Context: an optimization exercise on an open-source flow, tuned for small area, a short achievable clock period and few clock cycles per item. The choices shown serve that exercise and are no tape-out recipe.
At most, simulation tests tie the RTL to the original design; equivalence was not proved.
The series may have gaps, and a smaller design here may also do less where the tests do not look.
For runs 5 to 10, only the layout was checked, not whether the RTL still works.

### Floorplan with the power grid, run 1

Scale: 1 px per µm. Pins as bars on the die edge. Tap cells in gray.
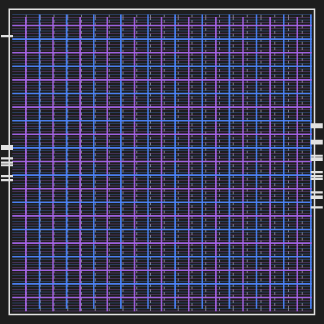
### Cells colored by class, run 1

Scale: 2 px per µm. Fill, decap, tap and diode cells in gray.
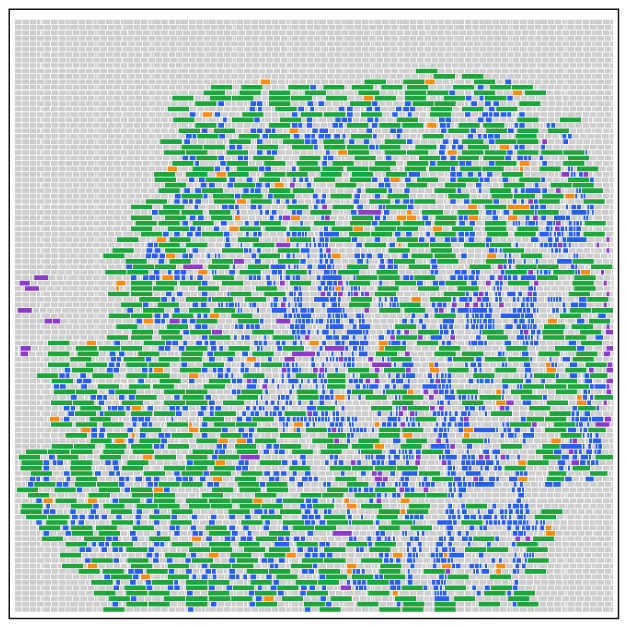
### Clock distribution, run 1

Scale: 1 px per µm.
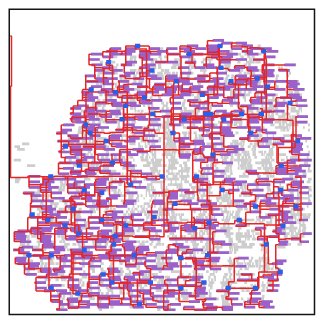
==> design/flow/design.v <==
module lzss_enc_top (
    input               clk,
    input               rst_x,
    input               i_valid,
    output              ow_ready,
    input       [7:0]   i_data,
    input               i_last,
    output              o_valid,
    input               i_ready,
    output      [8:0]   o_code,
    output              o_last
);
    integer             k;
    reg     [7:0]       r_win [1:64];    
    reg     [63:0]      r_s0, r_s1, r_s2;    
    reg     [5:0]       r_rv;            
    reg     [5:0]       r_lb;            
    reg     [6:0]       r_cnt;           
    reg     [2:0]       r_skip;          
    reg                 r_m1, r_m2, r_m3, r_m4;
    reg                 r_l2;
    reg     [1:0]       r_l3, r_l4;      
    reg     [5:0]       r_x1, r_x2, r_x3, r_x4;  
    reg                 r_rdy;           
    reg                 r_sv;
    reg                 r_hv;
    reg     [9:0]       r_hd;
    reg     [9:0]       r_sd;
    wire                w_ended = ~r_rv[0] | r_lb[0];
    wire                w_adv   = r_rdy & (i_valid | (w_ended & (|r_rv)));
    assign  ow_ready    = r_rdy;
    assign  o_valid     = r_hv;
    assign  o_code      = r_hd[8:0];
    assign  o_last      = r_hd[9];
    reg     [63:0]      w_eq;
    always @(*) begin
        for (k = 0; k < 64; k = k + 1)
            w_eq[k] = (i_data == r_win[k+1]) && (r_cnt > k);
    end
    wire    [63:0]      t2 = r_s1 | r_s2;
    wire    [63:0]      t3 = r_s2;
    wire    [63:0]      t4 = r_s2 & ~r_s0;
    wire    [63:0]      t5 = r_s2 & ~r_s1;
    wire    [5:0]       w_x2, w_x3, w_x4, w_x5;
    wire                a2, a3, a4, a5;
    lzss_lowest #(.W(64), .N(6)) u_low2 (.i_v(t2), .o_any(a2), .o_idx(w_x2));
    lzss_lowest #(.W(64), .N(6)) u_low3 (.i_v(t3), .o_any(a3), .o_idx(w_x3));
    lzss_lowest #(.W(64), .N(6)) u_low4 (.i_v(t4), .o_any(a4), .o_idx(w_x4));
    lzss_lowest #(.W(64), .N(6)) u_low5 (.i_v(t5), .o_any(a5), .o_idx(w_x5));
    always @(posedge clk) begin
        if (w_adv) begin
            r_win[1]    <= i_data;
            for (k = 2; k <= 64; k = k + 1)
                r_win[k]    <= r_win[k-1];
            r_s0        <= w_eq & ~r_s2;
            r_s1        <= w_eq & r_s0;
            r_s2        <= w_eq & (r_s1 | (r_s2 & ~r_s0));
            r_lb        <= {r_lb[4:0], i_valid & i_last};
            r_m1        <= a2;
            r_x1        <= w_x2;
            r_m2        <= a3 | r_m1;
            r_l2        <= a3;
            r_x2        <= a3 ? w_x3 : r_x1;
            r_m3        <= a4 | r_m2;
            r_l3        <= a4 ? 2'd2 : {1'b0, r_l2};
            r_x3        <= a4 ? w_x4 : r_x2;
            r_m4        <= a5 | r_m3;
            r_l4        <= a5 ? 2'd3 : r_l3;
            r_x4        <= a5 ? w_x5 : r_x3;
        end
    end
    always @(posedge clk or negedge rst_x) begin
        if (!rst_x) begin
            r_rv    <= 6'd0;
            r_cnt   <= 7'd0;
        end
        else if (w_adv) begin
            r_rv    <= {r_rv[4:0], i_valid};
            if (i_valid) begin
                if (i_last)
                    r_cnt   <= 7'd0;
                else if (!r_cnt[6])
                    r_cnt   <= r_cnt + 7'd1;
            end
        end
    end
    wire                w_lst = r_lb[5] | (r_m4 & (r_lb[4] | ((r_l4 != 2'd0) & r_lb[3]) |
                                ((r_l4[1]) & r_lb[2]) | ((r_l4 == 2'd3) & r_lb[1])));
    wire    [9:0]       w_code = r_m4 ? {w_lst, 1'b1, ~r_x4, r_l4} : {w_lst, 1'b0, r_win[6]};
    wire                w_push = w_adv & r_rv[5] & (r_skip == 3'd0);
    wire                w_pop  = r_hv & i_ready;
    always @(posedge clk or negedge rst_x) begin
        if (!rst_x) begin
            r_skip  <= 3'd0;
        end
        else if (w_adv && r_rv[5]) begin
            if (r_skip != 3'd0)
                r_skip  <= r_skip - 3'd1;
            else if (r_m4)
                r_skip  <= {1'b0, r_l4} + 3'd1;
        end
    end
    wire                w_sv_next = r_sv ? ~w_pop : (w_push & r_hv & ~w_pop);
    always @(posedge clk or negedge rst_x) begin
        if (!rst_x) begin
            r_hv    <= 1'b0;
            r_sv    <= 1'b0;
            r_rdy   <= 1'b0;
        end
        else begin
            r_sv    <= w_sv_next;
            r_rdy   <= ~w_sv_next;
            if (w_push)
                r_hv    <= 1'b1;
            else if (w_pop && !r_sv)
                r_hv    <= 1'b0;
        end
    end
    always @(posedge clk) begin
        if (r_sv) begin
            if (w_pop)
                r_hd    <= r_sd;
        end
        else if (w_push) begin
            if (!r_hv || w_pop)
                r_hd    <= w_code;
            else
                r_sd    <= w_code;
        end
    end
endmodule
module lzss_lowest #(
    parameter   W   = 64,
    parameter   N   = 6
)(
    input       [W-1:0]     i_v,
    output                  o_any,
    output      [N-1:0]     o_idx
);
    generate
        if (W == 2) begin : leaf
            assign  o_any   = i_v[0] | i_v[1];
            assign  o_idx   = ~i_v[0];
        end
        else begin : node
            wire                w_any_lo;
            wire                w_any_hi;
            wire    [N-2:0]     w_lo;
            wire    [N-2:0]     w_hi;
            lzss_lowest #(.W(W/2), .N(N-1)) u_lo (.i_v(i_v[W/2-1:0]), .o_any(w_any_lo), .o_idx(w_lo));
            lzss_lowest #(.W(W/2), .N(N-1)) u_hi (.i_v(i_v[W-1:W/2]), .o_any(w_any_hi), .o_idx(w_hi));
            assign  o_any   = w_any_lo | w_any_hi;
            assign  o_idx   = w_any_lo ? {1'b0, w_lo} : {1'b1, w_hi};
        end
    endgenerate
endmodule
==> design/flow/run.sh <==
#!/bin/bash
# synth_recipe.tcl (not shown) runs the flow's synth.tcl, then flattens the netlist and writes it again
# the make line also repeats each setting of config.mk as NAME=value (left out here)
make -C /OpenROAD-flow-scripts/flow DESIGN_CONFIG=/design/flow/config.mk WORK_HOME=/design/flow/orfs CLKGATE_MAP_FILE= SYNTH_SCRIPT=/design/flow/synth_recipe.tcl finish
==> design/flow/config.mk <==
export PLATFORM = sky130hd
export DESIGN_NAME = lzss_enc_top
export DESIGN_NICKNAME = lzss_enc_top
export VERILOG_FILES = /design/flow/design.v
export SDC_FILE = /design/flow/constraint.sdc
export NUM_CORES = 4
export LEC_CHECK = 0
export CAP_MARGIN = 20
export CORE_MARGIN = 2
export CORE_UTILIZATION = 40
export CTS_BUF_LIST = sky130_fd_sc_hd__clkbuf_4 sky130_fd_sc_hd__clkbuf_8
export CTS_CLUSTER_DIAMETER = 60
export CTS_CLUSTER_SIZE = 12
export SETUP_SLACK_MARGIN = 3.6
export SLEW_MARGIN = 20
export TNS_END_PERCENT = 5
==> design/flow/constraint.sdc <==
create_clock -name core_clock -period 6.0 [get_ports {clk}]
set_input_delay 1.2000 -clock core_clock [delete_from_list [all_inputs] [get_ports {clk}]]
set_output_delay 1.2000 -clock core_clock [all_outputs]
set_load 0.01 [all_outputs]
==> impl_results.md, run 1 <==
* CTS max path bufs at 3
* WL per Instance at 24.2 µm
* Root Buffer: clkbuf_8
* Dpl hpwl at about 65 mm
* CTS resizes at 176
* Starting Density at approximately two fifths
* Synth top area cells: edfxtp_1, xnor2_1, xor2_1
* Final worst setup slack at between 3 and 4 ns
* Top cell type's share of synthesized area at between 60% and 70%
* CP Capture Type: register
* Slew Viols, Final at 0
* DRC viols at 0
* Max cap viols at 0
* First-pass GRT wire length at between 100 and 150 mm
* FF-to-FF setup slack at ~3.4 ns
* Main combinational cell family by area after synthesis: simple AND/OR/NAND/NOR gates
* Clock-cell share of area at around 3.3%
* Number of cell rows at 109
* DR WL met3 at between 7 and 8 mm
* H-Tree Level Count at 3
* Final period utilization at ~43%
* Largest area contributor in the netlist: edfxtp_1
* Reg area at 23400 µm²
* Cells after synthesis at between 2000 and 3000
* Sequential share of the synthesized area at ~65%
* Avg Vias per Cell at 5.72
* Synth Area in Simple Gates at 14.0%
* 1st-pass router iterations at 6
* Initial antenna violation count at 3
* Tightest Hold Check Type: register to register
* Worst setup SP type: register
* DP Worst Slack at approximately 2.1 ns
* Async set-reset flop share out of synthesis at ~2.4%
* CTS buffer count at 79
* Most frequent cells in the layout: edfxtp_1, xnor2_1, nor2_1
* Worst EP arrival at 3.05 ns
* Post-Synth Adder-Cell Area at less than 1%
* Final setup skew at 0.0503 ns
* Vias in the first global route at 22495
* Area occupied by multi-input gates at 12600 µm²
* Layout clock buffer count at 91
* NumNets Final at roughly 2900
* Met2 wire len at between 40 and 50 mm
* Clk Latency, worst-skew pair at around 0.71 ns
* Multi-input logic portion of the cell area at approximately 31%
* CP required at 6.47 ns
* Layout area overhead at 12.5%
* Largest net degree at the start of global routing at between 100 and 150
* RePlAce Congestion at between 0.9 and 1
* Signal buffers at 135
* Worst slew margin at 34.3%
* Fin. Hold Viols at 0
* Die X at just over 300 µm
* Die Y at a little over 300 µm
* Non-clk invs at 68
* NonClk Buf Share at 3.24%
* Slew of the pin with the lowest slew margin at 0.985 ns
* Worst-path clk slew at 0.09 ns
* Post-synth EDFFs at 763
* Most common cell after layout, fill and taps aside: edfxtp_1
* Congestion Overflow GR at 0
* CP Class: register to register
* Netlist cell types at 73
* Final TNS setup at 0 ns
* CTS Sinks at around 780
* Hold_buf cts at 0
* Final min period at between 2 and 3 ns
* Unrepaired setup endpoints after global routing: true
* Fmax at between 0.3 and 0.4 GHz
* #MultiIn Comb at around 1800
* Post-synthesis compound-gate area fraction at under 10%
* Setup violators final at 0
* Share of layout cells above drive strength 1 at between 10% and 20%
* Synthesized cell area at roughly 36000 µm²
* Routed WL at about 98 mm
* Synth warn at 2
* Synthesized Nets at between 2000 and 3000
* Status: timing/DRC/antenna clean
* Well-tap cell count at approximately 1200
* N_diodes at 1
* Top FF cell, synth: edfxtp_1
* Filler cells at 7887
* XOR/XNOR share of the synthesized area at between 10% and 20%
* Crit-path max FO at 4
* Flops & latches, synth at approximately 800
* Ports at 25
* CTS tree: done
* Fraction of area in registers at between 50% and 60%
* Multiplexer area fraction after synthesis at 0.616%
* # port buffers at 24
Testbench counts for the RTL of run 1, summed over its fixed seeds: cycles 85,802, items 84,290.
Notes on 'Floorplan with the power grid' above:
legend:
  VSS:
    color: purple
  VDD:
    color: blue
signal pins: 25
met4 straps: 22
rows: 109
tap cells: 1165

Notes on 'Cells colored by class' above:
legend:
  combinational and other logic:
    color: blue
    cells: 1856
  clock drivers and dummy loads:
    color: orange
    cells: 109
  flops:
    color: green
    cells: 782
  other buffers and delay cells:
    color: purple
    cells: 135

Notes on 'Clock distribution' above:
legend:
  clock wires:
    color: red
    length: 10100 µm
  clock drivers:
    color: blue
    count: 79
  flip-flops:
    color: purple
    count: 782
routed clock nets: 80
flops lie: all over the die

run 1: Yosys cell counts, drive strengths merged (54+ instances only):
cell and n:
and2 54, clkbuf 59, nor3 82, xor2 170
inv 65, xnor2 342, o21ai 54, nor4 135
a21oi 97, nand2 80, nor2b 123, edfxtp 763
nor2 221, nand4 103
run 1: stage by stage:
stage	hold WS [ns]	area (µm²)	utilization [%]	std cells
after floorplan	0.427	36000	-	2727
after global placement	0.440	37500	42.2	3841
after detailed placement	0.439	37500	42.2	3841
after CTS	0.441	40200	45.2	4036
after global routing	0.456	40500	45.6	4048
final	0.447	40500	45.6	4048
run 1: worst max-delay path, cell delays in order (launching register included):
cell	delay, ns
edfxtp_1	0.46
or3_4	0.43
or4_1	0.43
or3_4	0.37
nor3_4	0.22
a21oi_1	0.18
o21bai_1	0.16
a21boi_1	0.09
run 1: path summary, 6_finish.rpt:
| kind | end | start | depth (start not counted) |
|---|---|---|---|
| max | r_x1[3]$_DFFE_PP_ | r_s2[44]$_DFFE_PP_ | 7 |
| min | r_win[26][3]$_DFFE_PP_ | r_win[25][3]$_DFFE_PP_ | 0 |
| max reg2reg | r_x1[3]$_DFFE_PP_ | r_s2[44]$_DFFE_PP_ | 7 |
| min reg2reg | r_win[26][3]$_DFFE_PP_ | r_win[25][3]$_DFFE_PP_ | 0 |
| max in group asynchronous | r_cnt[1]$_DFFE_PN0P_ | rst_x | 1 |
| min in group asynchronous | r_hv$_DFFE_PN0P_ | rst_x | 1 |
run 1: sequential cells by signal (all words and copies together), names as in the netlist, 2 cells and up:
name,flops
r_skip,3
r_rv,6
r_x4,6
r_l3,2
r_s0,64
r_lb,6
r_hd,10
r_win,512
r_x3,6
r_x1,6
r_sd,10
r_x2,6
r_cnt,7
r_l4,2
r_s1,64
r_s2,64
run 1: routing by layer:
metal / vias to the layer above / GRT usage [%]
met4: 2 / 5.54
met5: - / 0
met1: 11761 / 31.2
met3: 158 / 3.52
met2: 930 / 30.8
li1: 10311 / -
==> run 2, diff against run 1 <==
--- a/design/flow/config.mk
+++ b/design/flow/config.mk
@@ -11,6 +11,6 @@
 export CTS_BUF_LIST = sky130_fd_sc_hd__clkbuf_4 sky130_fd_sc_hd__clkbuf_8
 export CTS_CLUSTER_DIAMETER = 60
 export CTS_CLUSTER_SIZE = 12
-export SETUP_SLACK_MARGIN = 3.6
+export SETUP_SLACK_MARGIN = 3.8
 export SLEW_MARGIN = 20
-export TNS_END_PERCENT = 5
+export TNS_END_PERCENT = 0
==> run 2 against run 1 <==
Effect of this change:
- critical path depth did not move
- register-to-register slack got worse by 0.07 ns
- wire length barely moved
- final area fell by 0.22%
- first-iteration DRC count rose by 5.1%
- largest cell class unchanged
- die area did not move
- critical path type unchanged
- sequential cell count did not move
- still clean
- synthesized cell count did not move
- global-route usage barely moved
==> impl_results.md, run 2 <==
* Hold_buf cts at 0 (unchanged)
* Post-synth EDFFs at 763 (unchanged)
* FF-to-FF setup slack at 3.35 ns (-0.07 ns)
* Final non-filler cell total at 4043 (-0.12%)
* Top-count cell post-synth: edfxtp_1
* Async set-reset flop share out of synthesis at 2.43% (unchanged)
* Sequential share of the synthesized area at 65.0% (unchanged)
* Most frequent cells in the layout: edfxtp_1, xnor2_1, nor2_1
* Worst Min Path Start: r_win[25][3]$_DFFE_PP_
* Worst hold stages at 0 (unchanged)
* RePlAce Congestion at 0.967 (unchanged)
* CTS buffer count at 79 (unchanged)
* Vias in the first global route at 22460 (-0.16%)
* Top reg by flops: r_win
* Top cell type's share of synthesized area at 63.7% (unchanged)
* Netlist cell types at 73 (unchanged)
* Max cap viols at 0 (unchanged)
* Ports at 25 (unchanged)
* Largest area contributor in the netlist: edfxtp_1
* Fin Hold WS at 0.443 ns (-0.00353 ns)
* Die area at between 90000 and 100000 µm²
* First-pass GRT wire length at 145 mm (-0.16%)
* R2R depth at 7 (unchanged)
* CP Capture Type: register
* Synth top area cells: edfxtp_1, xnor2_1, xor2_1
* Share of layout cells above drive strength 1 at 12.7% (-0.15 points)
* Synth warn at 2 (unchanged)
* Most common cell after layout, fill and taps aside: edfxtp_1
* Status: timing/DRC/antenna clean
* Clk Latency, worst-skew pair at 0.71 ns (about the same)
* Worst-path clk slew at 0.08 ns (about the same)
* Final period utilization at 44.1% (+1.2 points)
* Setup violators final at 0 (unchanged)
* Worst R2R End: r_x3[2]$_DFFE_PP_
* Die Y at 304 µm (unchanged)
* Core Box Area at a little under 90000 µm²
* Worst setup SP type: register
* Final setup skew at 0.0486 ns (-0.00172 ns)
* Congestion Overflow GR at 0 (unchanged)
* Routed WL at 97.9 mm (about the same)
* Syn_area_per_cell at about 13 µm²
* Critical path cell sequence: inv_1 -> nor2_1 -> nor4_4 -> o21ai_0 -> a41oi_1 -> o21ai_1 -> a21oi_1
* # port buffers at 24 (unchanged)
* Worst EP arrival at 3.19 ns (+0.14 ns)
* Tightest Hold Check Type: register to register
* Starting Density at 40.5% (unchanged)
* Post-DRT Antenna Nets at 0
* Gr usage total at a little over 20%
* Placed Instances at 3841 (unchanged)
* Top FF cell, synth: edfxtp_1
* DRC viols at 0 (unchanged)
* Final min period at 2.65 ns (+0.0691 ns)
* Hold Path Sink: r_win[26][3]$_DFFE_PP_
* Synthesized Nets at 2748 (unchanged)
* Post-CTS setup buffer count at 74
* Number of cell rows at 109 (unchanged)
* Dpl hpwl at 65.0 mm (unchanged)
* Cells after synthesis at 2727 (unchanged)
* CP Class: register to register
* 1st-pass router iterations at 6 (unchanged)
* Fin. Hold Viols at 0 (unchanged)
* CP required at 6.55 ns (+0.08 ns)
* Avg Vias per Cell at 5.71 (-0.14%)
* Fmax at 0.378 GHz (-2.6%)
* Crit-path max FO at 8 (+4)
* Final TNS setup at 0 ns (unchanged)
* Largest net degree at the start of global routing at 103 (unchanged)
* Final instance area at 40400 µm² (-0.22%)
* Post-DP Area at 37500 µm² (unchanged)
* CTS resizes at 185 (+5.1%)
* Worst slew margin at 29.6% (-4.7 points)
* Flops & latches, synth at 782 (unchanged)
* Max reg flops at 512 (unchanged)
* Slowest cell on the critical path: edfxtp_1
* NumNets Final at 2870 (-0.17%)
* RR Startpoint: r_s2[56]$_DFFE_PP_
* Unrepaired setup endpoints after global routing: true
* Synthesized cell area at 36000 µm² (unchanged)
* Top cells by count, synth: edfxtp_1, xnor2_1, nor2_1
* CTS tree: done
* CP peak stage delay at 0.59 ns (+0.13 ns)
* Initial antenna violation count at 4 (+1)
* Slew Viols, Final at 0 (unchanged)
* Initial DRC Count at between 2000 and 3000
* Slew of the pin with the lowest slew margin at 1.06 ns (+0.0701 ns)
* Layout area overhead at 12.3%
* CTS max path bufs at 3 (unchanged)
* Die X at 304 µm (unchanged)
* Routed via count at between 20000 and 25000
==> run 2: kinds of logic after synthesis <==
group | synth area share (%)
buffers and inverters | 1.71
AOI/OAI and AO/OA | 5.91
and+or+nand+nor | 14.0
xor gates and xnor gates | 12.5
DFF | 65.0
adders and majority gates | 0.278
muxes | 0.616
==> run 2: final cells by class <==
class | instances | area (µm²)
Antenna cell | 1 | 2.50
Clock buffer | 91 | 1190
Clock inverter | 18 | 155
Fill cell | 7889 | 48400
Inverter | 65 | 270
Multi-Input combinational cell | 1788 | 12600
Sequential cell | 782 | 23400
Tap cell | 1165 | 1460
Timing Repair Buffer | 130 | 1240
Timing Repair inverter | 3 | 57.6
==> run 2: layer usage <==
metal / track usage, % / up-vias / wire length, µm
met5: 0 / - / 26
met1: 31.1 / 11729 / 45500
li1: - / 10294 / -
met2: 30.7 / 918 / 42600
met3: 3.75 / 156 / 7240
met4: 5.40 / 4 / 2440
==> run 2: critical path, delay by kind of cell, from the launching register on <==
family | cells | cell delay (ns)
DFF | 1 | 0.59
AOI/OAI and AO/OA | 4 | 1.10
buffers and inverters | 1 | 0.19
and+or+nand+nor | 2 | 0.61
==> run 2: stage by stage <==
| step | worst slack, ns | utilization [%] |
|---|---|---|
| after floorplan | 2.54 | - |
| after global placement | 2.20 | 42.2 |
| after detailed placement | 2.15 | 42.2 |
| after CTS | 3.46 | 45.2 |
| after global routing | 3.36 | 45.5 |
| final | 3.35 | 45.5 |
==> run 2: worst max path at each step <==
stage / start / endpoint / slack, ns
2_1_floorplan: i_valid / r_rv[3]$_DFFE_PN0P_ / 2.54
3_3_place_gp: i_data[4] / r_s0[18]$_DFFE_PP_ / 2.20
3_5_place_dp: i_data[4] / r_s0[18]$_DFFE_PP_ / 2.15
4_1_cts: r_hd[2]$_DFFE_PP_ / o_code[2] / 3.46
5_1_grt: r_s2[2]$_DFFE_PP_ / r_x3[0]$_DFFE_PP_ / 3.36
6_report: r_s2[56]$_DFFE_PP_ / r_x3[2]$_DFFE_PP_ / 3.35
### Congestion heat map, run 2

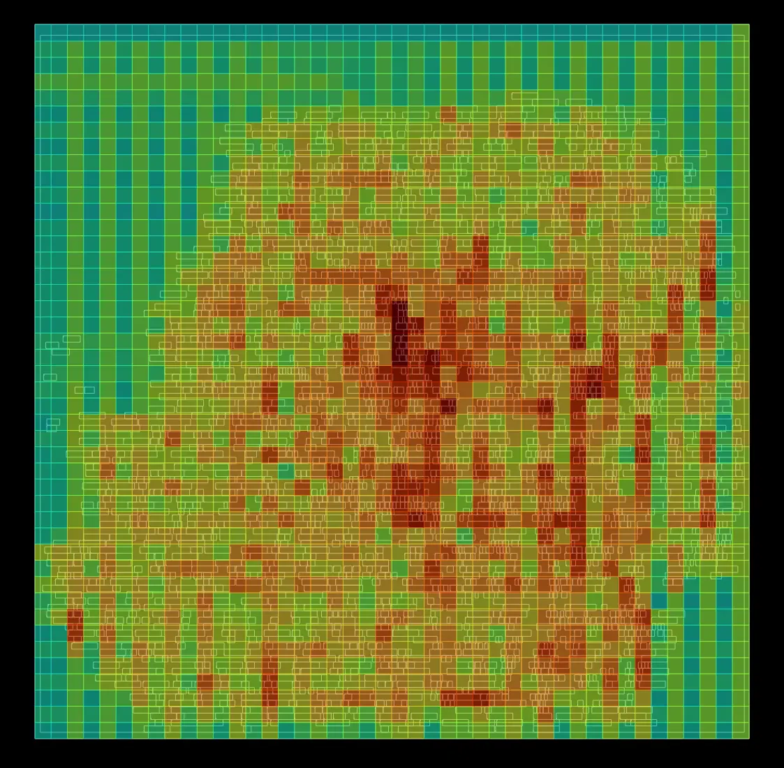
WL per Instance: 24.2 µm
met2 GRT Util: 30.7%
met3 Track Usage GR: 3.75%

### Wiring by layer, run 2

Scale: 1 px per µm. Two of the layers only.
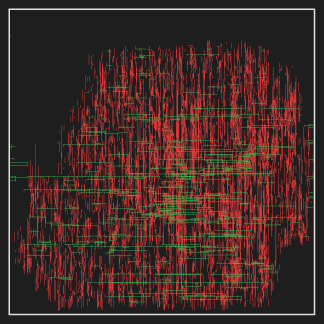
legend:
  metal 2:
    color: red
    wire_length: 42.6 mm
  metal 3:
    color: green
    wire_length: 7240 µm

### The clock tree on the layout, run 2

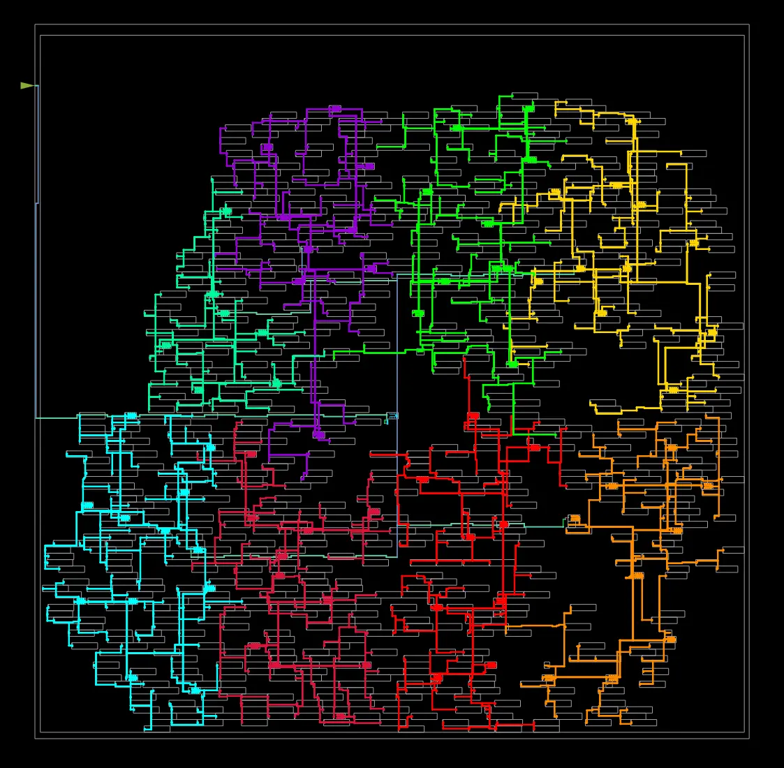
H-Tree Level Count: 3
CTS Sinks: 782
Root Buffer: clkbuf_8

### Cells colored by class, run 2

Scale: 2 px per µm. Fill, decap, tap and diode cells in gray.
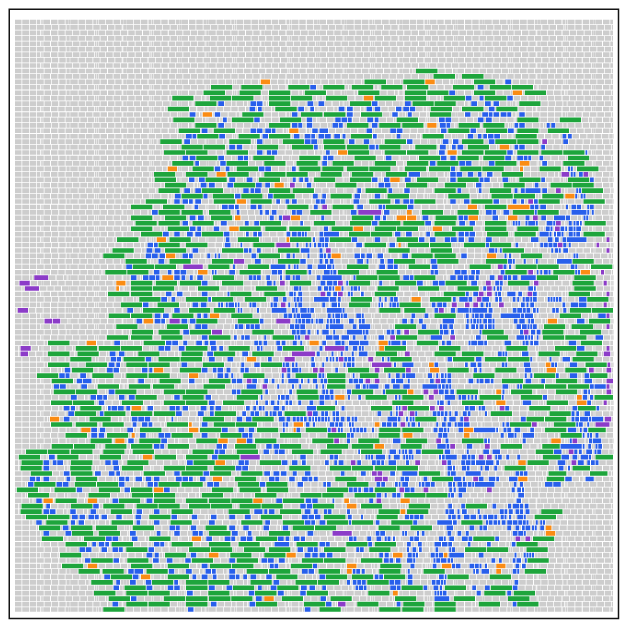
legend:
  other buffers and delay cells:
    color: purple
    cells: 130
  flops:
    color: green
    cells: 782
  combinational and other logic:
    color: blue
    cells: 1856
  clock drivers and dummy loads:
    color: orange
    cells: 109

==> run 3, diff against run 2 <==
==> design/flow/config.mk (replaced) <==
export PLATFORM = sky130hd
export DESIGN_NAME = lzss_enc_top
export DESIGN_NICKNAME = lzss_enc_top
export VERILOG_FILES = /design/flow/design.v
export SDC_FILE = /design/flow/constraint.sdc
export NUM_CORES = 4
export LEC_CHECK = 0
export CAP_MARGIN = 20
export CORE_MARGIN = 2
export CORE_UTILIZATION = 40
export SETUP_SLACK_MARGIN = 3.7
export SLEW_MARGIN = 20
==> run 3 against run 2 <==
Effect of this change:
- die area is the same
- critical endpoint is now r_x1[0]$_DFFE_PP_
- highest routed layer is now met4
- synthesized area is the same
- cell count grew 5.9%
- non-clock buffer count grew 193
- via count grew 6.7%
- hold slack gained 0.022 ns
- global-route usage grew 0.68 points
- first-iteration DRC count grew 9.6%
- count of clock-buffer cells in the layout grew 9
- still clean on timing, DRC and antenna
- register-to-register slack gained 0.04 ns
- final area grew 12%
==> impl_results.md, run 3 <==
* R2R depth at 7 (unchanged)
* Die X at 304 µm (unchanged)
* #MultiIn Comb at 1788 (unchanged)
* Starting Density at 40.5% (unchanged)
* Routed WL at 109 mm (+12%)
* Worst EP arrival at 3.01 ns (-0.18 ns)
* NumNets Final at 3071 (+7.0%)
* Final TNS setup at 0 ns (unchanged)
* Final setup skew at 0.0243 ns (-0.0243 ns)
* Final period utilization at 43.5% (-0.63 points)
* Synth top area cells: edfxtp_1, xnor2_1, xor2_1
* Dpl hpwl at 64.9 mm (about the same)
* RePlAce Congestion at 0.937 (-3.1%)
* Hold_buf cts at 0 (unchanged)
* Tightest Hold Check Type: register to register
* Worst hold stages at 0 (unchanged)
* Number of cell rows at 109 (unchanged)
* Async set-reset flop share out of synthesis at 2.43% (unchanged)
* Worst slew margin at 49.3% (+20 points)
* Filler cells at 7346 (-6.9%)
* Congestion Overflow GR at 0 (unchanged)
* N_diodes at 1 (unchanged)
* Worst-path clk slew at 0.06 ns (-0.02 ns)
* FF-to-FF setup slack at 3.39 ns (+0.04 ns)
* Synth warn at 2 (unchanged)
* Fin. Hold Viols at 0 (unchanged)
* Ports at 25 (unchanged)
* Unrepaired setup endpoints after global routing: true
* Area occupied by multi-input gates at 13400 µm² (+6.7%)
* Multi-input logic portion of the cell area at 29.6% (-1.6 points)
* Gr usage total at 21.3% (+0.68 points)
* Setup violators final at 0 (unchanged)
* Post-synth EDFFs at 763 (unchanged)
* RR Startpoint: r_s2[46]$_DFFE_PP_
* Clk Latency, worst-skew pair at 0.65 ns (-0.06 ns)
* Non-clk invs at 71 (+4.4%)
* Hold Path Sink: r_lb[4]$_DFFE_PP_
* Crit-path max FO at 4 (-4)
* Reg area at 23400 µm² (about the same)
* Initial DRC Count at 3008 (+9.6%)
* Status: timing/DRC/antenna clean
* DR WL met3 at 8.18 mm (+13%)
* Routed via count at 24650 (+6.7%)
* Metal-1 WL at 49.3 mm (+8.2%)
* CP Class: register to register
* Share of layout cells above drive strength 1 at 22.6% (+9.8 points)
* Well-tap cell count at 1165 (unchanged)
* Initial antenna violation count at 2 (-2)
* Die Y at 304 µm (unchanged)
* Fmax at 0.383 GHz (+1.5%)
* Core Box Area at 88800 µm² (unchanged)
* Vias in the first global route at 22948 (+2.2%)
* CTS tree: done
* NonClk Buf Share at 8.61% (+5.5 points)
* Top cell type's share of synthesized area at 63.7% (unchanged)
* # port buffers at 24 (unchanged)
* Top reg by flops: r_win
* Max layer used: met4
* Fraction of area in registers at 51.6% (-6.4 points)
* CTS max path bufs at 3 (unchanged)
* CTS Sinks at 782 (unchanged)
* Max reg flops at 512 (unchanged)
* Flops & latches, synth at 782 (unchanged)
* Post-DRT Antenna Nets at 0 (unchanged)
* Netlist cell types at 73 (unchanged)
* H-Tree Level Count at 3 (unchanged)
* Layout area overhead at 26.2%
* Worst R2R End: r_x1[0]$_DFFE_PP_
* Avg Vias per Cell at 5.76 (+0.75%)
* Synthesized cell area at 36000 µm² (unchanged)
* Most frequent cells in the layout: edfxtp_1, xnor2_1, nor2_1
* Layout clock buffer count at 100 (+9.9%)
* Cells after synthesis at 2727 (unchanged)
* Slew of the pin with the lowest slew margin at 0.761 ns (-0.294 ns)
* Most common cell after layout, fill and taps aside: edfxtp_1
* Sequential share of the synthesized area at 65.0% (unchanged)
* DRC viols at 0 (unchanged)
* CP Capture Type: register
* Top FF cell, synth: edfxtp_1
* Final min period at 2.61 ns (-0.0379 ns)
==> run 3: logic make-up (layout without fill, tap and decap cells) <==
| logic type | after synthesis | after routing | synth area share, % |
|---|---|---|---|
| DFF | 782 | 782 | 65.0 |
| xor gates and xnor gates | 512 | 512 | 12.5 |
| buffers and inverters | 157 | 546 | 1.71 |
| adders and majority gates | 8 | 8 | 0.278 |
| and+or+nand+nor | 925 | 925 | 14.0 |
| muxes | 20 | 20 | 0.616 |
| other | 0 | 1 | 0 |
| AOI/OAI and AO/OA | 323 | 323 | 5.91 |
==> run 3: timing repair <==
item                                    CTS  global route
pin swaps                                46            57
gates resized for setup                 276           144
buffers inserted                        140            73
cloned                                   16            53
endpoints found under the setup margin  992           755
hold endpoints to repair                  0             0
==> run 3: layer usage <==
layer | track usage (%) | vias to the layer above
met5 | 0 | -
met4 | 6.65 | 0
met3 | 2.72 | 163
met2 | 32.5 | 1149
met1 | 31.8 | 12546
li1 | - | 10792
==> run 3: critical path: stages (launching register included) <==
cell and delay [ns]:
edfxtp_1 0.41, or3_4 0.41, or4_4 0.42, or3_4 0.38, nor3_4 0.30, or4_4 0.20
o22ai_2 0.08, a21o_1 0.16
==> run 3: worst max-delay path by stage <==
| stage | startpoint | end | cells after the start |
|---|---|---|---|
| floorplan | i_valid | r_rv[3]$_DFFE_PN0P_ | 3 |
| finish | r_s2[46]$_DFFE_PP_ | r_x1[0]$_DFFE_PP_ | 7 |
| CTS | r_s2[45]$_DFFE_PP_ | r_x1[0]$_DFFE_PP_ | 7 |
| global route | r_s2[37]$_DFFE_PP_ | r_x1[0]$_DFFE_PP_ | 9 |
| detailed placement | i_valid | r_win[51][1]$_DFFE_PP_ | 4 |
| global placement | i_valid | r_win[51][1]$_DFFE_PP_ | 4 |
==> run 3: per-stage QoR <==
stage	area (µm²)	hold slack [ns]	instances	setup slack (ns)
after floorplan	36700	0.427	2727	2.54
after global placement	37700	0.443	3847	2.31
after detailed placement	37700	0.447	3847	2.23
after CTS	43000	0.462	4155	3.45
after global routing	45400	0.471	4281	3.30
final	45400	0.466	4282	3.39
### Clock distribution, run 3

Scale: 1 px per µm.
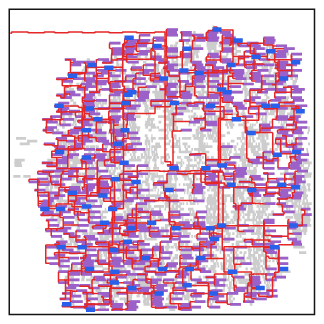
legend:
  clock wires:
    color: red
    length: 10100 µm
  flip-flops:
    color: purple
    count: 782
  clock drivers:
    color: blue
    count: 84
flops lie: all over the die
routed clock nets: 85

### Congestion heat map, run 3

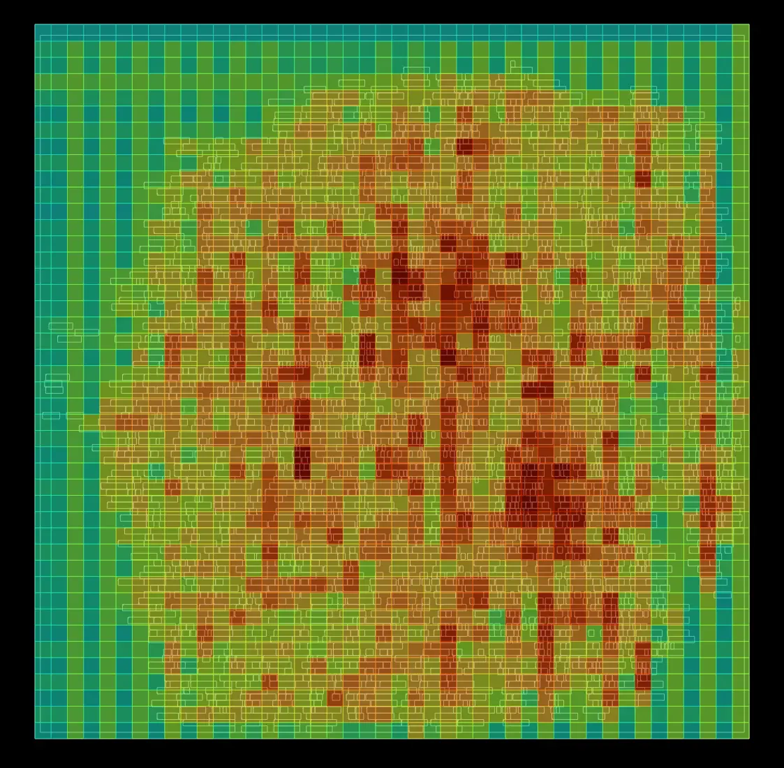
met3 Track Usage GR: 2.72%
Core Util, Final: 51.1%
most used routing layer: met2
WL per Instance: 25.5 µm

### The clock tree on the layout, run 3

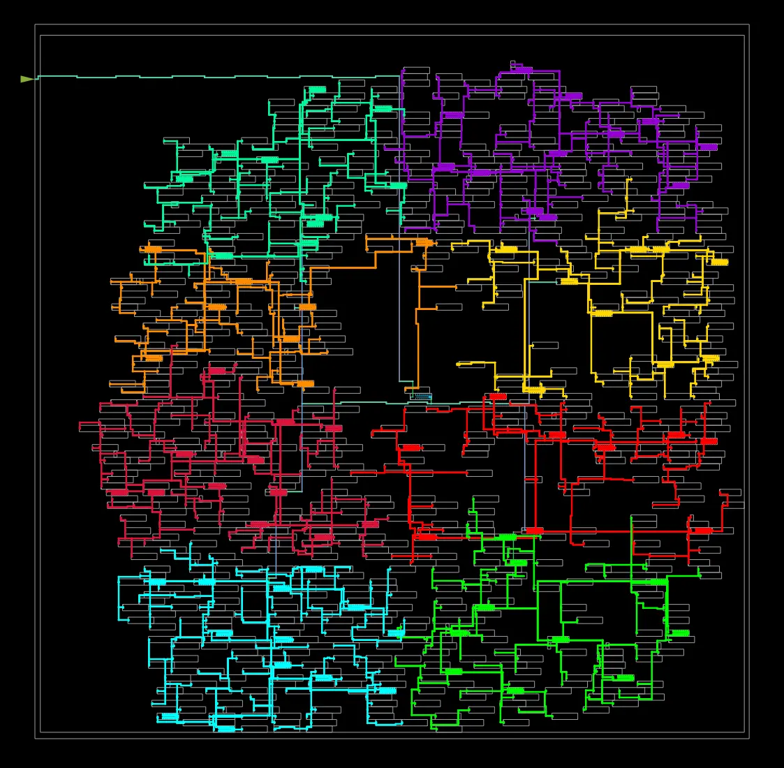
num sequential: 782
CTS buffer count: 84
Root Buffer: clkbuf_16

### Floorplan with the power grid, run 3

Scale: 1 px per µm. Pins as bars on the die edge. Tap cells in gray.
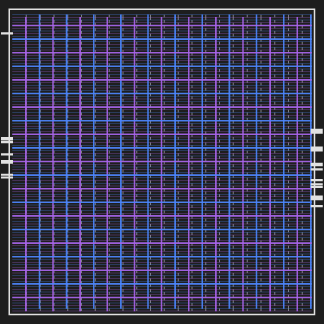
legend:
  VSS:
    color: purple
  VDD:
    color: blue
rows: 109
met1 rails: 110

==> run 4, diff against run 3 <==
--- a/design/flow/config.mk
+++ b/design/flow/config.mk
@@ -5,6 +5,7 @@
 export SDC_FILE = /design/flow/constraint.sdc
 export NUM_CORES = 4
 export LEC_CHECK = 0
+export ABC_CLOCK_PERIOD_IN_PS = 2000
 export CAP_MARGIN = 20
 export CORE_MARGIN = 2
 export CORE_UTILIZATION = 40
==> run 4 against run 3 <==
Effect of this change:
- final area unchanged
- critical endpoint unchanged
- core utilization did not move
- cell count unchanged
- hold slack unchanged
- highest routed layer unchanged
- synthesized area unchanged
- worst setup slack stayed put
- via count unchanged
- clock skew stayed put
==> impl_results.md, run 4 <==
* Top cell type's share of synthesized area at 63.7% (unchanged)
* Post-DRT Antenna Nets at 0 (unchanged)
* Initial antenna violation count at 2 (unchanged)
* GRT met1 Usage at 31.8% (unchanged)
* Met2 GRT Util at 32.5% (unchanged)
* Critical path cell sequence: or3_4 -> or4_4 -> or3_4 -> nor3_4 -> or4_4 -> o22ai_2 -> a21o_1
* Congestion Overflow GR at 0 (unchanged)
* Most common cell after layout, fill and taps aside: edfxtp_1
* Sequential share of the synthesized area at 65.0% (unchanged)
* DR WL met3 at 8.18 mm (unchanged)
* H-Tree Level Count at 3 (unchanged)
* WL per Instance at 25.5 µm (unchanged)
* Die Y at 304 µm (unchanged)
* Worst-path clk slew at 0.06 ns (about the same)
* CTS max path bufs at 3 (unchanged)
* Core Util, Final at 51.1% (unchanged)
* Max reg flops at 512 (unchanged)
* RePlAce Congestion at 0.937 (unchanged)
* Vias in the first global route at 22948 (unchanged)
* Routed WL at 109 mm (unchanged)
* Hold_buf cts at 0 (unchanged)
* Core Box Area at 88800 µm² (unchanged)
* CTS Sinks at 782 (unchanged)
* Max layer used: met4
* Synthesized cell area at 36000 µm² (unchanged)
* Unrepaired setup endpoints after global routing: true
* Top reg by flops: r_win
* Final period utilization at 43.5% (unchanged)
* Routed via count at 24650 (unchanged)
* Status: timing/DRC/antenna clean
* Crit path buf inv count at 0 (unchanged)
* Initial DRC Count at 3008 (unchanged)
* DRC viols at 0 (unchanged)
* Async set-reset flop share out of synthesis at 2.43% (unchanged)
* Slowest cell on the critical path: or4_4
* Synthesized Nets at roughly 2700
* Number of cell rows at 109 (unchanged)
* Top FF cell, synth: edfxtp_1
* # port buffers at 24 (unchanged)
* Fin. Hold Viols at 0 (unchanged)
* Worst EP arrival at 3.01 ns (about the same)
* Layout area overhead at 26.2% (unchanged)
* Starting Density at 40.5% (unchanged)
* Met3 Track Usage GR at 2.72% (unchanged)
* Slew of the pin with the lowest slew margin at 0.761 ns (unchanged)
* CP peak stage delay at 0.42 ns (about the same)
* Worst slew margin at 49.3% (unchanged)
* Setup violators final at 0 (unchanged)
* Crit-path leading delay family: simple AND/OR/NAND/NOR gates
* Crit-path max FO at 4 (unchanged)
* Most frequent cells in the layout: edfxtp_1, xnor2_1, nor2_1
* Netlist cell types at 73 (unchanged)
* Synth top area cells: edfxtp_1, xnor2_1, xor2_1
* Final non-filler cell total at 4282 (unchanged)
* Dpl hpwl at 64.9 mm (unchanged)
* Avg Vias per Cell at 5.76 (unchanged)
* Fmax at 0.383 GHz (unchanged)
* Share of layout cells above drive strength 1 at 22.6% (unchanged)
* Final setup skew at 0.0243 ns (unchanged)
* CP Capture Type: register
* Placed Instances at 3847 (unchanged)
* Flops & latches, synth at 782 (unchanged)
* Ports at 25 (unchanged)
* Die X at 304 µm (unchanged)
* Synth warn at 2 (unchanged)
* Most used routing layer: met2
* NumNets Final at 3071 (unchanged)
* Tightest Hold Check Type: register to register
* CP Class: register to register
* Post-synth EDFFs at 763 (unchanged)
-- run 4: path summary, 6_finish.rpt --
kind	start	end	cells after the start	slack (ns)
hold reg to reg	r_lb[3]$_DFFE_PP_	r_lb[4]$_DFFE_PP_	0	0.47
min in group asynchronous	rst_x	r_sv$_DFF_PN0_	1	0.52
max in group asynchronous	rst_x	r_cnt[2]$_DFFE_PN0P_	1	5.06
setup reg to reg	r_s2[46]$_DFFE_PP_	r_x1[0]$_DFFE_PP_	7	3.39
setup / recovery	r_s2[46]$_DFFE_PP_	r_x1[0]$_DFFE_PP_	7	3.39
hold / removal	r_lb[3]$_DFFE_PP_	r_lb[4]$_DFFE_PP_	0	0.47
-- run 4: logic make-up (layout without fill, tap and decap cells) --
| logic type | after synthesis | after routing | synth area share, % |
|---|---|---|---|
| muxes | 20 | 20 | 0.616 |
| and+or+nand+nor | 925 | 925 | 14.0 |
| adders and majority gates | 8 | 8 | 0.278 |
| DFF | 782 | 782 | 65.0 |
| AOI/OAI and AO/OA | 323 | 323 | 5.91 |
| buffers and inverters | 157 | 546 | 1.71 |
| xor gates and xnor gates | 512 | 512 | 12.5 |
| other | 0 | 1 | 0 |
-- run 4: through the flow --
step                      area [µm²]  hold WS (ns)  setup WS, ns
after floorplan                36700         0.427          2.54
after global placement         37700         0.443          2.31
after detailed placement       37700         0.447          2.23
after CTS                      43000         0.462          3.45
after global routing           45400         0.471          3.30
final                          45400         0.466          3.39
-- run 4: repair_timing --
| action | 4_1_cts | 5_1_grt |
|---|---|---|
| endpoints found under the setup margin | 992 | 755 |
| gates cloned | 16 | 53 |
| pin swaps | 46 | 57 |
| buffers inserted | 140 | 73 |
| resized for setup | 276 | 144 |
-- run 4: cell type report --
cell class                      count  area [µm²]  area share [%]
Timing Repair Buffer              323        3910            8.61
Sequential cell                   782       23400            51.6
Tap cell                         1165        1460            3.21
Clock inverter                     52         573            1.26
Antenna cell                        1        2.50         0.00551
Clock buffer                      100        2210            4.88
Timing Repair inverter              6         105           0.232
Multi-Input combinational cell   1788       13400            29.6
Inverter                           65         270           0.596
### Wiring by layer, run 4

Scale: 1 px per µm. Two of the layers only.
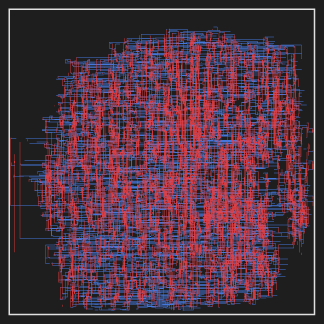
legend:
  metal 1:
    color: blue
    wire_length: 49.3 mm
  metal 2:
    color: red
    wire_length: 49.0 mm

### Cells colored by class, run 4

Scale: 2 px per µm. Fill, decap, tap and diode cells in gray.
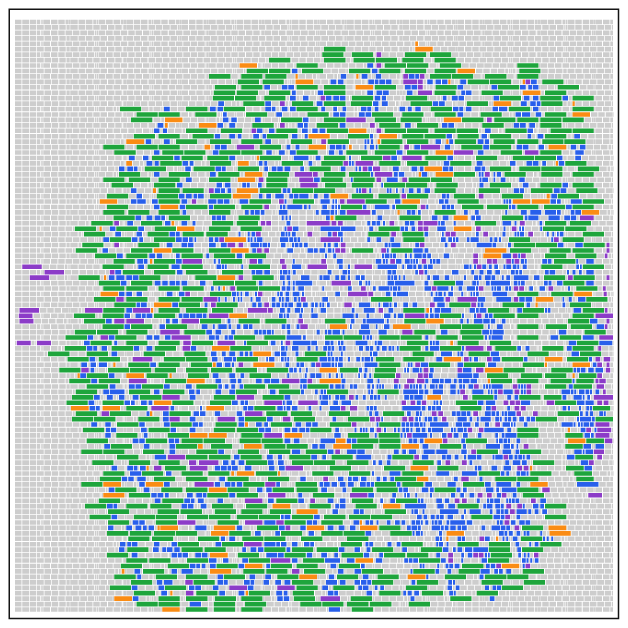
legend:
  combinational and other logic:
    color: blue
    cells: 1859
  clock drivers and dummy loads:
    color: orange
    cells: 152
  flops:
    color: green
    cells: 782
  other buffers and delay cells:
    color: purple
    cells: 323

==> run 5, diff against run 4 <==
--- a/design/flow/design.v
+++ b/design/flow/design.v
@@ -11,6 +11,10 @@
     output              o_last
 );
     integer             k;
+    reg                 r_rdy;           
+    reg                 r_iv;
+    reg     [7:0]       r_ib;
+    reg                 r_il;
     reg     [7:0]       r_win [1:64];    
     reg     [63:0]      r_s0, r_s1, r_s2;    
     reg     [5:0]       r_rv;            
@@ -21,21 +25,34 @@
     reg                 r_l2;
     reg     [1:0]       r_l3, r_l4;      
     reg     [5:0]       r_x1, r_x2, r_x3, r_x4;  
-    reg                 r_rdy;           
     reg                 r_sv;
     reg                 r_hv;
     reg     [9:0]       r_hd;
     reg     [9:0]       r_sd;
     wire                w_ended = ~r_rv[0] | r_lb[0];
-    wire                w_adv   = r_rdy & (i_valid | (w_ended & (|r_rv)));
+    wire                w_adv   = ~r_sv & (r_iv | (w_ended & (|r_rv)));
     assign  ow_ready    = r_rdy;
     assign  o_valid     = r_hv;
     assign  o_code      = r_hd[8:0];
     assign  o_last      = r_hd[9];
+    always @(posedge clk or negedge rst_x) begin
+        if (!rst_x) begin
+            r_iv    <= 1'b0;
+        end
+        else if (r_rdy) begin
+            r_iv    <= i_valid;
+        end
+    end
+    always @(posedge clk) begin
+        if (r_rdy) begin
+            r_ib    <= i_data;
+            r_il    <= i_last;
+        end
+    end
     reg     [63:0]      w_eq;
     always @(*) begin
         for (k = 0; k < 64; k = k + 1)
-            w_eq[k] = (i_data == r_win[k+1]) && (r_cnt > k);
+            w_eq[k] = (r_ib == r_win[k+1]) && (r_cnt > k);
     end
     wire    [63:0]      t2 = r_s1 | r_s2;
     wire    [63:0]      t3 = r_s2;
@@ -49,13 +66,13 @@
     lzss_lowest #(.W(64), .N(6)) u_low5 (.i_v(t5), .o_any(a5), .o_idx(w_x5));
     always @(posedge clk) begin
         if (w_adv) begin
-            r_win[1]    <= i_data;
+            r_win[1]    <= r_ib;
             for (k = 2; k <= 64; k = k + 1)
                 r_win[k]    <= r_win[k-1];
             r_s0        <= w_eq & ~r_s2;
             r_s1        <= w_eq & r_s0;
             r_s2        <= w_eq & (r_s1 | (r_s2 & ~r_s0));
-            r_lb        <= {r_lb[4:0], i_valid & i_last};
+            r_lb        <= {r_lb[4:0], r_iv & r_il};
             r_m1        <= a2;
             r_x1        <= w_x2;
             r_m2        <= a3 | r_m1;
@@ -75,9 +92,9 @@
             r_cnt   <= 7'd0;
         end
         else if (w_adv) begin
-            r_rv    <= {r_rv[4:0], i_valid};
-            if (i_valid) begin
-                if (i_last)
+            r_rv    <= {r_rv[4:0], r_iv};
+            if (r_iv) begin
+                if (r_il)
                     r_cnt   <= 7'd0;
                 else if (!r_cnt[6])
                     r_cnt   <= r_cnt + 7'd1;
==> design/flow/config.mk (replaced) <==
export PLATFORM = sky130hd
export DESIGN_NAME = lzss_enc_top
export DESIGN_NICKNAME = lzss_enc_top
export VERILOG_FILES = /design/flow/design.v
export SDC_FILE = /design/flow/constraint.sdc
export NUM_CORES = 4
export LEC_CHECK = 0
export CAP_MARGIN = 20
export CORE_MARGIN = 2
export CORE_UTILIZATION = 40
export SETUP_SLACK_MARGIN = 3.6
export SLEW_MARGIN = 20
export TNS_END_PERCENT = 5
==> run 5 against run 4 <==
Effect of this change:
- largest cell class unchanged
- clock skew down 0.00062 ns
- critical path depth up 1
- final area down 5.7%
- first-iteration DRC count down 25%
- maximum frequency up 0.25%
- register-to-register slack about the same
- hold slack worse by 0.018 ns
- cell count down 2.6%
- count of clock-buffer cells in the layout up 4
==> impl_results.md, run 5 <==
* Status: timing/DRC/antenna clean
* Fin Hold WS at 0.448 ns (-0.0181 ns)
* Die Y at 305 µm (+0.31%)
* Filler cells at 7817
* Synth top area cells: edfxtp_1, xnor2_1, xor2_1
* FF-to-FF setup slack at 3.40 ns (about the same)
* Routed WL at 94.8 mm (-13%)
* Ports at 25 (unchanged)
* Crit path buf inv count at 2 (+2)
* Initial DRC Count at 2251 (-25%)
* Top-count cell post-synth: edfxtp_1
* Worst EP arrival at 3.11 ns (+0.10 ns)
* Most frequent cells in the layout: edfxtp_1, xnor2_1, xor2_1
* NumNets Final at 2948 (-4.0%)
* CP most frequent cell: buf_4
* Synthesized Nets at 2761 (+0.47%)
* Worst setup SP type: register
* Fmax at 0.384 GHz (+0.25%)
* Max reg flops at 512 (unchanged)
* Gr usage total at between 10% and 20%
* Root Buffer: clkbuf_16
* Most common cell after layout, fill and taps aside: edfxtp_1
* Die X at 305 µm (+0.31%)
* Largest net degree at the start of global routing at between 100 and 150
* 1st-pass router iterations at 6
* Clk Latency, worst-skew pair at 0.66 ns
* Die area at just over 90000 µm²
* Netlist cell types at 77 (+5.5%)
* # port buffers at 24 (unchanged)
* N_diodes at 0 (-1)
* Async set-reset flop share out of synthesis at 2.53% (+0.096 points)
* WL per Instance at 22.7 µm (-11%)
* Worst-path clk slew at 0.06 ns (about the same)
* Layout area overhead at 18.2%
* CTS max path bufs at 3 (unchanged)
* CP Capture Type: register
* Core Box Area at 89900 µm² (+1.2%)
* Setup violators final at 0 (unchanged)
* H-Tree Level Count at 3 (unchanged)
* Synth warn at 2 (unchanged)
* Post-DRT Antenna Nets at 0 (unchanged)
* Starting Density at 40.3% (-0.24 points)
* Hold_buf cts at 0 (unchanged)
* Final non-filler cell total at 4171 (-2.6%)
* Reg area at 23700 µm² (+1.2%)
* Worst slew margin at 36.0% (-13 points)
* Fin. Hold Viols at 0 (unchanged)
* Initial antenna violation count at 3 (+1)
* Share of layout cells above drive strength 1 at 15.3% (-7.3 points)
* CTS tree: done
* CP Class: register to register
* Slew of the pin with the lowest slew margin at 0.953 ns (+0.192 ns)
* Tightest Hold Check Type: register to register
* Largest area contributor in the netlist: edfxtp_1
* Slew Viols, Final at 0
* Vias in the first global route at 22944 (-0.017%)
* Congestion Overflow GR at 0 (unchanged)
* Crit-path max FO at 5 (+1)
* First-pass GRT wire length at approximately 140 mm
* Critical path cell sequence: or4_1 -> nor4_1 -> buf_4 -> nand4_1 -> buf_4 -> nor2_4 -> o211ai_1 -> o21ai_1
* CP required at roughly 6.5 ns
* Sequential share of the synthesized area at 65.4% (+0.41 points)
* CP peak stage delay at 0.64 ns (+0.22 ns)
* Max cap viols at 0
* Post-synth EDFFs at 772 (+1.2%)
* RePlAce Congestion at 0.950 (+1.4%)
* Avg Vias per Cell at 5.59 (-2.9%)
* Cells after synthesis at between 2000 and 3000
* DRC viols at 0 (unchanged)
* Top reg by flops: r_win
* Top FF cell, synth: edfxtp_1
* Slowest cell on the critical path: or4_1
* Dpl hpwl at 61.9 mm (-4.6%)
* Flops & latches, synth at 792 (+1.3%)
* Final min period at between 2 and 3 ns
* Syn_area_per_cell at between 10 and 15 µm²
* Routed via count at 23315 (-5.4%)
* Area occupied by multi-input gates at 12700 µm² (-5.2%)
* Final period utilization at 43.4% (-0.11 points)
* Final setup skew at 0.0237 ns (-0.000624 ns)
* Placed Instances at 3873 (+0.68%)
* Unrepaired setup endpoints after global routing: true
* Number of cell rows at 110 (+0.92%)
* Top cells by count, synth: edfxtp_1, xnor2_1, nor2_1
* Top cell type's share of synthesized area at 64.1% (+0.35 points)
* Crit-path leading delay family: simple AND/OR/NAND/NOR gates
* Synthesized cell area at 36200 µm² (+0.63%)
## run 5: cell count changes after synthesis, moves of 7 or more
cell,before,now
a21boi_0,10,2
and2_1,54,39
edfxtp_1,763,772
inv_1,63,81
nand2_1,80,68
nand4_1,103,80
nor2_1,221,258
nor2b_1,123,113
nor3_1,79,54
o211ai_1,7,15
o21ai_0,48,55
xnor2_1,342,261
xor2_1,170,251
## run 5: cells by family (layout without fill, tap and decap cells)
| kind of cell | count (synthesis) | count (layout) | synth area share (%) |
|---|---|---|---|
| adder cells (fa/ha/maj) | 8 | 8 | 0.277 |
| flip-flops | 792 | 792 | 65.4 |
| buffers and inverters | 175 | 428 | 1.87 |
| multiplexers | 19 | 19 | 0.591 |
| AO/OA/AOI/OAI | 342 | 343 | 6.24 |
| XOR/XNOR | 512 | 512 | 12.4 |
| AND/OR/NAND/NOR | 892 | 893 | 13.2 |
## run 5: per-stage QoR
step           utilization [%]  setup TNS (ns)  cell area, µm²  setup slack [ns]
4_1_cts                   46.2               0           41500              3.43
2_1_floorplan                -        -4724.04           36200             -7.46
3_5_place_dp              42.1               0           37800              2.86
3_3_place_gp              42.1               0           37800              2.70
6_report                  47.6               0           42800              3.40
5_1_grt                   47.6               0           42800              3.34
## run 5: worst paths after layout
path,startpoint,end,cells after the start
max in group asynchronous,rst_x,r_rdy$_DFF_PN0_,1
worst min-delay path,r_lb[0]$_DFFE_PP_,r_lb[1]$_DFFE_PP_,0
worst max-delay path,r_s2[19]$_DFFE_PP_,r_x1[2]$_DFFE_PP_,8
worst max register to register,r_s2[19]$_DFFE_PP_,r_x1[2]$_DFFE_PP_,8
min in group asynchronous,rst_x,r_rdy$_DFF_PN0_,1
worst min register to register,r_lb[0]$_DFFE_PP_,r_lb[1]$_DFFE_PP_,0
## run 5: layer usage
layer  GRT usage (%)  part of all wire [%]
met3            2.93                   5.7
met5               0                 0.027
met1            27.4                    45
met2            31.8                    47
met4            6.92                   3.0
## run 5: cell type report
cell class / count / area share [%]
multi-input combinational: 1775 / 29.8
sequential: 792 / 55.4
clock inverter: 51 / 1.18
tap: 1176 / 3.44
clock buffer: 104 / 5.14
timing repair buffer: 192 / 4.36
inverter: 81 / 0.711
## run 5: timing repair
action,in CTS,in global routing
resized for setup,100,134
pin swaps,12,43
gates cloned,7,3
setup endpoints to repair,640,736
buffers inserted,52,81
### The clock tree on the layout, run 5

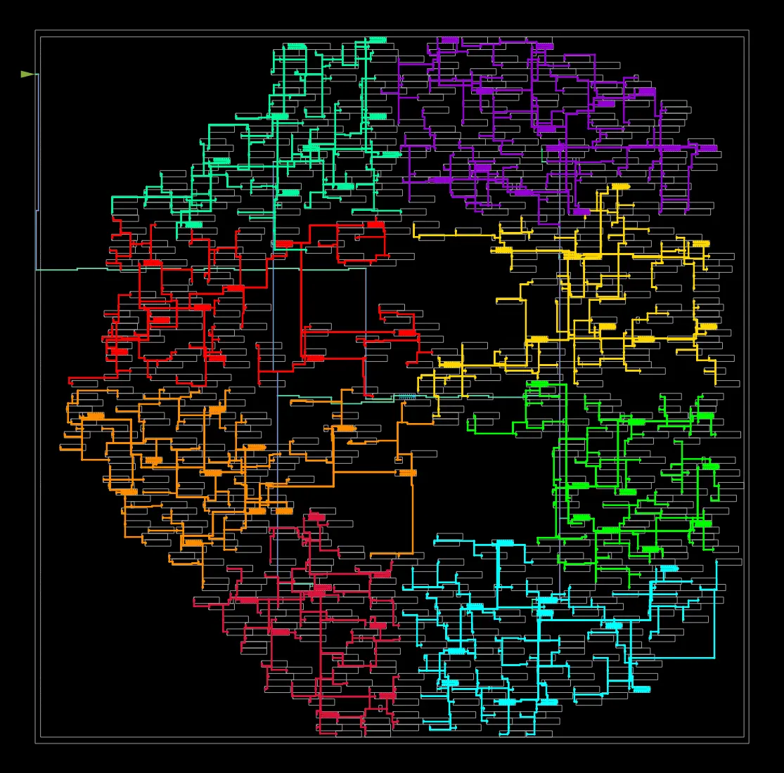
CTS buffer count: 85
num sequential: 792
CTS Sinks: 792

### Clock distribution, run 5

Scale: 1 px per µm.
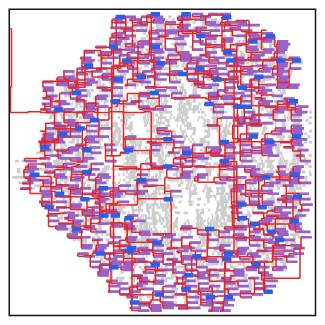
legend:
  flip-flops:
    color: purple
    count: 792
  clock drivers:
    color: blue
    count: 85
  clock wires:
    color: red
    length: 10300 µm
flops lie: all over the die
routed clock nets: 86

### Wiring by layer, run 5

Scale: 1 px per µm. Two of the layers only.
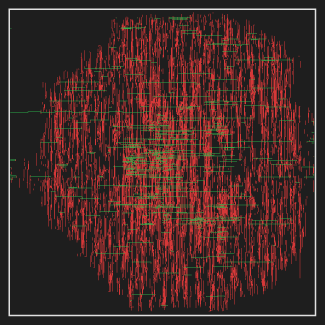
legend:
  metal 3:
    color: green
    wire_length: 5370 µm
  metal 2:
    color: red
    wire_length: 44.2 mm

### Cells colored by class, run 5

Scale: 2 px per µm. Fill, decap, tap and diode cells in gray.
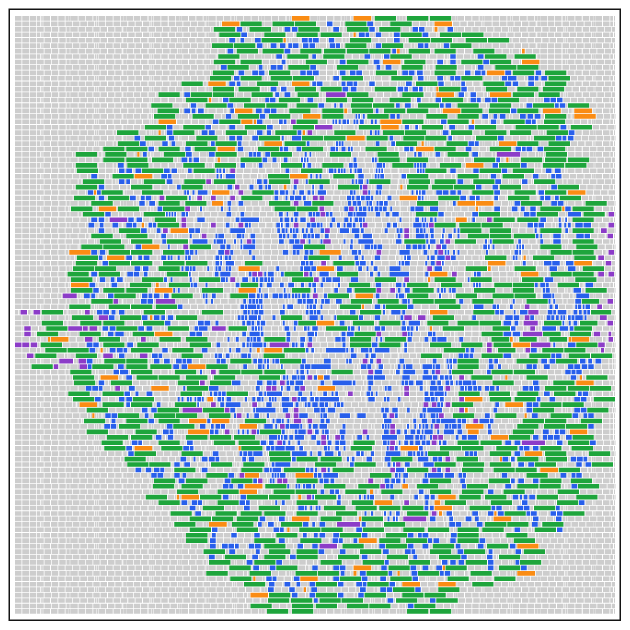
legend:
  combinational and other logic:
    color: blue
    cells: 1856
  other buffers and delay cells:
    color: purple
    cells: 192
  flops:
    color: green
    cells: 792
  clock drivers and dummy loads:
    color: orange
    cells: 155

==> run 6, diff against run 5 <==
--- a/design/flow/config.mk
+++ b/design/flow/config.mk
@@ -8,6 +8,9 @@
 export CAP_MARGIN = 20
 export CORE_MARGIN = 2
 export CORE_UTILIZATION = 40
+export CTS_BUF_LIST = sky130_fd_sc_hd__clkbuf_4 sky130_fd_sc_hd__clkbuf_8
+export CTS_CLUSTER_DIAMETER = 60
+export CTS_CLUSTER_SIZE = 12
 export SETUP_SLACK_MARGIN = 3.6
 export SLEW_MARGIN = 20
 export TNS_END_PERCENT = 5
==> run 6 against run 5 <==
Effect of this change:
- still clean
- maximum frequency is 3.0% higher
- worst setup slack gained 0.076 ns
- synthesized cell count is the same
- critical endpoint is now r_x1[0]$_DFFE_PP_
- largest cell class unchanged
- highest routed layer is now met4
==> impl_results.md, run 6 <==
* Status: timing/DRC/antenna clean
* Slew Viols, Final at 0 (unchanged)
* Tightest Hold Check Type: register to register
* RePlAce Congestion at 0.950 (unchanged)
* Fmax at 0.396 GHz (+3.0%)
* Worst-path clk slew at 0.08 ns (+0.02 ns)
* Top-count cell post-synth: edfxtp_1
* Metal-1 WL at 42.4 mm (about the same)
* CTS Sinks at 792 (unchanged)
* Async set-reset flop share out of synthesis at 2.53% (unchanged)
* Post-DRT Antenna Nets at 0 (unchanged)
* CP required at 6.53 ns (+0.02 ns)
* Main combinational cell family by area after synthesis: simple AND/OR/NAND/NOR gates
* Final non-filler cell total at 4153 (-0.43%)
* CTS tree: done
* Met3 Track Usage GR at 2.96% (+0.035 points)
* Routed WL at 93.9 mm (-1.0%)
* Critical path launch point: r_s2[0]$_DFFE_PP_
* CTS max path bufs at 3 (unchanged)
* CP Capture Type: register
* Top cells by count, synth: edfxtp_1, xnor2_1, nor2_1
* Initial antenna violation count at 3 (unchanged)
* Post-synth EDFFs at 772 (unchanged)
* Crit-path max FO at 8 (+3)
* Most used routing layer: met2
* GRT met1 Usage at 27.5% (+0.063 points)
* # port buffers at 24 (unchanged)
* Largest net degree at the start of global routing at 109 (unchanged)
* Setup violators final at 0 (unchanged)
* Worst R2R End: r_x1[0]$_DFFE_PP_
* Top reg by flops: r_win
* NumNets Final at 2961 (+0.44%)
* Number of cell rows at 110 (unchanged)
* FF-to-FF setup slack at 3.47 ns (+0.08 ns)
* Netlist cell types at 77 (unchanged)
* Fin. Hold Viols at 0 (unchanged)
* Clk Latency, worst-skew pair at 0.72 ns (+0.06 ns)
* DRC viols at 0 (unchanged)
* 1st-pass router iterations at 6 (unchanged)
* Worst setup SP type: register
* Routed via count at 23254 (-0.26%)
* Share of layout cells above drive strength 1 at 16.6% (+1.3 points)
* Post-Synth Adder-Cell Area at 0.277% (unchanged)
* Placed Instances at 3873 (unchanged)
* Final instance area at 41800 µm² (-2.2%)
* First-pass GRT wire length at 140 mm (-0.81%)
* Max layer used: met4
* Synthesized cell area at 36200 µm² (unchanged)
* Congestion Overflow GR at 0 (unchanged)
* Max cap viols at 0 (unchanged)
* Dpl hpwl at 61.9 mm (unchanged)
* Final period utilization at 42.1% (-1.3 points)
* Max reg flops at 512 (unchanged)
* Flops & latches, synth at 792 (unchanged)
* Core Box Area at 89900 µm² (unchanged)
* XOR/XNOR share of the synthesized area at 12.4% (unchanged)
* Starting Density at 40.3% (unchanged)
* Die area at 92900 µm² (unchanged)
* Initial DRC Count at 2081 (-7.6%)
* Vias in the first global route at 22828 (-0.51%)
* Synth warn at 2 (unchanged)
* WL per Instance at 22.6 µm (-0.58%)
* RR Startpoint: r_s2[0]$_DFFE_PP_
* Syn_area_per_cell at 13.2 µm² (unchanged)
* Slew of the pin with the lowest slew margin at 0.984 ns (+0.0316 ns)
* Worst EP arrival at 3.06 ns (-0.05 ns)
* Post-DP Area at 37800 µm² (unchanged)
* Top FF cell, synth: edfxtp_1
* Final min period at 2.53 ns (-0.0761 ns)
* Final setup skew at 0.0396 ns (+0.0158 ns)
* DR WL met3 at 4.91 mm (-8.5%)
* Worst slew margin at 33.9% (-2.1 points)
* Most common cell after layout, fill and taps aside: edfxtp_1
* Most frequent cells in the layout: edfxtp_1, xnor2_1, xor2_1
* R2R depth at 7 (-1)
* Worst setup endpoint: r_x1[0]$_DFFE_PP_
* Synth top area cells: edfxtp_1, xnor2_1, xor2_1
* H-Tree Level Count at 3 (unchanged)
* Top cell type's share of synthesized area at 64.1% (unchanged)
* Die Y at 305 µm (unchanged)
* CP Class: register to register
* Ports at 25 (unchanged)
* Synthesized Nets at 2761 (unchanged)
* Post-synthesis compound-gate area fraction at 6.24% (unchanged)
* Hold_buf cts at 0 (unchanged)
* Sequential share of the synthesized area at 65.4% (unchanged)
* Die X at 305 µm (unchanged)
* Unrepaired setup endpoints after global routing: true
* Met2 wire len at 44.1 mm (-0.24%)
* Layout area overhead at 15.6%
* Largest area contributor in the netlist: edfxtp_1
* Multiplexer area fraction after synthesis at 0.591% (unchanged)
* Synth Area in Simple Gates at 13.2% (unchanged)
* Met2 GRT Util at 31.5% (-0.32 points)
* Cells after synthesis at 2740 (unchanged)
* Avg Vias per Cell at 5.60 (+0.17%)
## run 6: changes by cell type in the layout (fill, tap and decap cells not counted), sizes merged
cell           change
buf               +17
inv                +5
bufinv             -6
clkinvlp           +2
dlygate4sd2       -11
clkdlybuf4s15     +10
clkbuf             -7
diode              +3
clkinv            -31
## run 6: what timing repair did
| item | in CTS | in global routing |
|---|---|---|
| endpoints found under the setup margin | 645 | 736 |
| resized for setup | 118 | 157 |
| gates cloned | 7 | 4 |
| pin swaps | 9 | 47 |
| buffers inserted | 49 | 99 |
## run 6: area by class of cell
cell class	count	area, µm²
tap	1176	1470
inverter	81	304
fill	7906	48000
antenna	3	7.51
sequential	792	23700
timing repair buffer	208	2040
clock inverter	21	199
clock buffer	97	1250
multi-input combinational	1775	12900
## run 6: worst max-delay path, cell delays in order (launching register included)
cell,delay (ns)
edfxtp_1,0.54
or4_4,0.51
buf_4,0.16
nor2_4,0.14
nand3_2,0.10
nand2b_4,0.19
or3_1,0.43
o31ai_1,0.28
## run 6: metrics by stage
| step | worst slack [ns] | utilization [%] | hold WS (ns) | setup TNS (ns) |
|---|---|---|---|---|
| after floorplan | -7.46 | - | 0.421 | -4724.04 |
| after global placement | 2.70 | 42.1 | 0.436 | 0 |
| after detailed placement | 2.86 | 42.1 | 0.434 | 0 |
| after CTS | 3.41 | 44.8 | 0.452 | 0 |
| after global routing | 3.39 | 46.5 | 0.450 | 0 |
| final | 3.47 | 46.5 | 0.437 | 0 |
## run 6: worst min-delay path by stage
| stage | to | startpoint | cells past startpoint | slack, ns |
|---|---|---|---|---|
| finish | r_win[41][1]$_DFFE_PP_ | r_win[40][1]$_DFFE_PP_ | 0 | 0.44 |
| global route | r_win[41][1]$_DFFE_PP_ | r_win[40][1]$_DFFE_PP_ | 0 | 0.45 |
| CTS | r_win[41][1]$_DFFE_PP_ | r_win[40][1]$_DFFE_PP_ | 0 | 0.45 |
| detailed placement | r_lb[1]$_DFFE_PP_ | r_lb[0]$_DFFE_PP_ | 0 | 0.43 |
| global placement | r_lb[3]$_DFFE_PP_ | r_lb[2]$_DFFE_PP_ | 0 | 0.44 |
| floorplan | r_win[1][1]$_DFFE_PP_ | r_ib[1]$_DFFE_PP_ | 0 | 0.42 |
### Clock distribution, run 6

Scale: 1 px per µm.
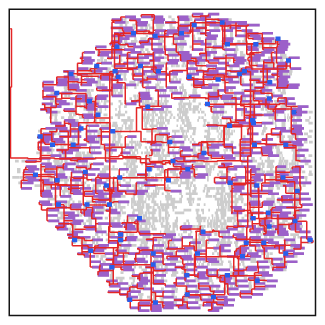
legend:
  flip-flops:
    color: purple
    count: 792
  clock drivers:
    color: blue
    count: 82
  clock wires:
    color: red
    length: 9940 µm
flops lie: all over the die
routed clock nets: 83

### The clock tree on the layout, run 6

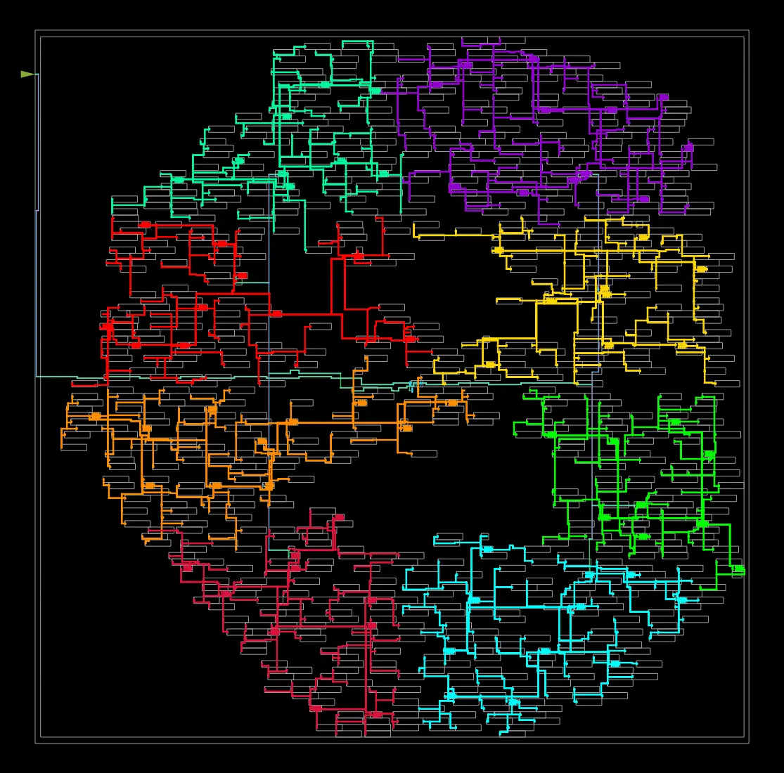
CTS buffer count: 82
Root Buffer: clkbuf_8

### Floorplan with the power grid, run 6

Scale: 1 px per µm. Pins as bars on the die edge. Tap cells in gray.
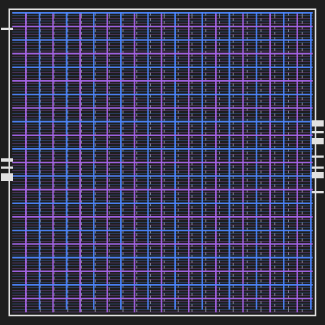
legend:
  VDD:
    color: blue
  VSS:
    color: purple
met5 straps: 22
met1 rails: 111
met4 straps: 22
tap cells: 1176
rows: 110

### Congestion heat map, run 6

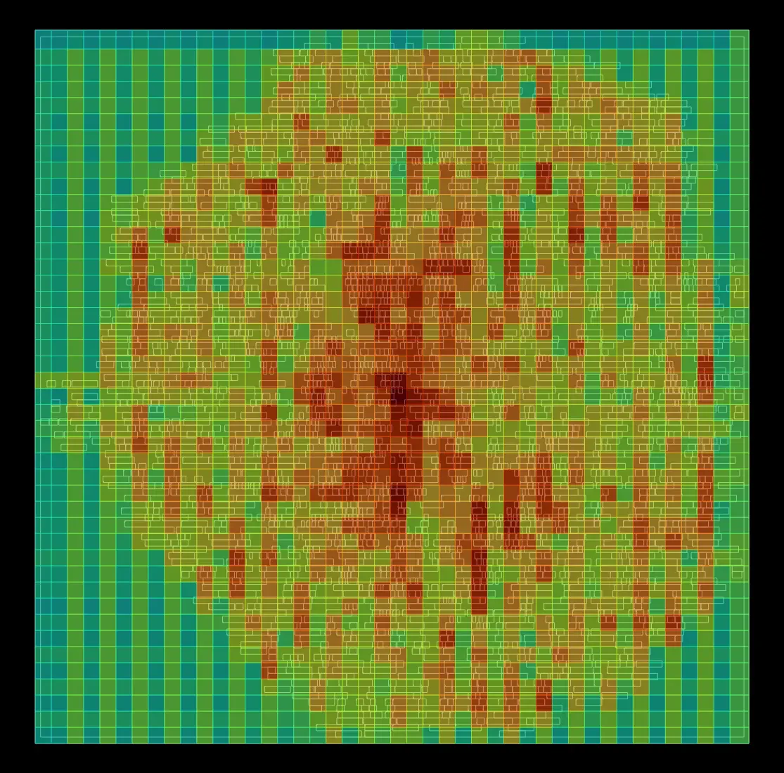
Core Util, Final: 46.5%
gr usage total: 19.6%

==> run 7, diff against run 6 <==
--- a/design/flow/config.mk
+++ b/design/flow/config.mk
@@ -11,6 +11,5 @@
 export CTS_BUF_LIST = sky130_fd_sc_hd__clkbuf_4 sky130_fd_sc_hd__clkbuf_8
 export CTS_CLUSTER_DIAMETER = 60
 export CTS_CLUSTER_SIZE = 12
-export SETUP_SLACK_MARGIN = 3.6
+export SETUP_SLACK_MARGIN = 3.5
 export SLEW_MARGIN = 20
-export TNS_END_PERCENT = 5
==> run 7 against run 6 <==
Effect of this change:
- die area unchanged
- maximum frequency down 2.8%
- worst setup slack lost 0.073 ns
- register-to-register slack lost 0.07 ns
- largest cell class unchanged
- hold slack got worse by 0.00066 ns
- final area down 0.12%
- sequential cell count unchanged
- critical endpoint is now r_win[40][6]$_DFFE_PP_
==> impl_results.md, run 7 <==
* Status: timing/DRC/antenna clean
* Final TNS setup at 0 ns (unchanged)
* Share of layout cells above drive strength 1 at 15.7% (-0.87 points)
* Root Buffer: clkbuf_8
* Top cell type's share of synthesized area at 64.1% (unchanged)
* Async set-reset flop share out of synthesis at 2.53% (unchanged)
* Congestion Overflow GR at 0 (unchanged)
* Final instance area at 41800 µm² (-0.12%)
* Worst EP arrival at 3.04 ns (-0.02 ns)
* Top reg by flops: r_win
* Final non-filler cell total at 4152 (-0.024%)
* Synth warn at 2 (unchanged)
* Vias in the first global route at 22613 (-0.94%)
* Slowest cell on the critical path: or4_4
* DP Worst Slack at 2.75 ns (-0.108 ns)
* Synthesized cell area at 36200 µm² (unchanged)
* FF-to-FF setup slack at 3.40 ns (-0.07 ns)
* WL per Instance at 23.1 µm (+2.4%)
* Die X at 305 µm (unchanged)
* 1st-pass router iterations at 6 (unchanged)
* Tightest Hold Check Type: register to register
* Unrepaired setup endpoints after global routing: true
* Ports at 25 (unchanged)
* Clk Latency, worst-skew pair at 0.74 ns (+0.02 ns)
* DRC viols at 0 (unchanged)
* Initial DRC Count at 2498 (+20%)
* CTS tree: done
* CP Capture Type: register
* CP peak stage delay at 0.53 ns (about the same)
* Final setup skew at 0.0548 ns (+0.0152 ns)
* Layout area overhead at 15.5%
* CTS max path bufs at 3 (unchanged)
* Slew Viols, Final at 0 (unchanged)
* Placed Instances at 3871 (-0.052%)
* Cells after synthesis at 2740 (unchanged)
* Setup violators final at 0 (unchanged)
* Starting Density at 40.3% (unchanged)
* Worst-path clk slew at 0.09 ns (about the same)
* Crit path buf inv count at 3 (+2)
* Synthesized Nets at 2761 (unchanged)
* Top-count cell post-synth: edfxtp_1
* Largest area contributor in the netlist: edfxtp_1
* Top cells by count, synth: edfxtp_1, xnor2_1, nor2_1
* NumNets Final at 2954 (-0.24%)
* Final min period at 2.60 ns (+0.0727 ns)
* Initial antenna violation count at 4 (+1)
* Post-DRT Antenna Nets at 0 (unchanged)
* Final worst setup slack at 3.40 ns (-0.0727 ns)
* Crit-path max FO at 24 (+16)
* Crit-path leading delay family: simple AND/OR/NAND/NOR gates
* # port buffers at 24 (unchanged)
* Dpl hpwl at 62.4 mm (+0.80%)
* Worst setup SP type: register
* Fmax at 0.385 GHz (-2.8%)
* Die Y at 305 µm (unchanged)
* Hold_buf cts at 0 (unchanged)
* RePlAce Congestion at 0.965 (+1.6%)
* Routed via count at 23054 (-0.86%)
* Routed WL at 96.1 mm (+2.3%)
* Most frequent cells in the layout: edfxtp_1, xnor2_1, xor2_1
* CTS buffer count at 83 (+1.2%)
* Sequential share of the synthesized area at 65.4% (unchanged)
* Worst slew margin at 21.5% (-12 points)
* Avg Vias per Cell at 5.55 (-0.84%)
* Core Util, Final at 46.5% (-0.054 points)
* Fin. Hold Viols at 0 (unchanged)
* Critical path cell sequence: or4_4 -> or3_4 -> a21oi_4 -> nor2_4 -> buf_12 -> buf_4 -> buf_16
* CP required at 6.44 ns (-0.09 ns)
* Max cap viols at 0 (unchanged)
* Final period utilization at 43.3% (+1.2 points)
* Fin Hold WS at 0.436 ns (-0.000661 ns)
* Core Box Area at 89900 µm² (unchanged)
* Number of cell rows at 110 (unchanged)
* Gr usage total at 19.8% (+0.22 points)
* Synth top area cells: edfxtp_1, xnor2_1, xor2_1
* Largest net degree at the start of global routing at 99 (-9.2%)
* Most common cell after layout, fill and taps aside: edfxtp_1
* Syn_area_per_cell at 13.2 µm² (unchanged)
* Flops & latches, synth at 792 (unchanged)
* CTS Sinks at 792 (unchanged)
* Top FF cell, synth: edfxtp_1
* Slew of the pin with the lowest slew margin at 1.18 ns (+0.193 ns)
* H-Tree Level Count at 3 (unchanged)
* Max reg flops at 512 (unchanged)
* First-pass GRT wire length at 140 mm (+0.33%)
* Post-DP Area at 37800 µm² (about the same)
* CP Class: register to register
* Netlist cell types at 77 (unchanged)
* Post-synth EDFFs at 772 (unchanged)
* Die area at 92900 µm² (unchanged)
run 7: cell types whose count changed in the layout (fill, tap and decap cells not counted), sizes merged:
cell	delta
clkdlybuf4s50	+1
clkdlybuf4s15	-10
inv	-1
bufbuf	-2
bufinv	+1
nor2	+3
clkinvlp	+4
clkbuf	+10
buf	-7
run 7: final timing paths:
path | startpoint | to | depth (start not counted)
setup / recovery | r_rv[3]$_DFFE_PN0P_ | r_win[40][6]$_DFFE_PP_ | 7
hold / removal | r_win[56][2]$_DFFE_PP_ | r_win[57][2]$_DFFE_PP_ | 0
setup reg to reg | r_rv[3]$_DFFE_PN0P_ | r_win[40][6]$_DFFE_PP_ | 7
hold reg to reg | r_win[56][2]$_DFFE_PP_ | r_win[57][2]$_DFFE_PP_ | 0
max in group asynchronous | rst_x | r_rdy$_DFF_PN0_ | 1
min in group asynchronous | rst_x | r_rdy$_DFF_PN0_ | 1
run 7: timing repair:
item	CTS	global route
pin swaps	27	24
resized for setup	187	77
setup endpoints to repair	838	646
gates cloned	7	15
setup buffers	63	68
run 7: final cells by class:
| type | count | area [µm²] |
|---|---|---|
| Antenna cell | 3 | 7.51 |
| Tap cell | 1176 | 1470 |
| Inverter | 81 | 304 |
| Sequential cell | 792 | 23700 |
| Fill cell | 7897 | 48100 |
| Timing Repair Buffer | 197 | 2020 |
| Clock inverter | 25 | 235 |
| Multi-Input combinational cell | 1778 | 12800 |
| Clock buffer | 100 | 1310 |
run 7: worst reg2reg max path: cells and delay by family (launching register included):
kind / cells / cell delay (ns)
AND/OR/NAND/NOR: 3 / 1.03
AO/OA/AOI/OAI: 1 / 0.26
buffers and inverters: 3 / 0.58
flip-flops: 1 / 0.39
run 7: metal layers:
layer | share of wire (%) | global-route usage (%)
met1 | 45 | 28.0
met3 | 5.6 | 2.75
met5 | 0 | 0
met2 | 46 | 31.2
met4 | 3.2 | 7.23
run 7: cell families after synthesis:
logic type,share of synthesized area (%)
AOI/OAI and AO/OA,6.24
xor gates and xnor gates,12.4
adders and majority gates,0.277
buffers and inverters,1.87
DFF,65.4
muxes,0.591
and+or+nand+nor,13.2
### Wiring by layer, run 7

Scale: 1 px per µm. Two of the layers only.
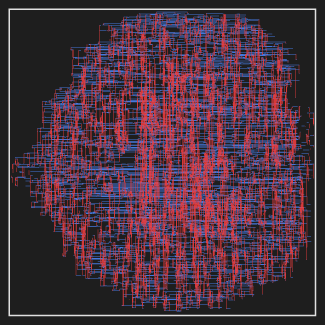
legend:
  metal 2:
    color: red
    wire_length: 44.0 mm
  metal 1:
    color: blue
    wire_length: 43.6 mm

### Clock distribution, run 7

Scale: 1 px per µm.
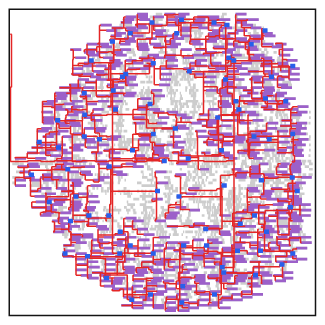
legend:
  clock wires:
    color: red
    length: 10200 µm
  flip-flops:
    color: purple
    count: 792
  clock drivers:
    color: blue
    count: 83
flops lie: all over the die
routed clock nets: 84

### Cells colored by class, run 7

Scale: 2 px per µm. Fill, decap, tap and diode cells in gray.
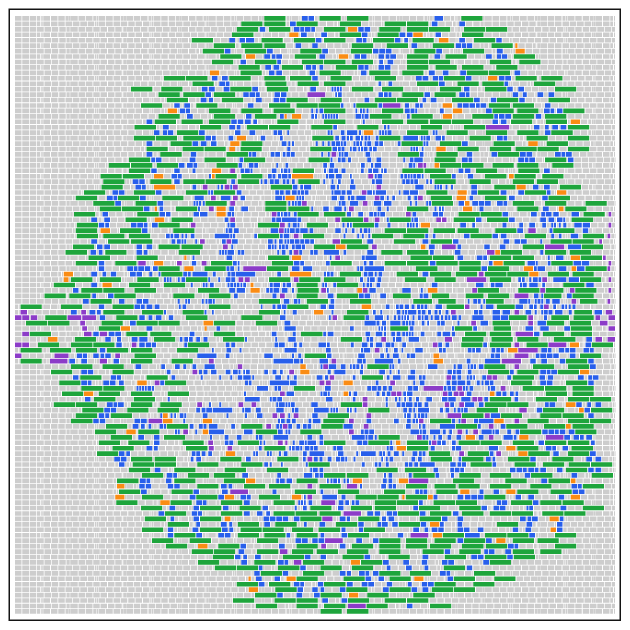
legend:
  flops:
    color: green
    cells: 792
  clock drivers and dummy loads:
    color: orange
    cells: 125
  other buffers and delay cells:
    color: purple
    cells: 197
  combinational and other logic:
    color: blue
    cells: 1859

### Floorplan with the power grid, run 7

Scale: 1 px per µm. Pins as bars on the die edge. Tap cells in gray.
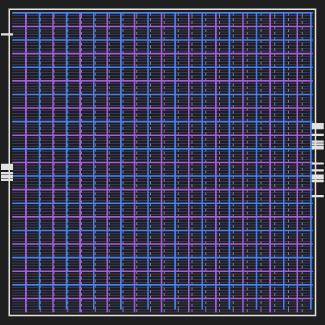
legend:
  VDD:
    color: blue
  VSS:
    color: purple
met1 rails: 111
met4 straps: 22
signal pins: 25
tap cells: 1176

==> run 8, diff against run 7 <==
--- a/design/flow/design.v
+++ b/design/flow/design.v
@@ -11,7 +11,7 @@
     output              o_last
 );
     integer             k;
-    reg                 r_rdy;           
+    reg                 r_room;          
     reg                 r_iv;
     reg     [7:0]       r_ib;
     reg                 r_il;
@@ -25,13 +25,12 @@
     reg                 r_l2;
     reg     [1:0]       r_l3, r_l4;      
     reg     [5:0]       r_x1, r_x2, r_x3, r_x4;  
-    reg                 r_sv;
     reg                 r_hv;
     reg     [9:0]       r_hd;
     reg     [9:0]       r_sd;
     wire                w_ended = ~r_rv[0] | r_lb[0];
-    wire                w_adv   = ~r_sv & (r_iv | (w_ended & (|r_rv)));
-    assign  ow_ready    = r_rdy;
+    wire                w_adv   = r_room & (r_iv | (w_ended & (|r_rv)));
+    assign  ow_ready    = r_room;
     assign  o_valid     = r_hv;
     assign  o_code      = r_hd[8:0];
     assign  o_last      = r_hd[9];
@@ -39,12 +38,12 @@
         if (!rst_x) begin
             r_iv    <= 1'b0;
         end
-        else if (r_rdy) begin
+        else if (r_room) begin
             r_iv    <= i_valid;
         end
     end
     always @(posedge clk) begin
-        if (r_rdy) begin
+        if (r_room) begin
             r_ib    <= i_data;
             r_il    <= i_last;
         end
@@ -117,24 +116,28 @@
                 r_skip  <= {1'b0, r_l4} + 3'd1;
         end
     end
-    wire                w_sv_next = r_sv ? ~w_pop : (w_push & r_hv & ~w_pop);
     always @(posedge clk or negedge rst_x) begin
         if (!rst_x) begin
             r_hv    <= 1'b0;
-            r_sv    <= 1'b0;
-            r_rdy   <= 1'b0;
+            r_room  <= 1'b1;
         end
         else begin
-            r_sv    <= w_sv_next;
-            r_rdy   <= ~w_sv_next;
-            if (w_push)
+            if (!r_room) begin
+                if (w_pop)
+                    r_room  <= 1'b1;
+            end
+            else if (w_push) begin
                 r_hv    <= 1'b1;
-            else if (w_pop && !r_sv)
+                if (r_hv && !w_pop)
+                    r_room  <= 1'b0;
+            end
+            else if (w_pop) begin
                 r_hv    <= 1'b0;
+            end
         end
     end
     always @(posedge clk) begin
-        if (r_sv) begin
+        if (!r_room) begin
             if (w_pop)
                 r_hd    <= r_sd;
         end
==> run 8 against run 7 <==
Effect of this change:
- still clean on timing, DRC and antenna
- cell count decreased by 1.1%
- count of clock-buffer cells in the layout decreased by 6
- first-iteration DRC count decreased by 13%
- critical path depth unchanged
- global-route usage decreased by 0.56 points
- critical path type unchanged
- critical endpoint is now r_x4[0]$_DFFE_PP_
- highest routed layer unchanged
==> impl_results.md, run 8 <==
* Synth warn at 2 (unchanged)
* Max cap viols at 0 (unchanged)
* Share of layout cells above drive strength 1 at 14.5% (-1.2 points)
* Crit-path leading delay family: compound AO/OA/AOI/OAI gates
* Congestion Overflow GR at 0 (unchanged)
* Slowest cell on the critical path: a2111oi_2
* Core Box Area at 89700 µm² (-0.15%)
* DR WL met3 at 4.77 mm (-12%)
* Slew of the pin with the lowest slew margin at 0.945 ns (-0.233 ns)
* Netlist cell types at 74 (-3.9%)
* Fin. Hold Viols at 0 (unchanged)
* Crit-path max FO at 5 (-79%)
* Top reg by flops: r_win
* Initial DRC Count at 2179 (-13%)
* Top cells by count, synth: edfxtp_1, xnor2_1, nor2_1
* CP Class: register to register
* Vias in the first global route at 22548 (-0.29%)
* Met2 wire len at 42.1 mm (-4.3%)
* Post-DRT Antenna Nets at 0 (unchanged)
* Unrepaired setup endpoints after global routing: true
* Ports at 25 (unchanged)
* DP Worst Slack at 2.45 ns (-0.300 ns)
* Avg Vias per Cell at 5.58 (+0.42%)
* RePlAce Congestion at 0.979 (+1.5%)
* Most common cell after layout, fill and taps aside: edfxtp_1
* Fin Hold WS at 0.423 ns (-0.0137 ns)
* Synthesized Nets at 2757 (-0.14%)
* NumNets Final at 2923 (-1.0%)
* CTS Sinks at 791 (-0.13%)
* Final non-filler cell total at 4105 (-1.1%)
* Worst slew margin at 36.8% (+15 points)
* Setup violators final at 0 (unchanged)
* CTS buffer count at 80 (-3.6%)
* DRC viols at 0 (unchanged)
* Max reg flops at 512 (unchanged)
* Crit path buf inv count at 0 (-3)
* Status: timing/DRC/antenna clean
* Slew Viols, Final at 0 (unchanged)
* Fmax at 0.364 GHz (-5.4%)
* Clk Latency, worst-skew pair at 0.74 ns (about the same)
* Placed Instances at 3867 (-0.10%)
* # port buffers at 24 (unchanged)
* Final worst setup slack at 3.25 ns (-0.150 ns)
* WL per Instance at 22.4 µm (-3.0%)
* Most frequent cells in the layout: edfxtp_1, xnor2_1, nor2_1
* Worst-path clk slew at 0.09 ns (about the same)
* Sequential share of the synthesized area at 65.5% (+0.088 points)
* Largest area contributor in the netlist: edfxtp_1
* CP peak stage delay at 0.61 ns (+0.08 ns)
* Dpl hpwl at 58.5 mm (-6.3%)
* Top cell type's share of synthesized area at 64.2% (+0.15 points)
* Tightest Hold Check Type: register to register
* Post-synth EDFFs at 772 (unchanged)
* 1st-pass router iterations at 6 (unchanged)
* Root Buffer: clkbuf_8
* Syn_area_per_cell at 13.2 µm² (about the same)
* Async set-reset flop share out of synthesis at 2.40% (-0.12 points)
* Final min period at 2.75 ns (+0.150 ns)
* Max layer used: met4
* H-Tree Level Count at 3 (unchanged)
* Initial antenna violation count at 2 (-2)
* Cells after synthesis at 2736 (-0.15%)
* First-pass GRT wire length at 138 mm (-2.0%)
* Final period utilization at 45.8% (+2.5 points)
* CTS tree: done
* Die area at 92700 µm² (-0.23%)
* CP Capture Type: register
* Gr usage total at 19.2% (-0.56 points)
* Final instance area at 41300 µm² (-1.2%)
* Filler cells at 7976 (+1.0%)
* Top FF cell, synth: edfxtp_1
* Metal-1 WL at 41.8 mm (-4.0%)
* FF-to-FF setup slack at 3.25 ns (-0.15 ns)
* Layout area overhead at 14.3%
* Final TNS setup at 0 ns (unchanged)
* Routed via count at 22889 (-0.72%)
* Synthesized cell area at 36100 µm² (-0.24%)
* Final setup skew at 0.0527 ns (-0.00205 ns)
* Starting Density at 40.2% (about the same)
* Routed WL at 92.1 mm (-4.1%)
* Post-DP Area at 37800 µm² (-0.12%)
* Number of cell rows at 110 (unchanged)
* Flops & latches, synth at 791 (-0.13%)
* Die Y at 304 µm (-0.12%)
* Critical path cell sequence: nor2b_1 -> a2111oi_2 -> and4b_1 -> o21ai_0 -> a21oi_1 -> nor4_2 -> o22a_1
* Top-count cell post-synth: edfxtp_1
* CTS max path bufs at 3 (unchanged)
* Synth top area cells: edfxtp_1, xnor2_1, xor2_1
* Worst setup SP type: register
* Worst EP arrival at 3.23 ns (+0.19 ns)
* Core Util, Final at 46.0% (-0.49 points)
* Largest net degree at the start of global routing at 106 (+7.1%)
* CP required at 6.47 ns (+0.03 ns)
* Die X at 304 µm (-0.12%)
## run 8: changes by cell type in the layout (fill, tap and decap cells not counted), sizes merged, moves of 18 or more
cell	delta
inv	-18
nor3	+19
xnor2	+61
xor2	-61
buf	-21
## run 8: metal layers
| layer | GRT usage (%) | up-vias |
|---|---|---|
| met2 | 30.0 | 738 |
| met5 | 0 | - |
| met3 | 2.80 | 200 |
| met1 | 27.3 | 11538 |
| met4 | 7.22 | 0 |
| li1 | - | 10413 |
## run 8: final cells by class
| type | instances | area, µm² | share of cell area [%] |
|---|---|---|---|
| repair buffers | 172 | 1820 | 4.40 |
| diodes | 2 | 5.00 | 0.0121 |
| clock inverters | 13 | 119 | 0.288 |
| clock buffers | 94 | 1230 | 2.98 |
| repair inverters | 1 | 7.51 | 0.0182 |
| inverters | 68 | 263 | 0.636 |
| flip-flops and latches | 791 | 23700 | 57.3 |
| multi-input cells | 1788 | 12700 | 30.8 |
| well taps | 1176 | 1470 | 3.56 |
## run 8: repair_timing
action,4_1_cts,5_1_grt
buffers inserted,70,39
gates resized for setup,180,74
cloned,8,12
hold buffers,0,0
pin swaps,18,28
endpoints found under the setup margin,941,751
## run 8: cell families after synthesis
kind of cell / Yosys count / share of synthesized area [%]
AO/OA/AOI/OAI: 338 / 6.12
AND/OR/NAND/NOR: 914 / 13.5
XOR/XNOR: 512 / 12.4
adder cells (fa/ha/maj): 8 / 0.277
multiplexers: 16 / 0.496
buffers and inverters: 157 / 1.67
flip-flops: 791 / 65.5
## run 8: worst paths after layout
path / from / to / depth (start not counted)
setup / recovery: r_s2[45]$_DFFE_PP_ / r_x4[0]$_DFFE_PP_ / 7
hold / removal: r_win[28][5]$_DFFE_PP_ / r_win[29][5]$_DFFE_PP_ / 0
setup reg to reg: r_s2[45]$_DFFE_PP_ / r_x4[0]$_DFFE_PP_ / 7
hold reg to reg: r_win[28][5]$_DFFE_PP_ / r_win[29][5]$_DFFE_PP_ / 0
max in group asynchronous: rst_x / r_cnt[3]$_DFFE_PN0P_ / 1
min in group asynchronous: rst_x / r_rv[1]$_DFFE_PN0P_ / 1
### Clock distribution, run 8

Scale: 1 px per µm.
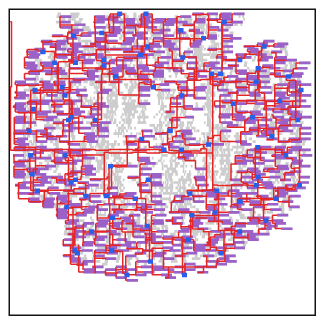
legend:
  flip-flops:
    color: purple
    count: 791
  clock drivers:
    color: blue
    count: 80
  clock wires:
    color: red
    length: 10000 µm
flops lie: all over the die

### Cells colored by class, run 8

Scale: 2 px per µm. Fill, decap, tap and diode cells in gray.
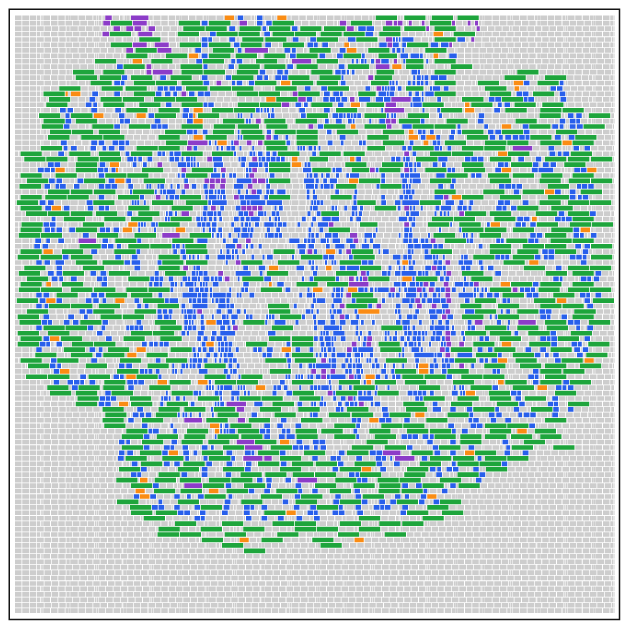
legend:
  combinational and other logic:
    color: blue
    cells: 1857
  clock drivers and dummy loads:
    color: orange
    cells: 107
  other buffers and delay cells:
    color: purple
    cells: 172
  flops:
    color: green
    cells: 791

### Wiring by layer, run 8

Scale: 1 px per µm. Two of the layers only.
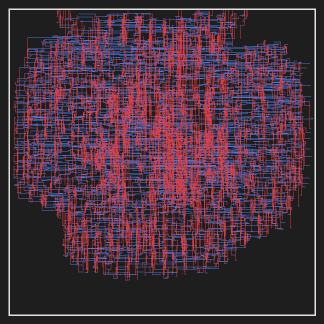
legend:
  metal 2:
    color: red
    wire_length: 42.1 mm
  metal 1:
    color: blue
    wire_length: 41.8 mm

### Floorplan with the power grid, run 8

Scale: 1 px per µm. Pins as bars on the die edge. Tap cells in gray.
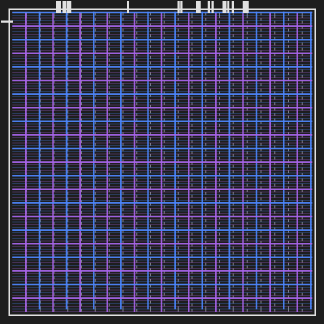
legend:
  VDD:
    color: blue
  VSS:
    color: purple
rows: 110
met1 rails: 111
met4 straps: 22
signal pins: 25

--- run 9 (changed files replaced; the others as in run 8) ---
==> design/flow/design.v <==
module lzss_enc_top (
    input               clk,
    input               rst_x,
    input               i_valid,
    output              ow_ready,
    input       [7:0]   i_data,
    input               i_last,
    output              o_valid,
    input               i_ready,
    output      [8:0]   o_code,
    output              o_last
);
    integer             k;
    reg     [7:0]       r_win [1:64];    
    reg     [63:0]      r_row [0:4];     
    reg     [5:0]       r_rv;            
    reg     [5:0]       r_lb;            
    reg     [6:0]       r_cnt;           
    reg     [2:0]       r_skip;          
    reg     [3:0]       r_any;
    reg     [5:0]       r_idx [2:5];
    reg                 r_hv;
    reg     [9:0]       r_hd;
    reg                 r_sv;
    reg     [9:0]       r_sd;
    wire                w_room  = ~r_sv;
    wire                w_ended = ~r_rv[0] | r_lb[0];
    wire                w_adv   = w_room & (i_valid | (w_ended & (|r_rv)));
    assign  ow_ready    = w_room;
    assign  o_valid     = r_hv;
    assign  o_code      = r_hd[8:0];
    assign  o_last      = r_hd[9];
    reg     [63:0]      w_eq;
    always @(*) begin
        for (k = 0; k < 64; k = k + 1)
            w_eq[k] = (i_data == r_win[k+1]) && (r_cnt > k);
    end
    wire    [63:0]      m2 = r_row[4] & r_row[3];
    wire    [63:0]      m3 = m2 & r_row[2];
    wire    [63:0]      m4 = m3 & r_row[1];
    wire    [63:0]      m5 = m4 & r_row[0];
    wire    [5:0]       w_idx2, w_idx3, w_idx4, w_idx5;
    wire    [3:0]       w_any;
    lzss_lowest #(.W(64), .N(6)) u_low2 (.i_v(m2), .o_any(w_any[0]), .o_idx(w_idx2));
    lzss_lowest #(.W(64), .N(6)) u_low3 (.i_v(m3), .o_any(w_any[1]), .o_idx(w_idx3));
    lzss_lowest #(.W(64), .N(6)) u_low4 (.i_v(m4), .o_any(w_any[2]), .o_idx(w_idx4));
    lzss_lowest #(.W(64), .N(6)) u_low5 (.i_v(m5), .o_any(w_any[3]), .o_idx(w_idx5));
    always @(posedge clk) begin
        if (w_adv) begin
            r_win[1]    <= i_data;
            for (k = 2; k <= 64; k = k + 1)
                r_win[k]    <= r_win[k-1];
            r_row[0]    <= w_eq;
            for (k = 1; k <= 4; k = k + 1)
                r_row[k]    <= r_row[k-1];
            r_lb        <= {r_lb[4:0], i_valid & i_last};
            r_any       <= w_any;
            r_idx[2]    <= w_idx2;
            r_idx[3]    <= w_idx3;
            r_idx[4]    <= w_idx4;
            r_idx[5]    <= w_idx5;
        end
    end
    always @(posedge clk or negedge rst_x) begin
        if (!rst_x) begin
            r_rv    <= 6'd0;
            r_cnt   <= 7'd0;
        end
        else if (w_adv) begin
            r_rv    <= {r_rv[4:0], i_valid};
            if (i_valid) begin
                if (i_last)
                    r_cnt   <= 7'd0;
                else if (!r_cnt[6])
                    r_cnt   <= r_cnt + 7'd1;
            end
        end
    end
    wire                a2 = r_any[0];
    wire                a3 = r_any[1];
    wire                a4 = r_any[2];
    wire                a5 = r_any[3];
    wire    [5:0]       w_idx = a5 ? r_idx[5] : a4 ? r_idx[4] : a3 ? r_idx[3] : r_idx[2];
    wire    [1:0]       w_len = a5 ? 2'd3 : a4 ? 2'd2 : a3 ? 2'd1 : 2'd0;    
    wire                w_lst = r_lb[5] | (a2 & r_lb[4]) | (a3 & r_lb[3]) | (a4 & r_lb[2]) | (a5 & r_lb[1]);
    wire    [9:0]       w_code = a2 ? {w_lst, 1'b1, ~w_idx, w_len} : {w_lst, 1'b0, r_win[6]};
    wire                w_push = w_adv & r_rv[5] & (r_skip == 3'd0);
    wire                w_pop  = r_hv & i_ready;
    always @(posedge clk or negedge rst_x) begin
        if (!rst_x) begin
            r_skip  <= 3'd0;
        end
        else if (w_adv && r_rv[5]) begin
            if (r_skip != 3'd0)
                r_skip  <= r_skip - 3'd1;
            else
                r_skip  <= a5 ? 3'd4 : a4 ? 3'd3 : a3 ? 3'd2 : a2 ? 3'd1 : 3'd0;
        end
    end
    always @(posedge clk or negedge rst_x) begin
        if (!rst_x) begin
            r_hv    <= 1'b0;
            r_sv    <= 1'b0;
        end
        else begin
            if (r_sv) begin
                if (w_pop)
                    r_sv    <= 1'b0;
            end
            else if (w_push) begin
                r_hv    <= 1'b1;
                if (r_hv && !w_pop)
                    r_sv    <= 1'b1;
            end
            else if (w_pop) begin
                r_hv    <= 1'b0;
            end
        end
    end
    always @(posedge clk) begin
        if (r_sv) begin
            if (w_pop)
                r_hd    <= r_sd;
        end
        else if (w_push) begin
            if (!r_hv || w_pop)
                r_hd    <= w_code;
            else
                r_sd    <= w_code;
        end
    end
endmodule
module lzss_lowest #(
    parameter   W   = 64,
    parameter   N   = 6
)(
    input       [W-1:0]     i_v,
    output                  o_any,
    output      [N-1:0]     o_idx
);
    generate
        if (W == 2) begin : leaf
            assign  o_any   = i_v[0] | i_v[1];
            assign  o_idx   = ~i_v[0];
        end
        else begin : node
            wire                w_any_lo;
            wire                w_any_hi;
            wire    [N-2:0]     w_lo;
            wire    [N-2:0]     w_hi;
            lzss_lowest #(.W(W/2), .N(N-1)) u_lo (.i_v(i_v[W/2-1:0]), .o_any(w_any_lo), .o_idx(w_lo));
            lzss_lowest #(.W(W/2), .N(N-1)) u_hi (.i_v(i_v[W-1:W/2]), .o_any(w_any_hi), .o_idx(w_hi));
            assign  o_any   = w_any_lo | w_any_hi;
            assign  o_idx   = w_any_lo ? {1'b0, w_lo} : {1'b1, w_hi};
        end
    endgenerate
endmodule
==> design/flow/config.mk <==
export PLATFORM = sky130hd
export DESIGN_NAME = lzss_enc_top
export DESIGN_NICKNAME = lzss_enc_top
export VERILOG_FILES = /design/flow/design.v
export SDC_FILE = /design/flow/constraint.sdc
export NUM_CORES = 4
export LEC_CHECK = 0
export CAP_MARGIN = 20
export CORE_MARGIN = 2
export CORE_UTILIZATION = 40
export SLEW_MARGIN = 20
==> run 9 against run 8 <==
Effect of this change:
- core utilization is 0.43 points lower
- global-route usage is 0.85 points lower
- synthesized cell count is 3.7% lower
- register-to-register slack worse by 0.67 ns
- critical path type is now primary input to register
==> impl_results.md, run 9 <==
* Slew of the pin with the lowest slew margin at 1.13 ns (+0.185 ns)
* Routed via count at 22673 (-0.94%)
* Top cells by count, synth: edfxtp_1, xnor2_1, nand2_1
* Starting Density at 40.5% (+0.27 points)
* Root Buffer: clkbuf_16
* Fin Hold WS at 0.427 ns (+0.00401 ns)
* Fin. Hold Viols at 0 (unchanged)
* Largest area contributor in the netlist: edfxtp_1
* Synthesized cell area at 38600 µm² (+6.9%)
* Gr usage total at 18.4% (-0.85 points)
* CTS resizes at 0 (-100%)
* Worst Min Path Start: r_row[1][9]$_DFFE_PN_
* Top reg by flops: r_win
* Congestion Overflow GR at 0 (unchanged)
* Post-DRT Antenna Nets at 0 (unchanged)
* Ports at 25 (unchanged)
* DRC viols at 0 (unchanged)
* CTS buffer count at 93 (+16%)
* Die X at 315 µm (+3.4%)
* Max cap viols at 0 (unchanged)
* Final TNS setup at 0 ns (unchanged)
* Hold_buf cts at 0 (unchanged)
* Critical path launch point: i_valid
* Top FF cell, synth: edfxtp_1
* Unrepaired setup endpoints after global routing: false
* Number of cell rows at 113 (+2.7%)
* Cells after synthesis at 2636 (-3.7%)
* Met2 GRT Util at 29.0% (-1.0 points)
* Slew Viols, Final at 0 (unchanged)
* Netlist cell types at 78 (+5.4%)
* Initial DRC Count at 2601 (+19%)
* RePlAce Congestion at 0.908 (-7.2%)
* Flops & latches, synth at 904 (+14%)
* Top cell type's share of synthesized area at 68.9% (+4.7 points)
* Slowest cell on the critical path: buf_4
* Most used routing layer: met2
* Worst EP arrival at 3.80 ns (+0.57 ns)
* Final min period at 3.54 ns (+0.786 ns)
* Worst-path clk slew at 0.06 ns (-0.03 ns)
* Synth top area cells: edfxtp_1, xnor2_1, nand4_1
* Sequential share of the synthesized area at 70.1% (+4.6 points)
* Synthesized Nets at 2655 (-3.7%)
* Layout area overhead at 12.5%
* Tightest Hold Check Type: register to register
* Worst slew margin at 24.4% (-12 points)
* Clk Latency, worst-skew pair at 0.66 ns (-0.08 ns)
* Share of layout cells above drive strength 1 at 8.13% (-6.4 points)
* Post-CTS setup buffer count at 0 (-100%)
* Final worst setup slack at 2.46 ns (-0.786 ns)
* Synth warn at 4 (+2)
* Avg Vias per Cell at 5.62 (+0.77%)
* Max reg flops at 512 (unchanged)
* CP peak stage delay at 0.92 ns (+0.31 ns)
* Die area at 99000 µm² (+6.8%)
* First-pass GRT wire length at 139 mm (+0.83%)
* Critical path cell sequence: clkdlybuf4s50_1 -> o21a_4 -> buf_12 -> buf_4
* Met3 Track Usage GR at 2.42% (-0.38 points)
* Dpl hpwl at 63.1 mm (+7.9%)
* Fmax at 0.283 GHz (-22%)
* CP Class: primary input to register
* Crit-path max FO at 116 (+111)
* NumNets Final at 2713 (-7.2%)
* Worst setup SP type: primary input
* Top-count cell post-synth: edfxtp_1
* Status: timing/DRC/antenna clean
* Most common cell after layout, fill and taps aside: edfxtp_1
* CTS tree: done
* CP required at 6.26 ns (-0.21 ns)
* Syn_area_per_cell at 14.6 µm² (+11%)
* Post-synth EDFFs at 886 (+15%)
* FF-to-FF setup slack at 2.58 ns (-0.67 ns)
* CTS max path bufs at 3 (unchanged)
* CP Capture Type: register
* Async set-reset flop share out of synthesis at 1.99% (-0.41 points)
* Largest net degree at the start of global routing at 192 (+81%)
* Core Util, Final at 45.6% (-0.43 points)
* 1st-pass router iterations at 5 (-1)
* DP Worst Slack at 1.75 ns (-0.695 ns)
* Top Registers: r_win x512, r_row x320, r_idx x24
* Most frequent cells in the layout: edfxtp_1, xnor2_1, nand2_1
* Final period utilization at 58.9% (+13 points)
* Setup violators final at 0 (unchanged)
* H-Tree Level Count at 3 (unchanged)
* Final setup skew at 0.0264 ns (-0.0263 ns)
* RR Startpoint: r_sv$_DFF_PN0_
* Initial antenna violation count at 2 (unchanged)
* CTS Sinks at 904 (+14%)
* # port buffers at 24 (unchanged)
* Die Y at 315 µm (+3.4%)
* Routed WL at 92.3 mm (+0.23%)
* Vias in the first global route at 22180 (-1.6%)
* Core Box Area at 95300 µm² (+6.2%)
[run 9: cells by family after synthesis]
| logic type | share of synthesized area, % |
|---|---|
| DFF | 70.1 |
| and+or+nand+nor | 10.0 |
| xor gates and xnor gates | 11.6 |
| AOI/OAI and AO/OA | 6.25 |
| buffers and inverters | 1.20 |
| muxes | 0.622 |
| adders and majority gates | 0.194 |
[run 9: per-stage QoR]
step                      cell area [µm²]  std cells
after floorplan                     38600       2636
after detailed placement            40300       3864
final                               43400       4035
after global routing                43400       4034
after global placement              40300       3864
after CTS                           43400       4034
[run 9: final cells by class]
class | instances | area (µm²)
Multi-Input combinational cell | 1611 | 11100
Timing Repair Buffer | 51 | 455
Clock buffer | 113 | 2480
Tap cell | 1265 | 1580
Inverter | 33 | 124
Antenna cell | 1 | 2.50
Sequential cell | 904 | 27100
Clock inverter | 57 | 628
Fill cell | 8417 | 51900
[run 9: worst max-delay path, delay by kind of cell]
kind / cells / cell delay, ns
buffers and inverters: 3 / 1.98
AO/OA/AOI/OAI: 1 / 0.52
[run 9: final timing paths]
kind	end	depth (start not counted)
setup / recovery	r_win[37][5]$_DFFE_PN_	4
hold / removal	r_row[2][9]$_DFFE_PN_	0
setup reg to reg	r_win[37][5]$_DFFE_PN_	4
hold reg to reg	r_row[2][9]$_DFFE_PN_	0
max in group asynchronous	r_cnt[6]$_DFFE_PN0P_	1
min in group asynchronous	r_rv[0]$_DFFE_PN0N_	1
[run 9: layer usage]
metal | wire [µm] | vias to the layer above
met5 | 0 | -
met4 | 2190 | 0
met3 | 5420 | 135
met2 | 43000 | 842
met1 | 41800 | 11451
li1 | - | 10245
### Congestion heat map, run 9

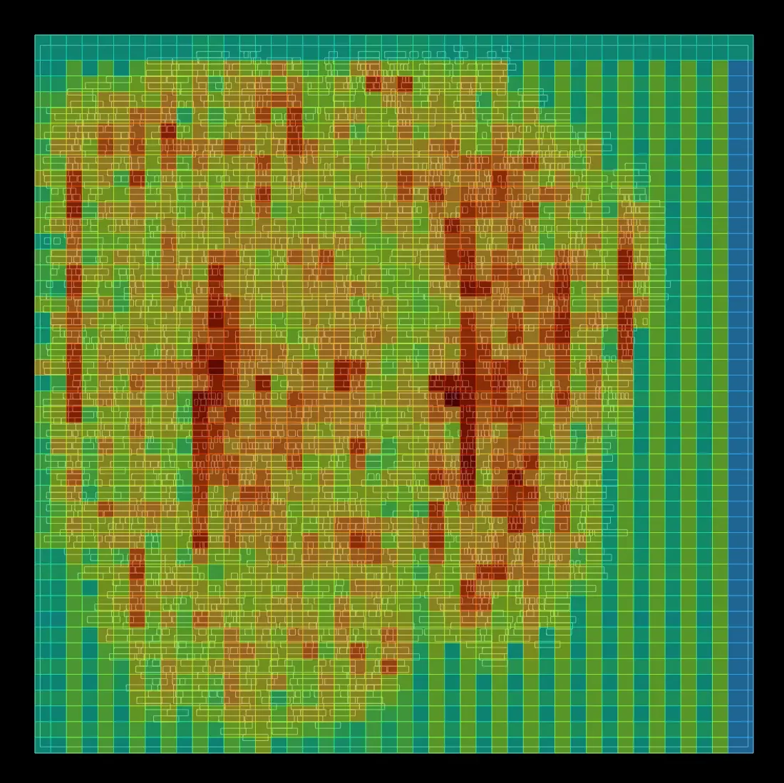
GRT met1 Usage: 26.6%
WL per Instance: 22.9 µm

### Wiring by layer, run 9

Scale: 1 px per µm. Two of the layers only.
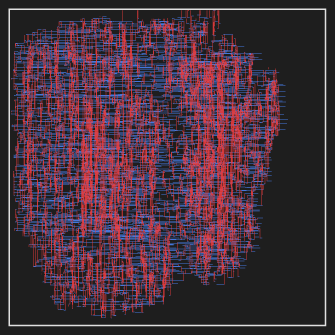
legend:
  metal 1:
    color: blue
    wire_length: 41.8 mm
  metal 2:
    color: red
    wire_length: 43.0 mm

### Clock distribution, run 9

Scale: 1 px per µm.
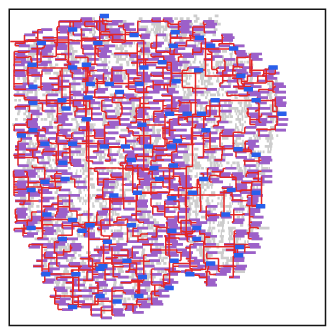
legend:
  clock wires:
    color: red
    length: 10900 µm
  flip-flops:
    color: purple
    count: 904
  clock drivers:
    color: blue
    count: 93
routed clock nets: 94

### Floorplan with the power grid, run 9

Scale: 1 px per µm. Pins as bars on the die edge. Tap cells in gray.
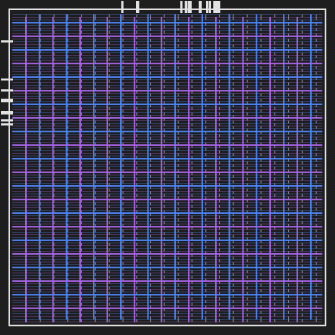
legend:
  VDD:
    color: blue
  VSS:
    color: purple
signal pins: 25
tap cells: 1265
rows: 113

==> run 10, diff against run 9 <==
--- a/design/flow/config.mk
+++ b/design/flow/config.mk
@@ -8,4 +8,5 @@
 export CAP_MARGIN = 20
 export CORE_MARGIN = 2
 export CORE_UTILIZATION = 40
+export SETUP_SLACK_MARGIN = 3.5
 export SLEW_MARGIN = 20
==> run 10 against run 9 <==
Effect of this change:
- still clean
- critical path depth up 3
- cell count is 1.5% higher
- clock skew grew 0.0099 ns
- global-route usage rose by 0.58 points
- largest cell class unchanged
==> impl_results.md, run 10 <==
* Status: timing/DRC/antenna clean
* Final TNS setup at 0 ns (unchanged)
* Dpl hpwl at 62.8 mm (-0.51%)
* CTS max path bufs at 3 (unchanged)
* Largest area contributor in the netlist: edfxtp_1
* Fmax at 0.386 GHz (+36%)
* Post-synth EDFFs at 886 (unchanged)
* Initial antenna violation count at 1 (-1)
* Final setup skew at 0.0363 ns (+0.00986 ns)
* Cells after synthesis at 2636 (unchanged)
* Top Registers: r_win x512, r_row x320, r_idx x24
* Slowest cell on the critical path: edfxtp_1
* Met2 GRT Util at 29.4% (+0.45 points)
* Slew Viols, Final at 0 (unchanged)
* CTS tree: done
* CP required at 6.39 ns (+0.13 ns)
* Most common cell after layout, fill and taps aside: edfxtp_1
* Hold_buf cts at 0 (unchanged)
* FF-to-FF setup slack at 3.41 ns (+0.83 ns)
* # port buffers at 24 (unchanged)
* CP Class: register to register
* Vias in the first global route at 22754 (+2.6%)
* Fin. Hold Viols at 0 (unchanged)
* GRT met1 Usage at 27.3% (+0.64 points)
* Number of cell rows at 113 (unchanged)
* Largest net degree at the start of global routing at 164 (-15%)
* Top FF cell, synth: edfxtp_1
* Worst R2R End: r_idx[5][1]$_DFFE_PN_
* Setup violators final at 0 (unchanged)
* Final instance area at 44500 µm² (+2.5%)
* Worst setup SP type: register
* Die area at 99000 µm² (unchanged)
* Post-DP Area at 40300 µm² (about the same)
* Starting Density at 40.5% (unchanged)
* RR Startpoint: r_row[3][4]$_DFFE_PN_
* Top cell type's share of synthesized area at 68.9% (unchanged)
* Layout area overhead at 15.3%
* Flops & latches, synth at 904 (unchanged)
* Post-DRT Antenna Nets at 0 (unchanged)
* Critical path launch point: r_row[3][4]$_DFFE_PN_
* Synth top area cells: edfxtp_1, xnor2_1, nand4_1
* Worst slew margin at 35.9% (+11 points)
* CTS buffer count at 95 (+2.2%)
* Synth warn at 4 (unchanged)
* H-Tree Level Count at 3 (unchanged)
* Tightest Hold Check Type: register to register
* Critical path cell sequence: and3_1 -> a32oi_1 -> nand4_1 -> nor2_1 -> o21ai_0 -> nand3b_1 -> o31ai_1
* Routed via count at 23076 (+1.8%)
* Number of cells on the critical path at 7 (+3)
* WL per Instance at 23.2 µm (+1.5%)
* Die Y at 315 µm (unchanged)
* Top-count cell post-synth: edfxtp_1
* Die X at 315 µm (unchanged)
* Area occupied by multi-input gates at 11400 µm² (+2.7%)
* Share of layout cells above drive strength 1 at 11.9% (+3.8 points)
* Most frequent cells in the layout: edfxtp_1, xnor2_1, nand2_1
* Worst EP arrival at 2.98 ns (-0.82 ns)
* Async set-reset flop share out of synthesis at 1.99% (unchanged)
* Final period utilization at 43.2% (-16 points)
* Synthesized Nets at 2655 (unchanged)
* CP peak stage delay at 0.46 ns (-0.46 ns)
* Final min period at 2.59 ns (-0.946 ns)
* Max reg flops at 512 (unchanged)
* Core Box Area at 95300 µm² (unchanged)
* N_diodes at 0 (-1)
* DRC viols at 0 (unchanged)
* Syn_area_per_cell at 14.6 µm² (unchanged)
* Worst setup endpoint: r_idx[5][1]$_DFFE_PN_
* Reg area at 27100 µm² (about the same)
* Congestion Overflow GR at 0 (unchanged)
* Sequential share of the synthesized area at 70.1% (unchanged)
* Gr usage total at 19.0% (+0.58 points)
* First-pass GRT wire length at 143 mm (+3.1%)
* Met3 Track Usage GR at 2.96% (+0.54 points)
* Ports at 25 (unchanged)
* Crit-path leading delay family: simple AND/OR/NAND/NOR gates
* Crit path buf inv count at 0 (-3)
* 1st-pass router iterations at 7 (+2)
* Max cap viols at 0 (unchanged)
* Routed WL at 95.1 mm (+3.0%)
* Unrepaired setup endpoints after global routing: true
* Top reg by flops: r_win
* RePlAce Congestion at 0.903 (-0.64%)
run 10: layout make-up:
cell class	instances	share of cell area, %
tap	1265	3.56
timing repair buffer	108	2.60
sequential	904	60.8
clock inverter	60	1.63
inverter	33	0.287
multi-input combinational	1613	25.6
clock buffer	111	5.52
run 10: cell families (layout without fill, tap and decap cells):
kind of cell | count (synthesis) | in the layout | share of synthesized area [%]
AOI/OAI and AO/OA | 352 | 354 | 6.25
xor gates and xnor gates | 512 | 512 | 11.6
adders and majority gates | 6 | 6 | 0.194
buffers and inverters | 121 | 312 | 1.20
DFF | 904 | 904 | 70.1
muxes | 22 | 22 | 0.622
and+or+nand+nor | 719 | 719 | 10.0
run 10: metrics by stage:
step	setup slack [ns]	hold WS (ns)	std cells	utilization, %
2_1_floorplan	1.23	0.417	2636	-
3_3_place_gp	2.16	0.425	3857	42.3
3_5_place_dp	2.05	0.426	3857	42.3
4_1_cts	3.45	0.442	4073	46.3
5_1_grt	3.37	0.449	4094	46.7
6_report	3.41	0.442	4094	46.7
run 10: worst min-delay path by stage:
stage | startpoint | endpoint | slack (ns) | depth (start not counted)
floorplan | r_row[0][50]$_DFFE_PN_ | r_row[1][50]$_DFFE_PN_ | 0.42 | 0
global placement | r_row[1][29]$_DFFE_PN_ | r_row[2][29]$_DFFE_PN_ | 0.43 | 0
detailed placement | r_row[1][54]$_DFFE_PN_ | r_row[2][54]$_DFFE_PN_ | 0.43 | 0
CTS | r_row[1][54]$_DFFE_PN_ | r_row[2][54]$_DFFE_PN_ | 0.44 | 0
global route | r_row[1][29]$_DFFE_PN_ | r_row[2][29]$_DFFE_PN_ | 0.45 | 0
finish | r_row[1][29]$_DFFE_PN_ | r_row[2][29]$_DFFE_PN_ | 0.44 | 0
run 10: repair_timing:
action | 4_1_cts | 5_1_grt
setup endpoints to repair | 917 | 403
cloned | 4 | 3
gates resized for setup | 96 | 40
setup buffers | 41 | 18
pin swaps | 13 | 15
run 10: metal layers:
metal,up-vias,wire length [µm],part of all wire [%]
met5,-,0,0
met4,0,2900,3.0
met3,168,6120,6.4
met2,845,44100,46
met1,11700,42000,44
li1,10363,-,-
### Cells colored by class, run 10

Scale: 2 px per µm. Fill, decap, tap and diode cells in gray.
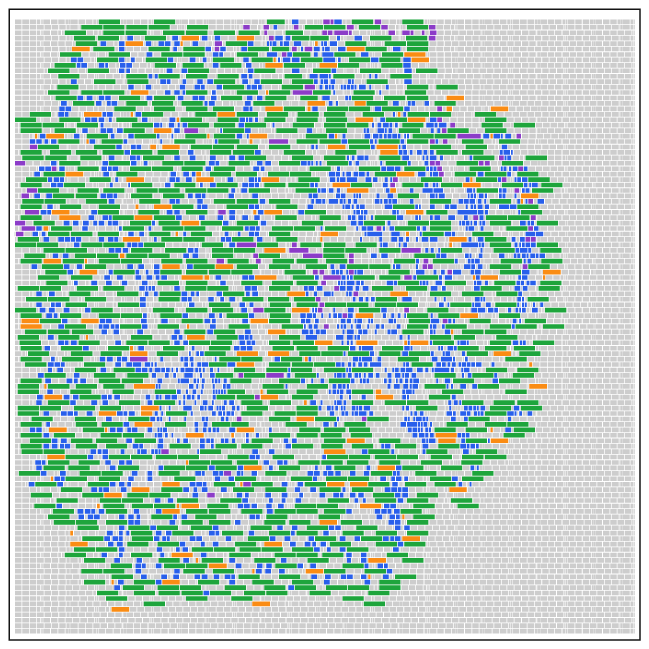
legend:
  other buffers and delay cells:
    color: purple
    cells: 108
  flops:
    color: green
    cells: 904
  clock drivers and dummy loads:
    color: orange
    cells: 171
  combinational and other logic:
    color: blue
    cells: 1646

### Floorplan with the power grid, run 10

Scale: 1 px per µm. Pins as bars on the die edge. Tap cells in gray.
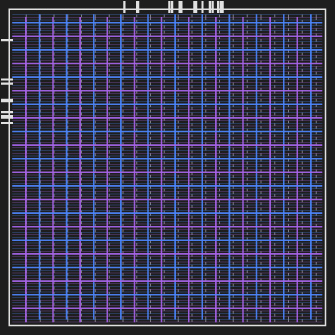
legend:
  VSS:
    color: purple
  VDD:
    color: blue
met4 straps: 22
met1 rails: 114
rows: 113
signal pins: 25
met5 straps: 22

### The clock tree on the layout, run 10

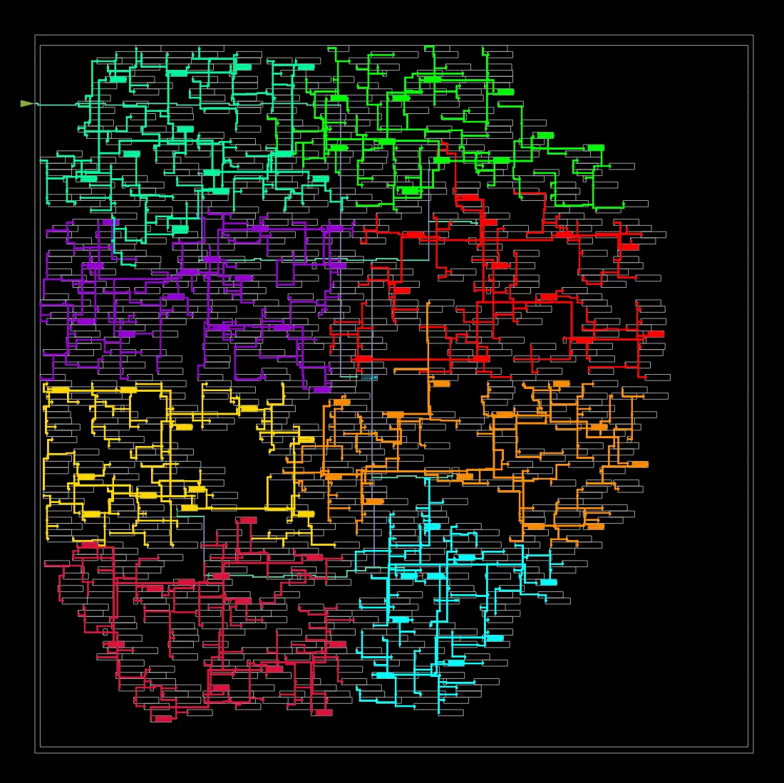
Root Buffer: clkbuf_16
num sequential: 904

### Clock distribution, run 10

Scale: 1 px per µm.
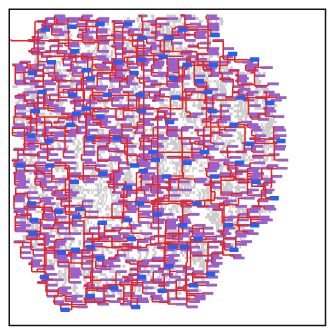
legend:
  clock wires:
    color: red
    length: 11400 µm
  flip-flops:
    color: purple
    count: 904
  clock drivers:
    color: blue
    count: 95
flops lie: all over the die
routed clock nets: 96


==> layout pictures side by side <==
Wiring by layer.
Scale: 1 px per µm. Two of the layers only.
image #1
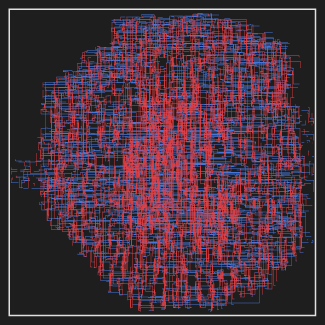
image #2
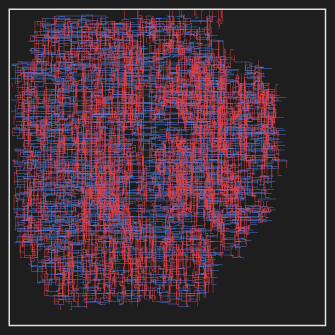
image #3
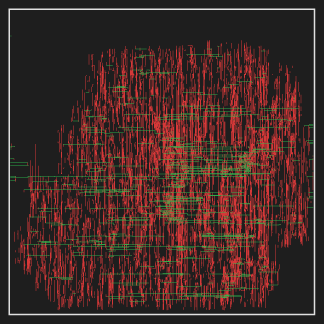
run 1: image #3
run 10: image #2
run 6: image #1

Key to image #2:
legend:
  metal 1:
    color: blue
    wire_length: 42.0 mm
  metal 2:
    color: red
    wire_length: 44.1 mm


==> screenshots <==
The clock tree on the layout.
panel A
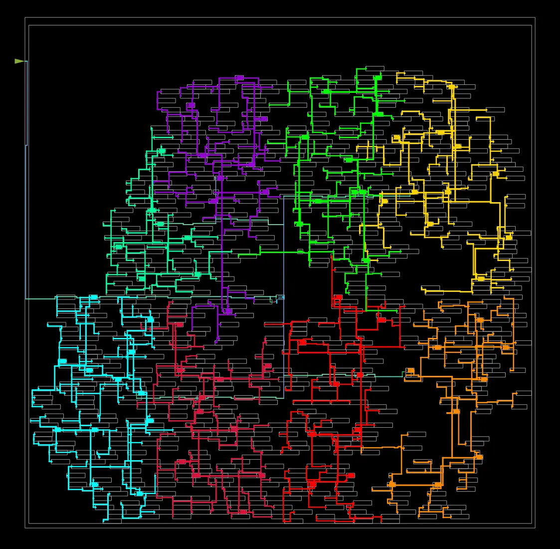
panel B
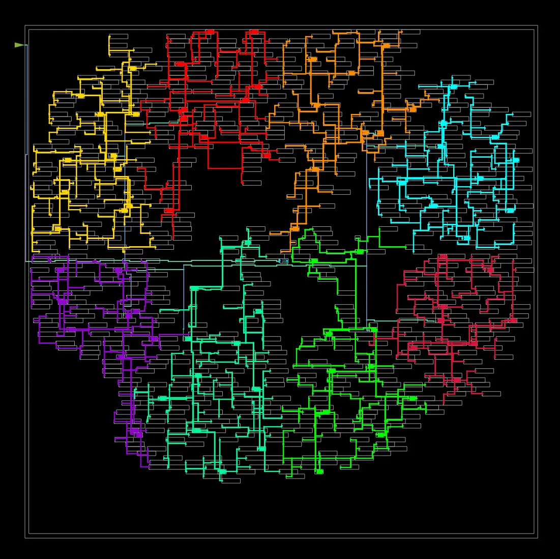
panel C
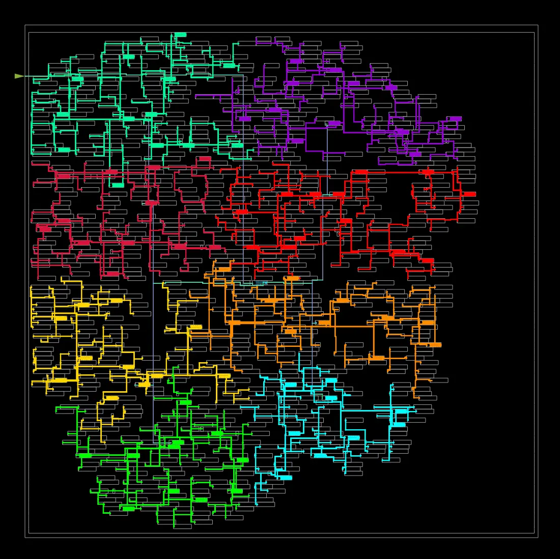
panel D
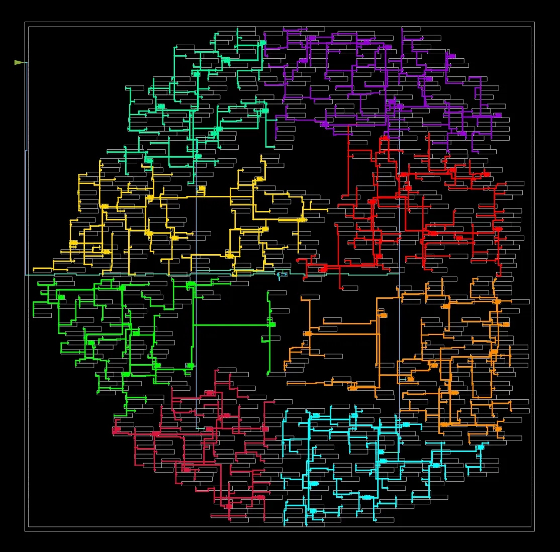
Run 8 is panel B.
Run 1 is panel A.
Run 9 is panel C.
Run 7 is panel D.

==> port drivers added, routing unchanged <==
In the flow no input, the clock included, has a driving cell. The finished layouts below were timed again as built, in two steps. Step 1 (the two cells are an assumption about what drives the block):
set clk [get_ports {clk}]
set_driving_cell -lib_cell sky130_fd_sc_hd__clkbuf_16 $clk
set_driving_cell -lib_cell sky130_fd_sc_hd__buf_2 [delete_from_list [all_inputs] $clk]
Step 2 times the ports against the registers' clock, not the clock port: input delays grow and output delays shrink by t, the midpoint of the rising clock arrivals with the driver on. a / b / c = ideal ports / drivers / drivers and shift; a / b = the first two.
run	t, ns	setup WS [ns]	clock arrival spread, ns	worst register clock-pin slew, ns	cell pins on the clock port's net
run 1	0.748	3.421 / 3.421 / 2.695	0.052 / 0.053	0.10 / 0.10	1
run 2	0.750	3.351 / 3.351 / 2.681	0.053 / 0.054	0.10 / 0.10	1
run 3	0.712	3.389 / 3.389 / 2.769	0.025 / 0.025	0.07 / 0.07	1
run 4	0.712	3.389 / 3.389 / 2.769	0.025 / 0.025	0.07 / 0.07	1
run 5	0.714	3.396 / 3.396 / 3.208	0.024 / 0.025	0.07 / 0.07	1
run 6	0.764	3.472 / 3.414 / 3.266	0.042 / 0.043	0.09 / 0.09	1
run 7	0.774	3.399 / 3.393 / 3.155	0.063 / 0.063	0.09 / 0.09	1
run 8	0.774	3.250 / 3.250 / 3.250	0.060 / 0.059	0.09 / 0.09	1
run 9	0.712	2.464 / 2.504 / 1.792	0.028 / 0.028	0.07 / 0.07	1
run 10	0.718	3.409 / 3.409 / 2.953	0.039 / 0.039	0.07 / 0.07	1
After both steps every run listed still meets setup and hold. For run 1, which loses most, drivers alone change the setup slack by 0.000 ns; drivers and shift together by -0.726 ns.
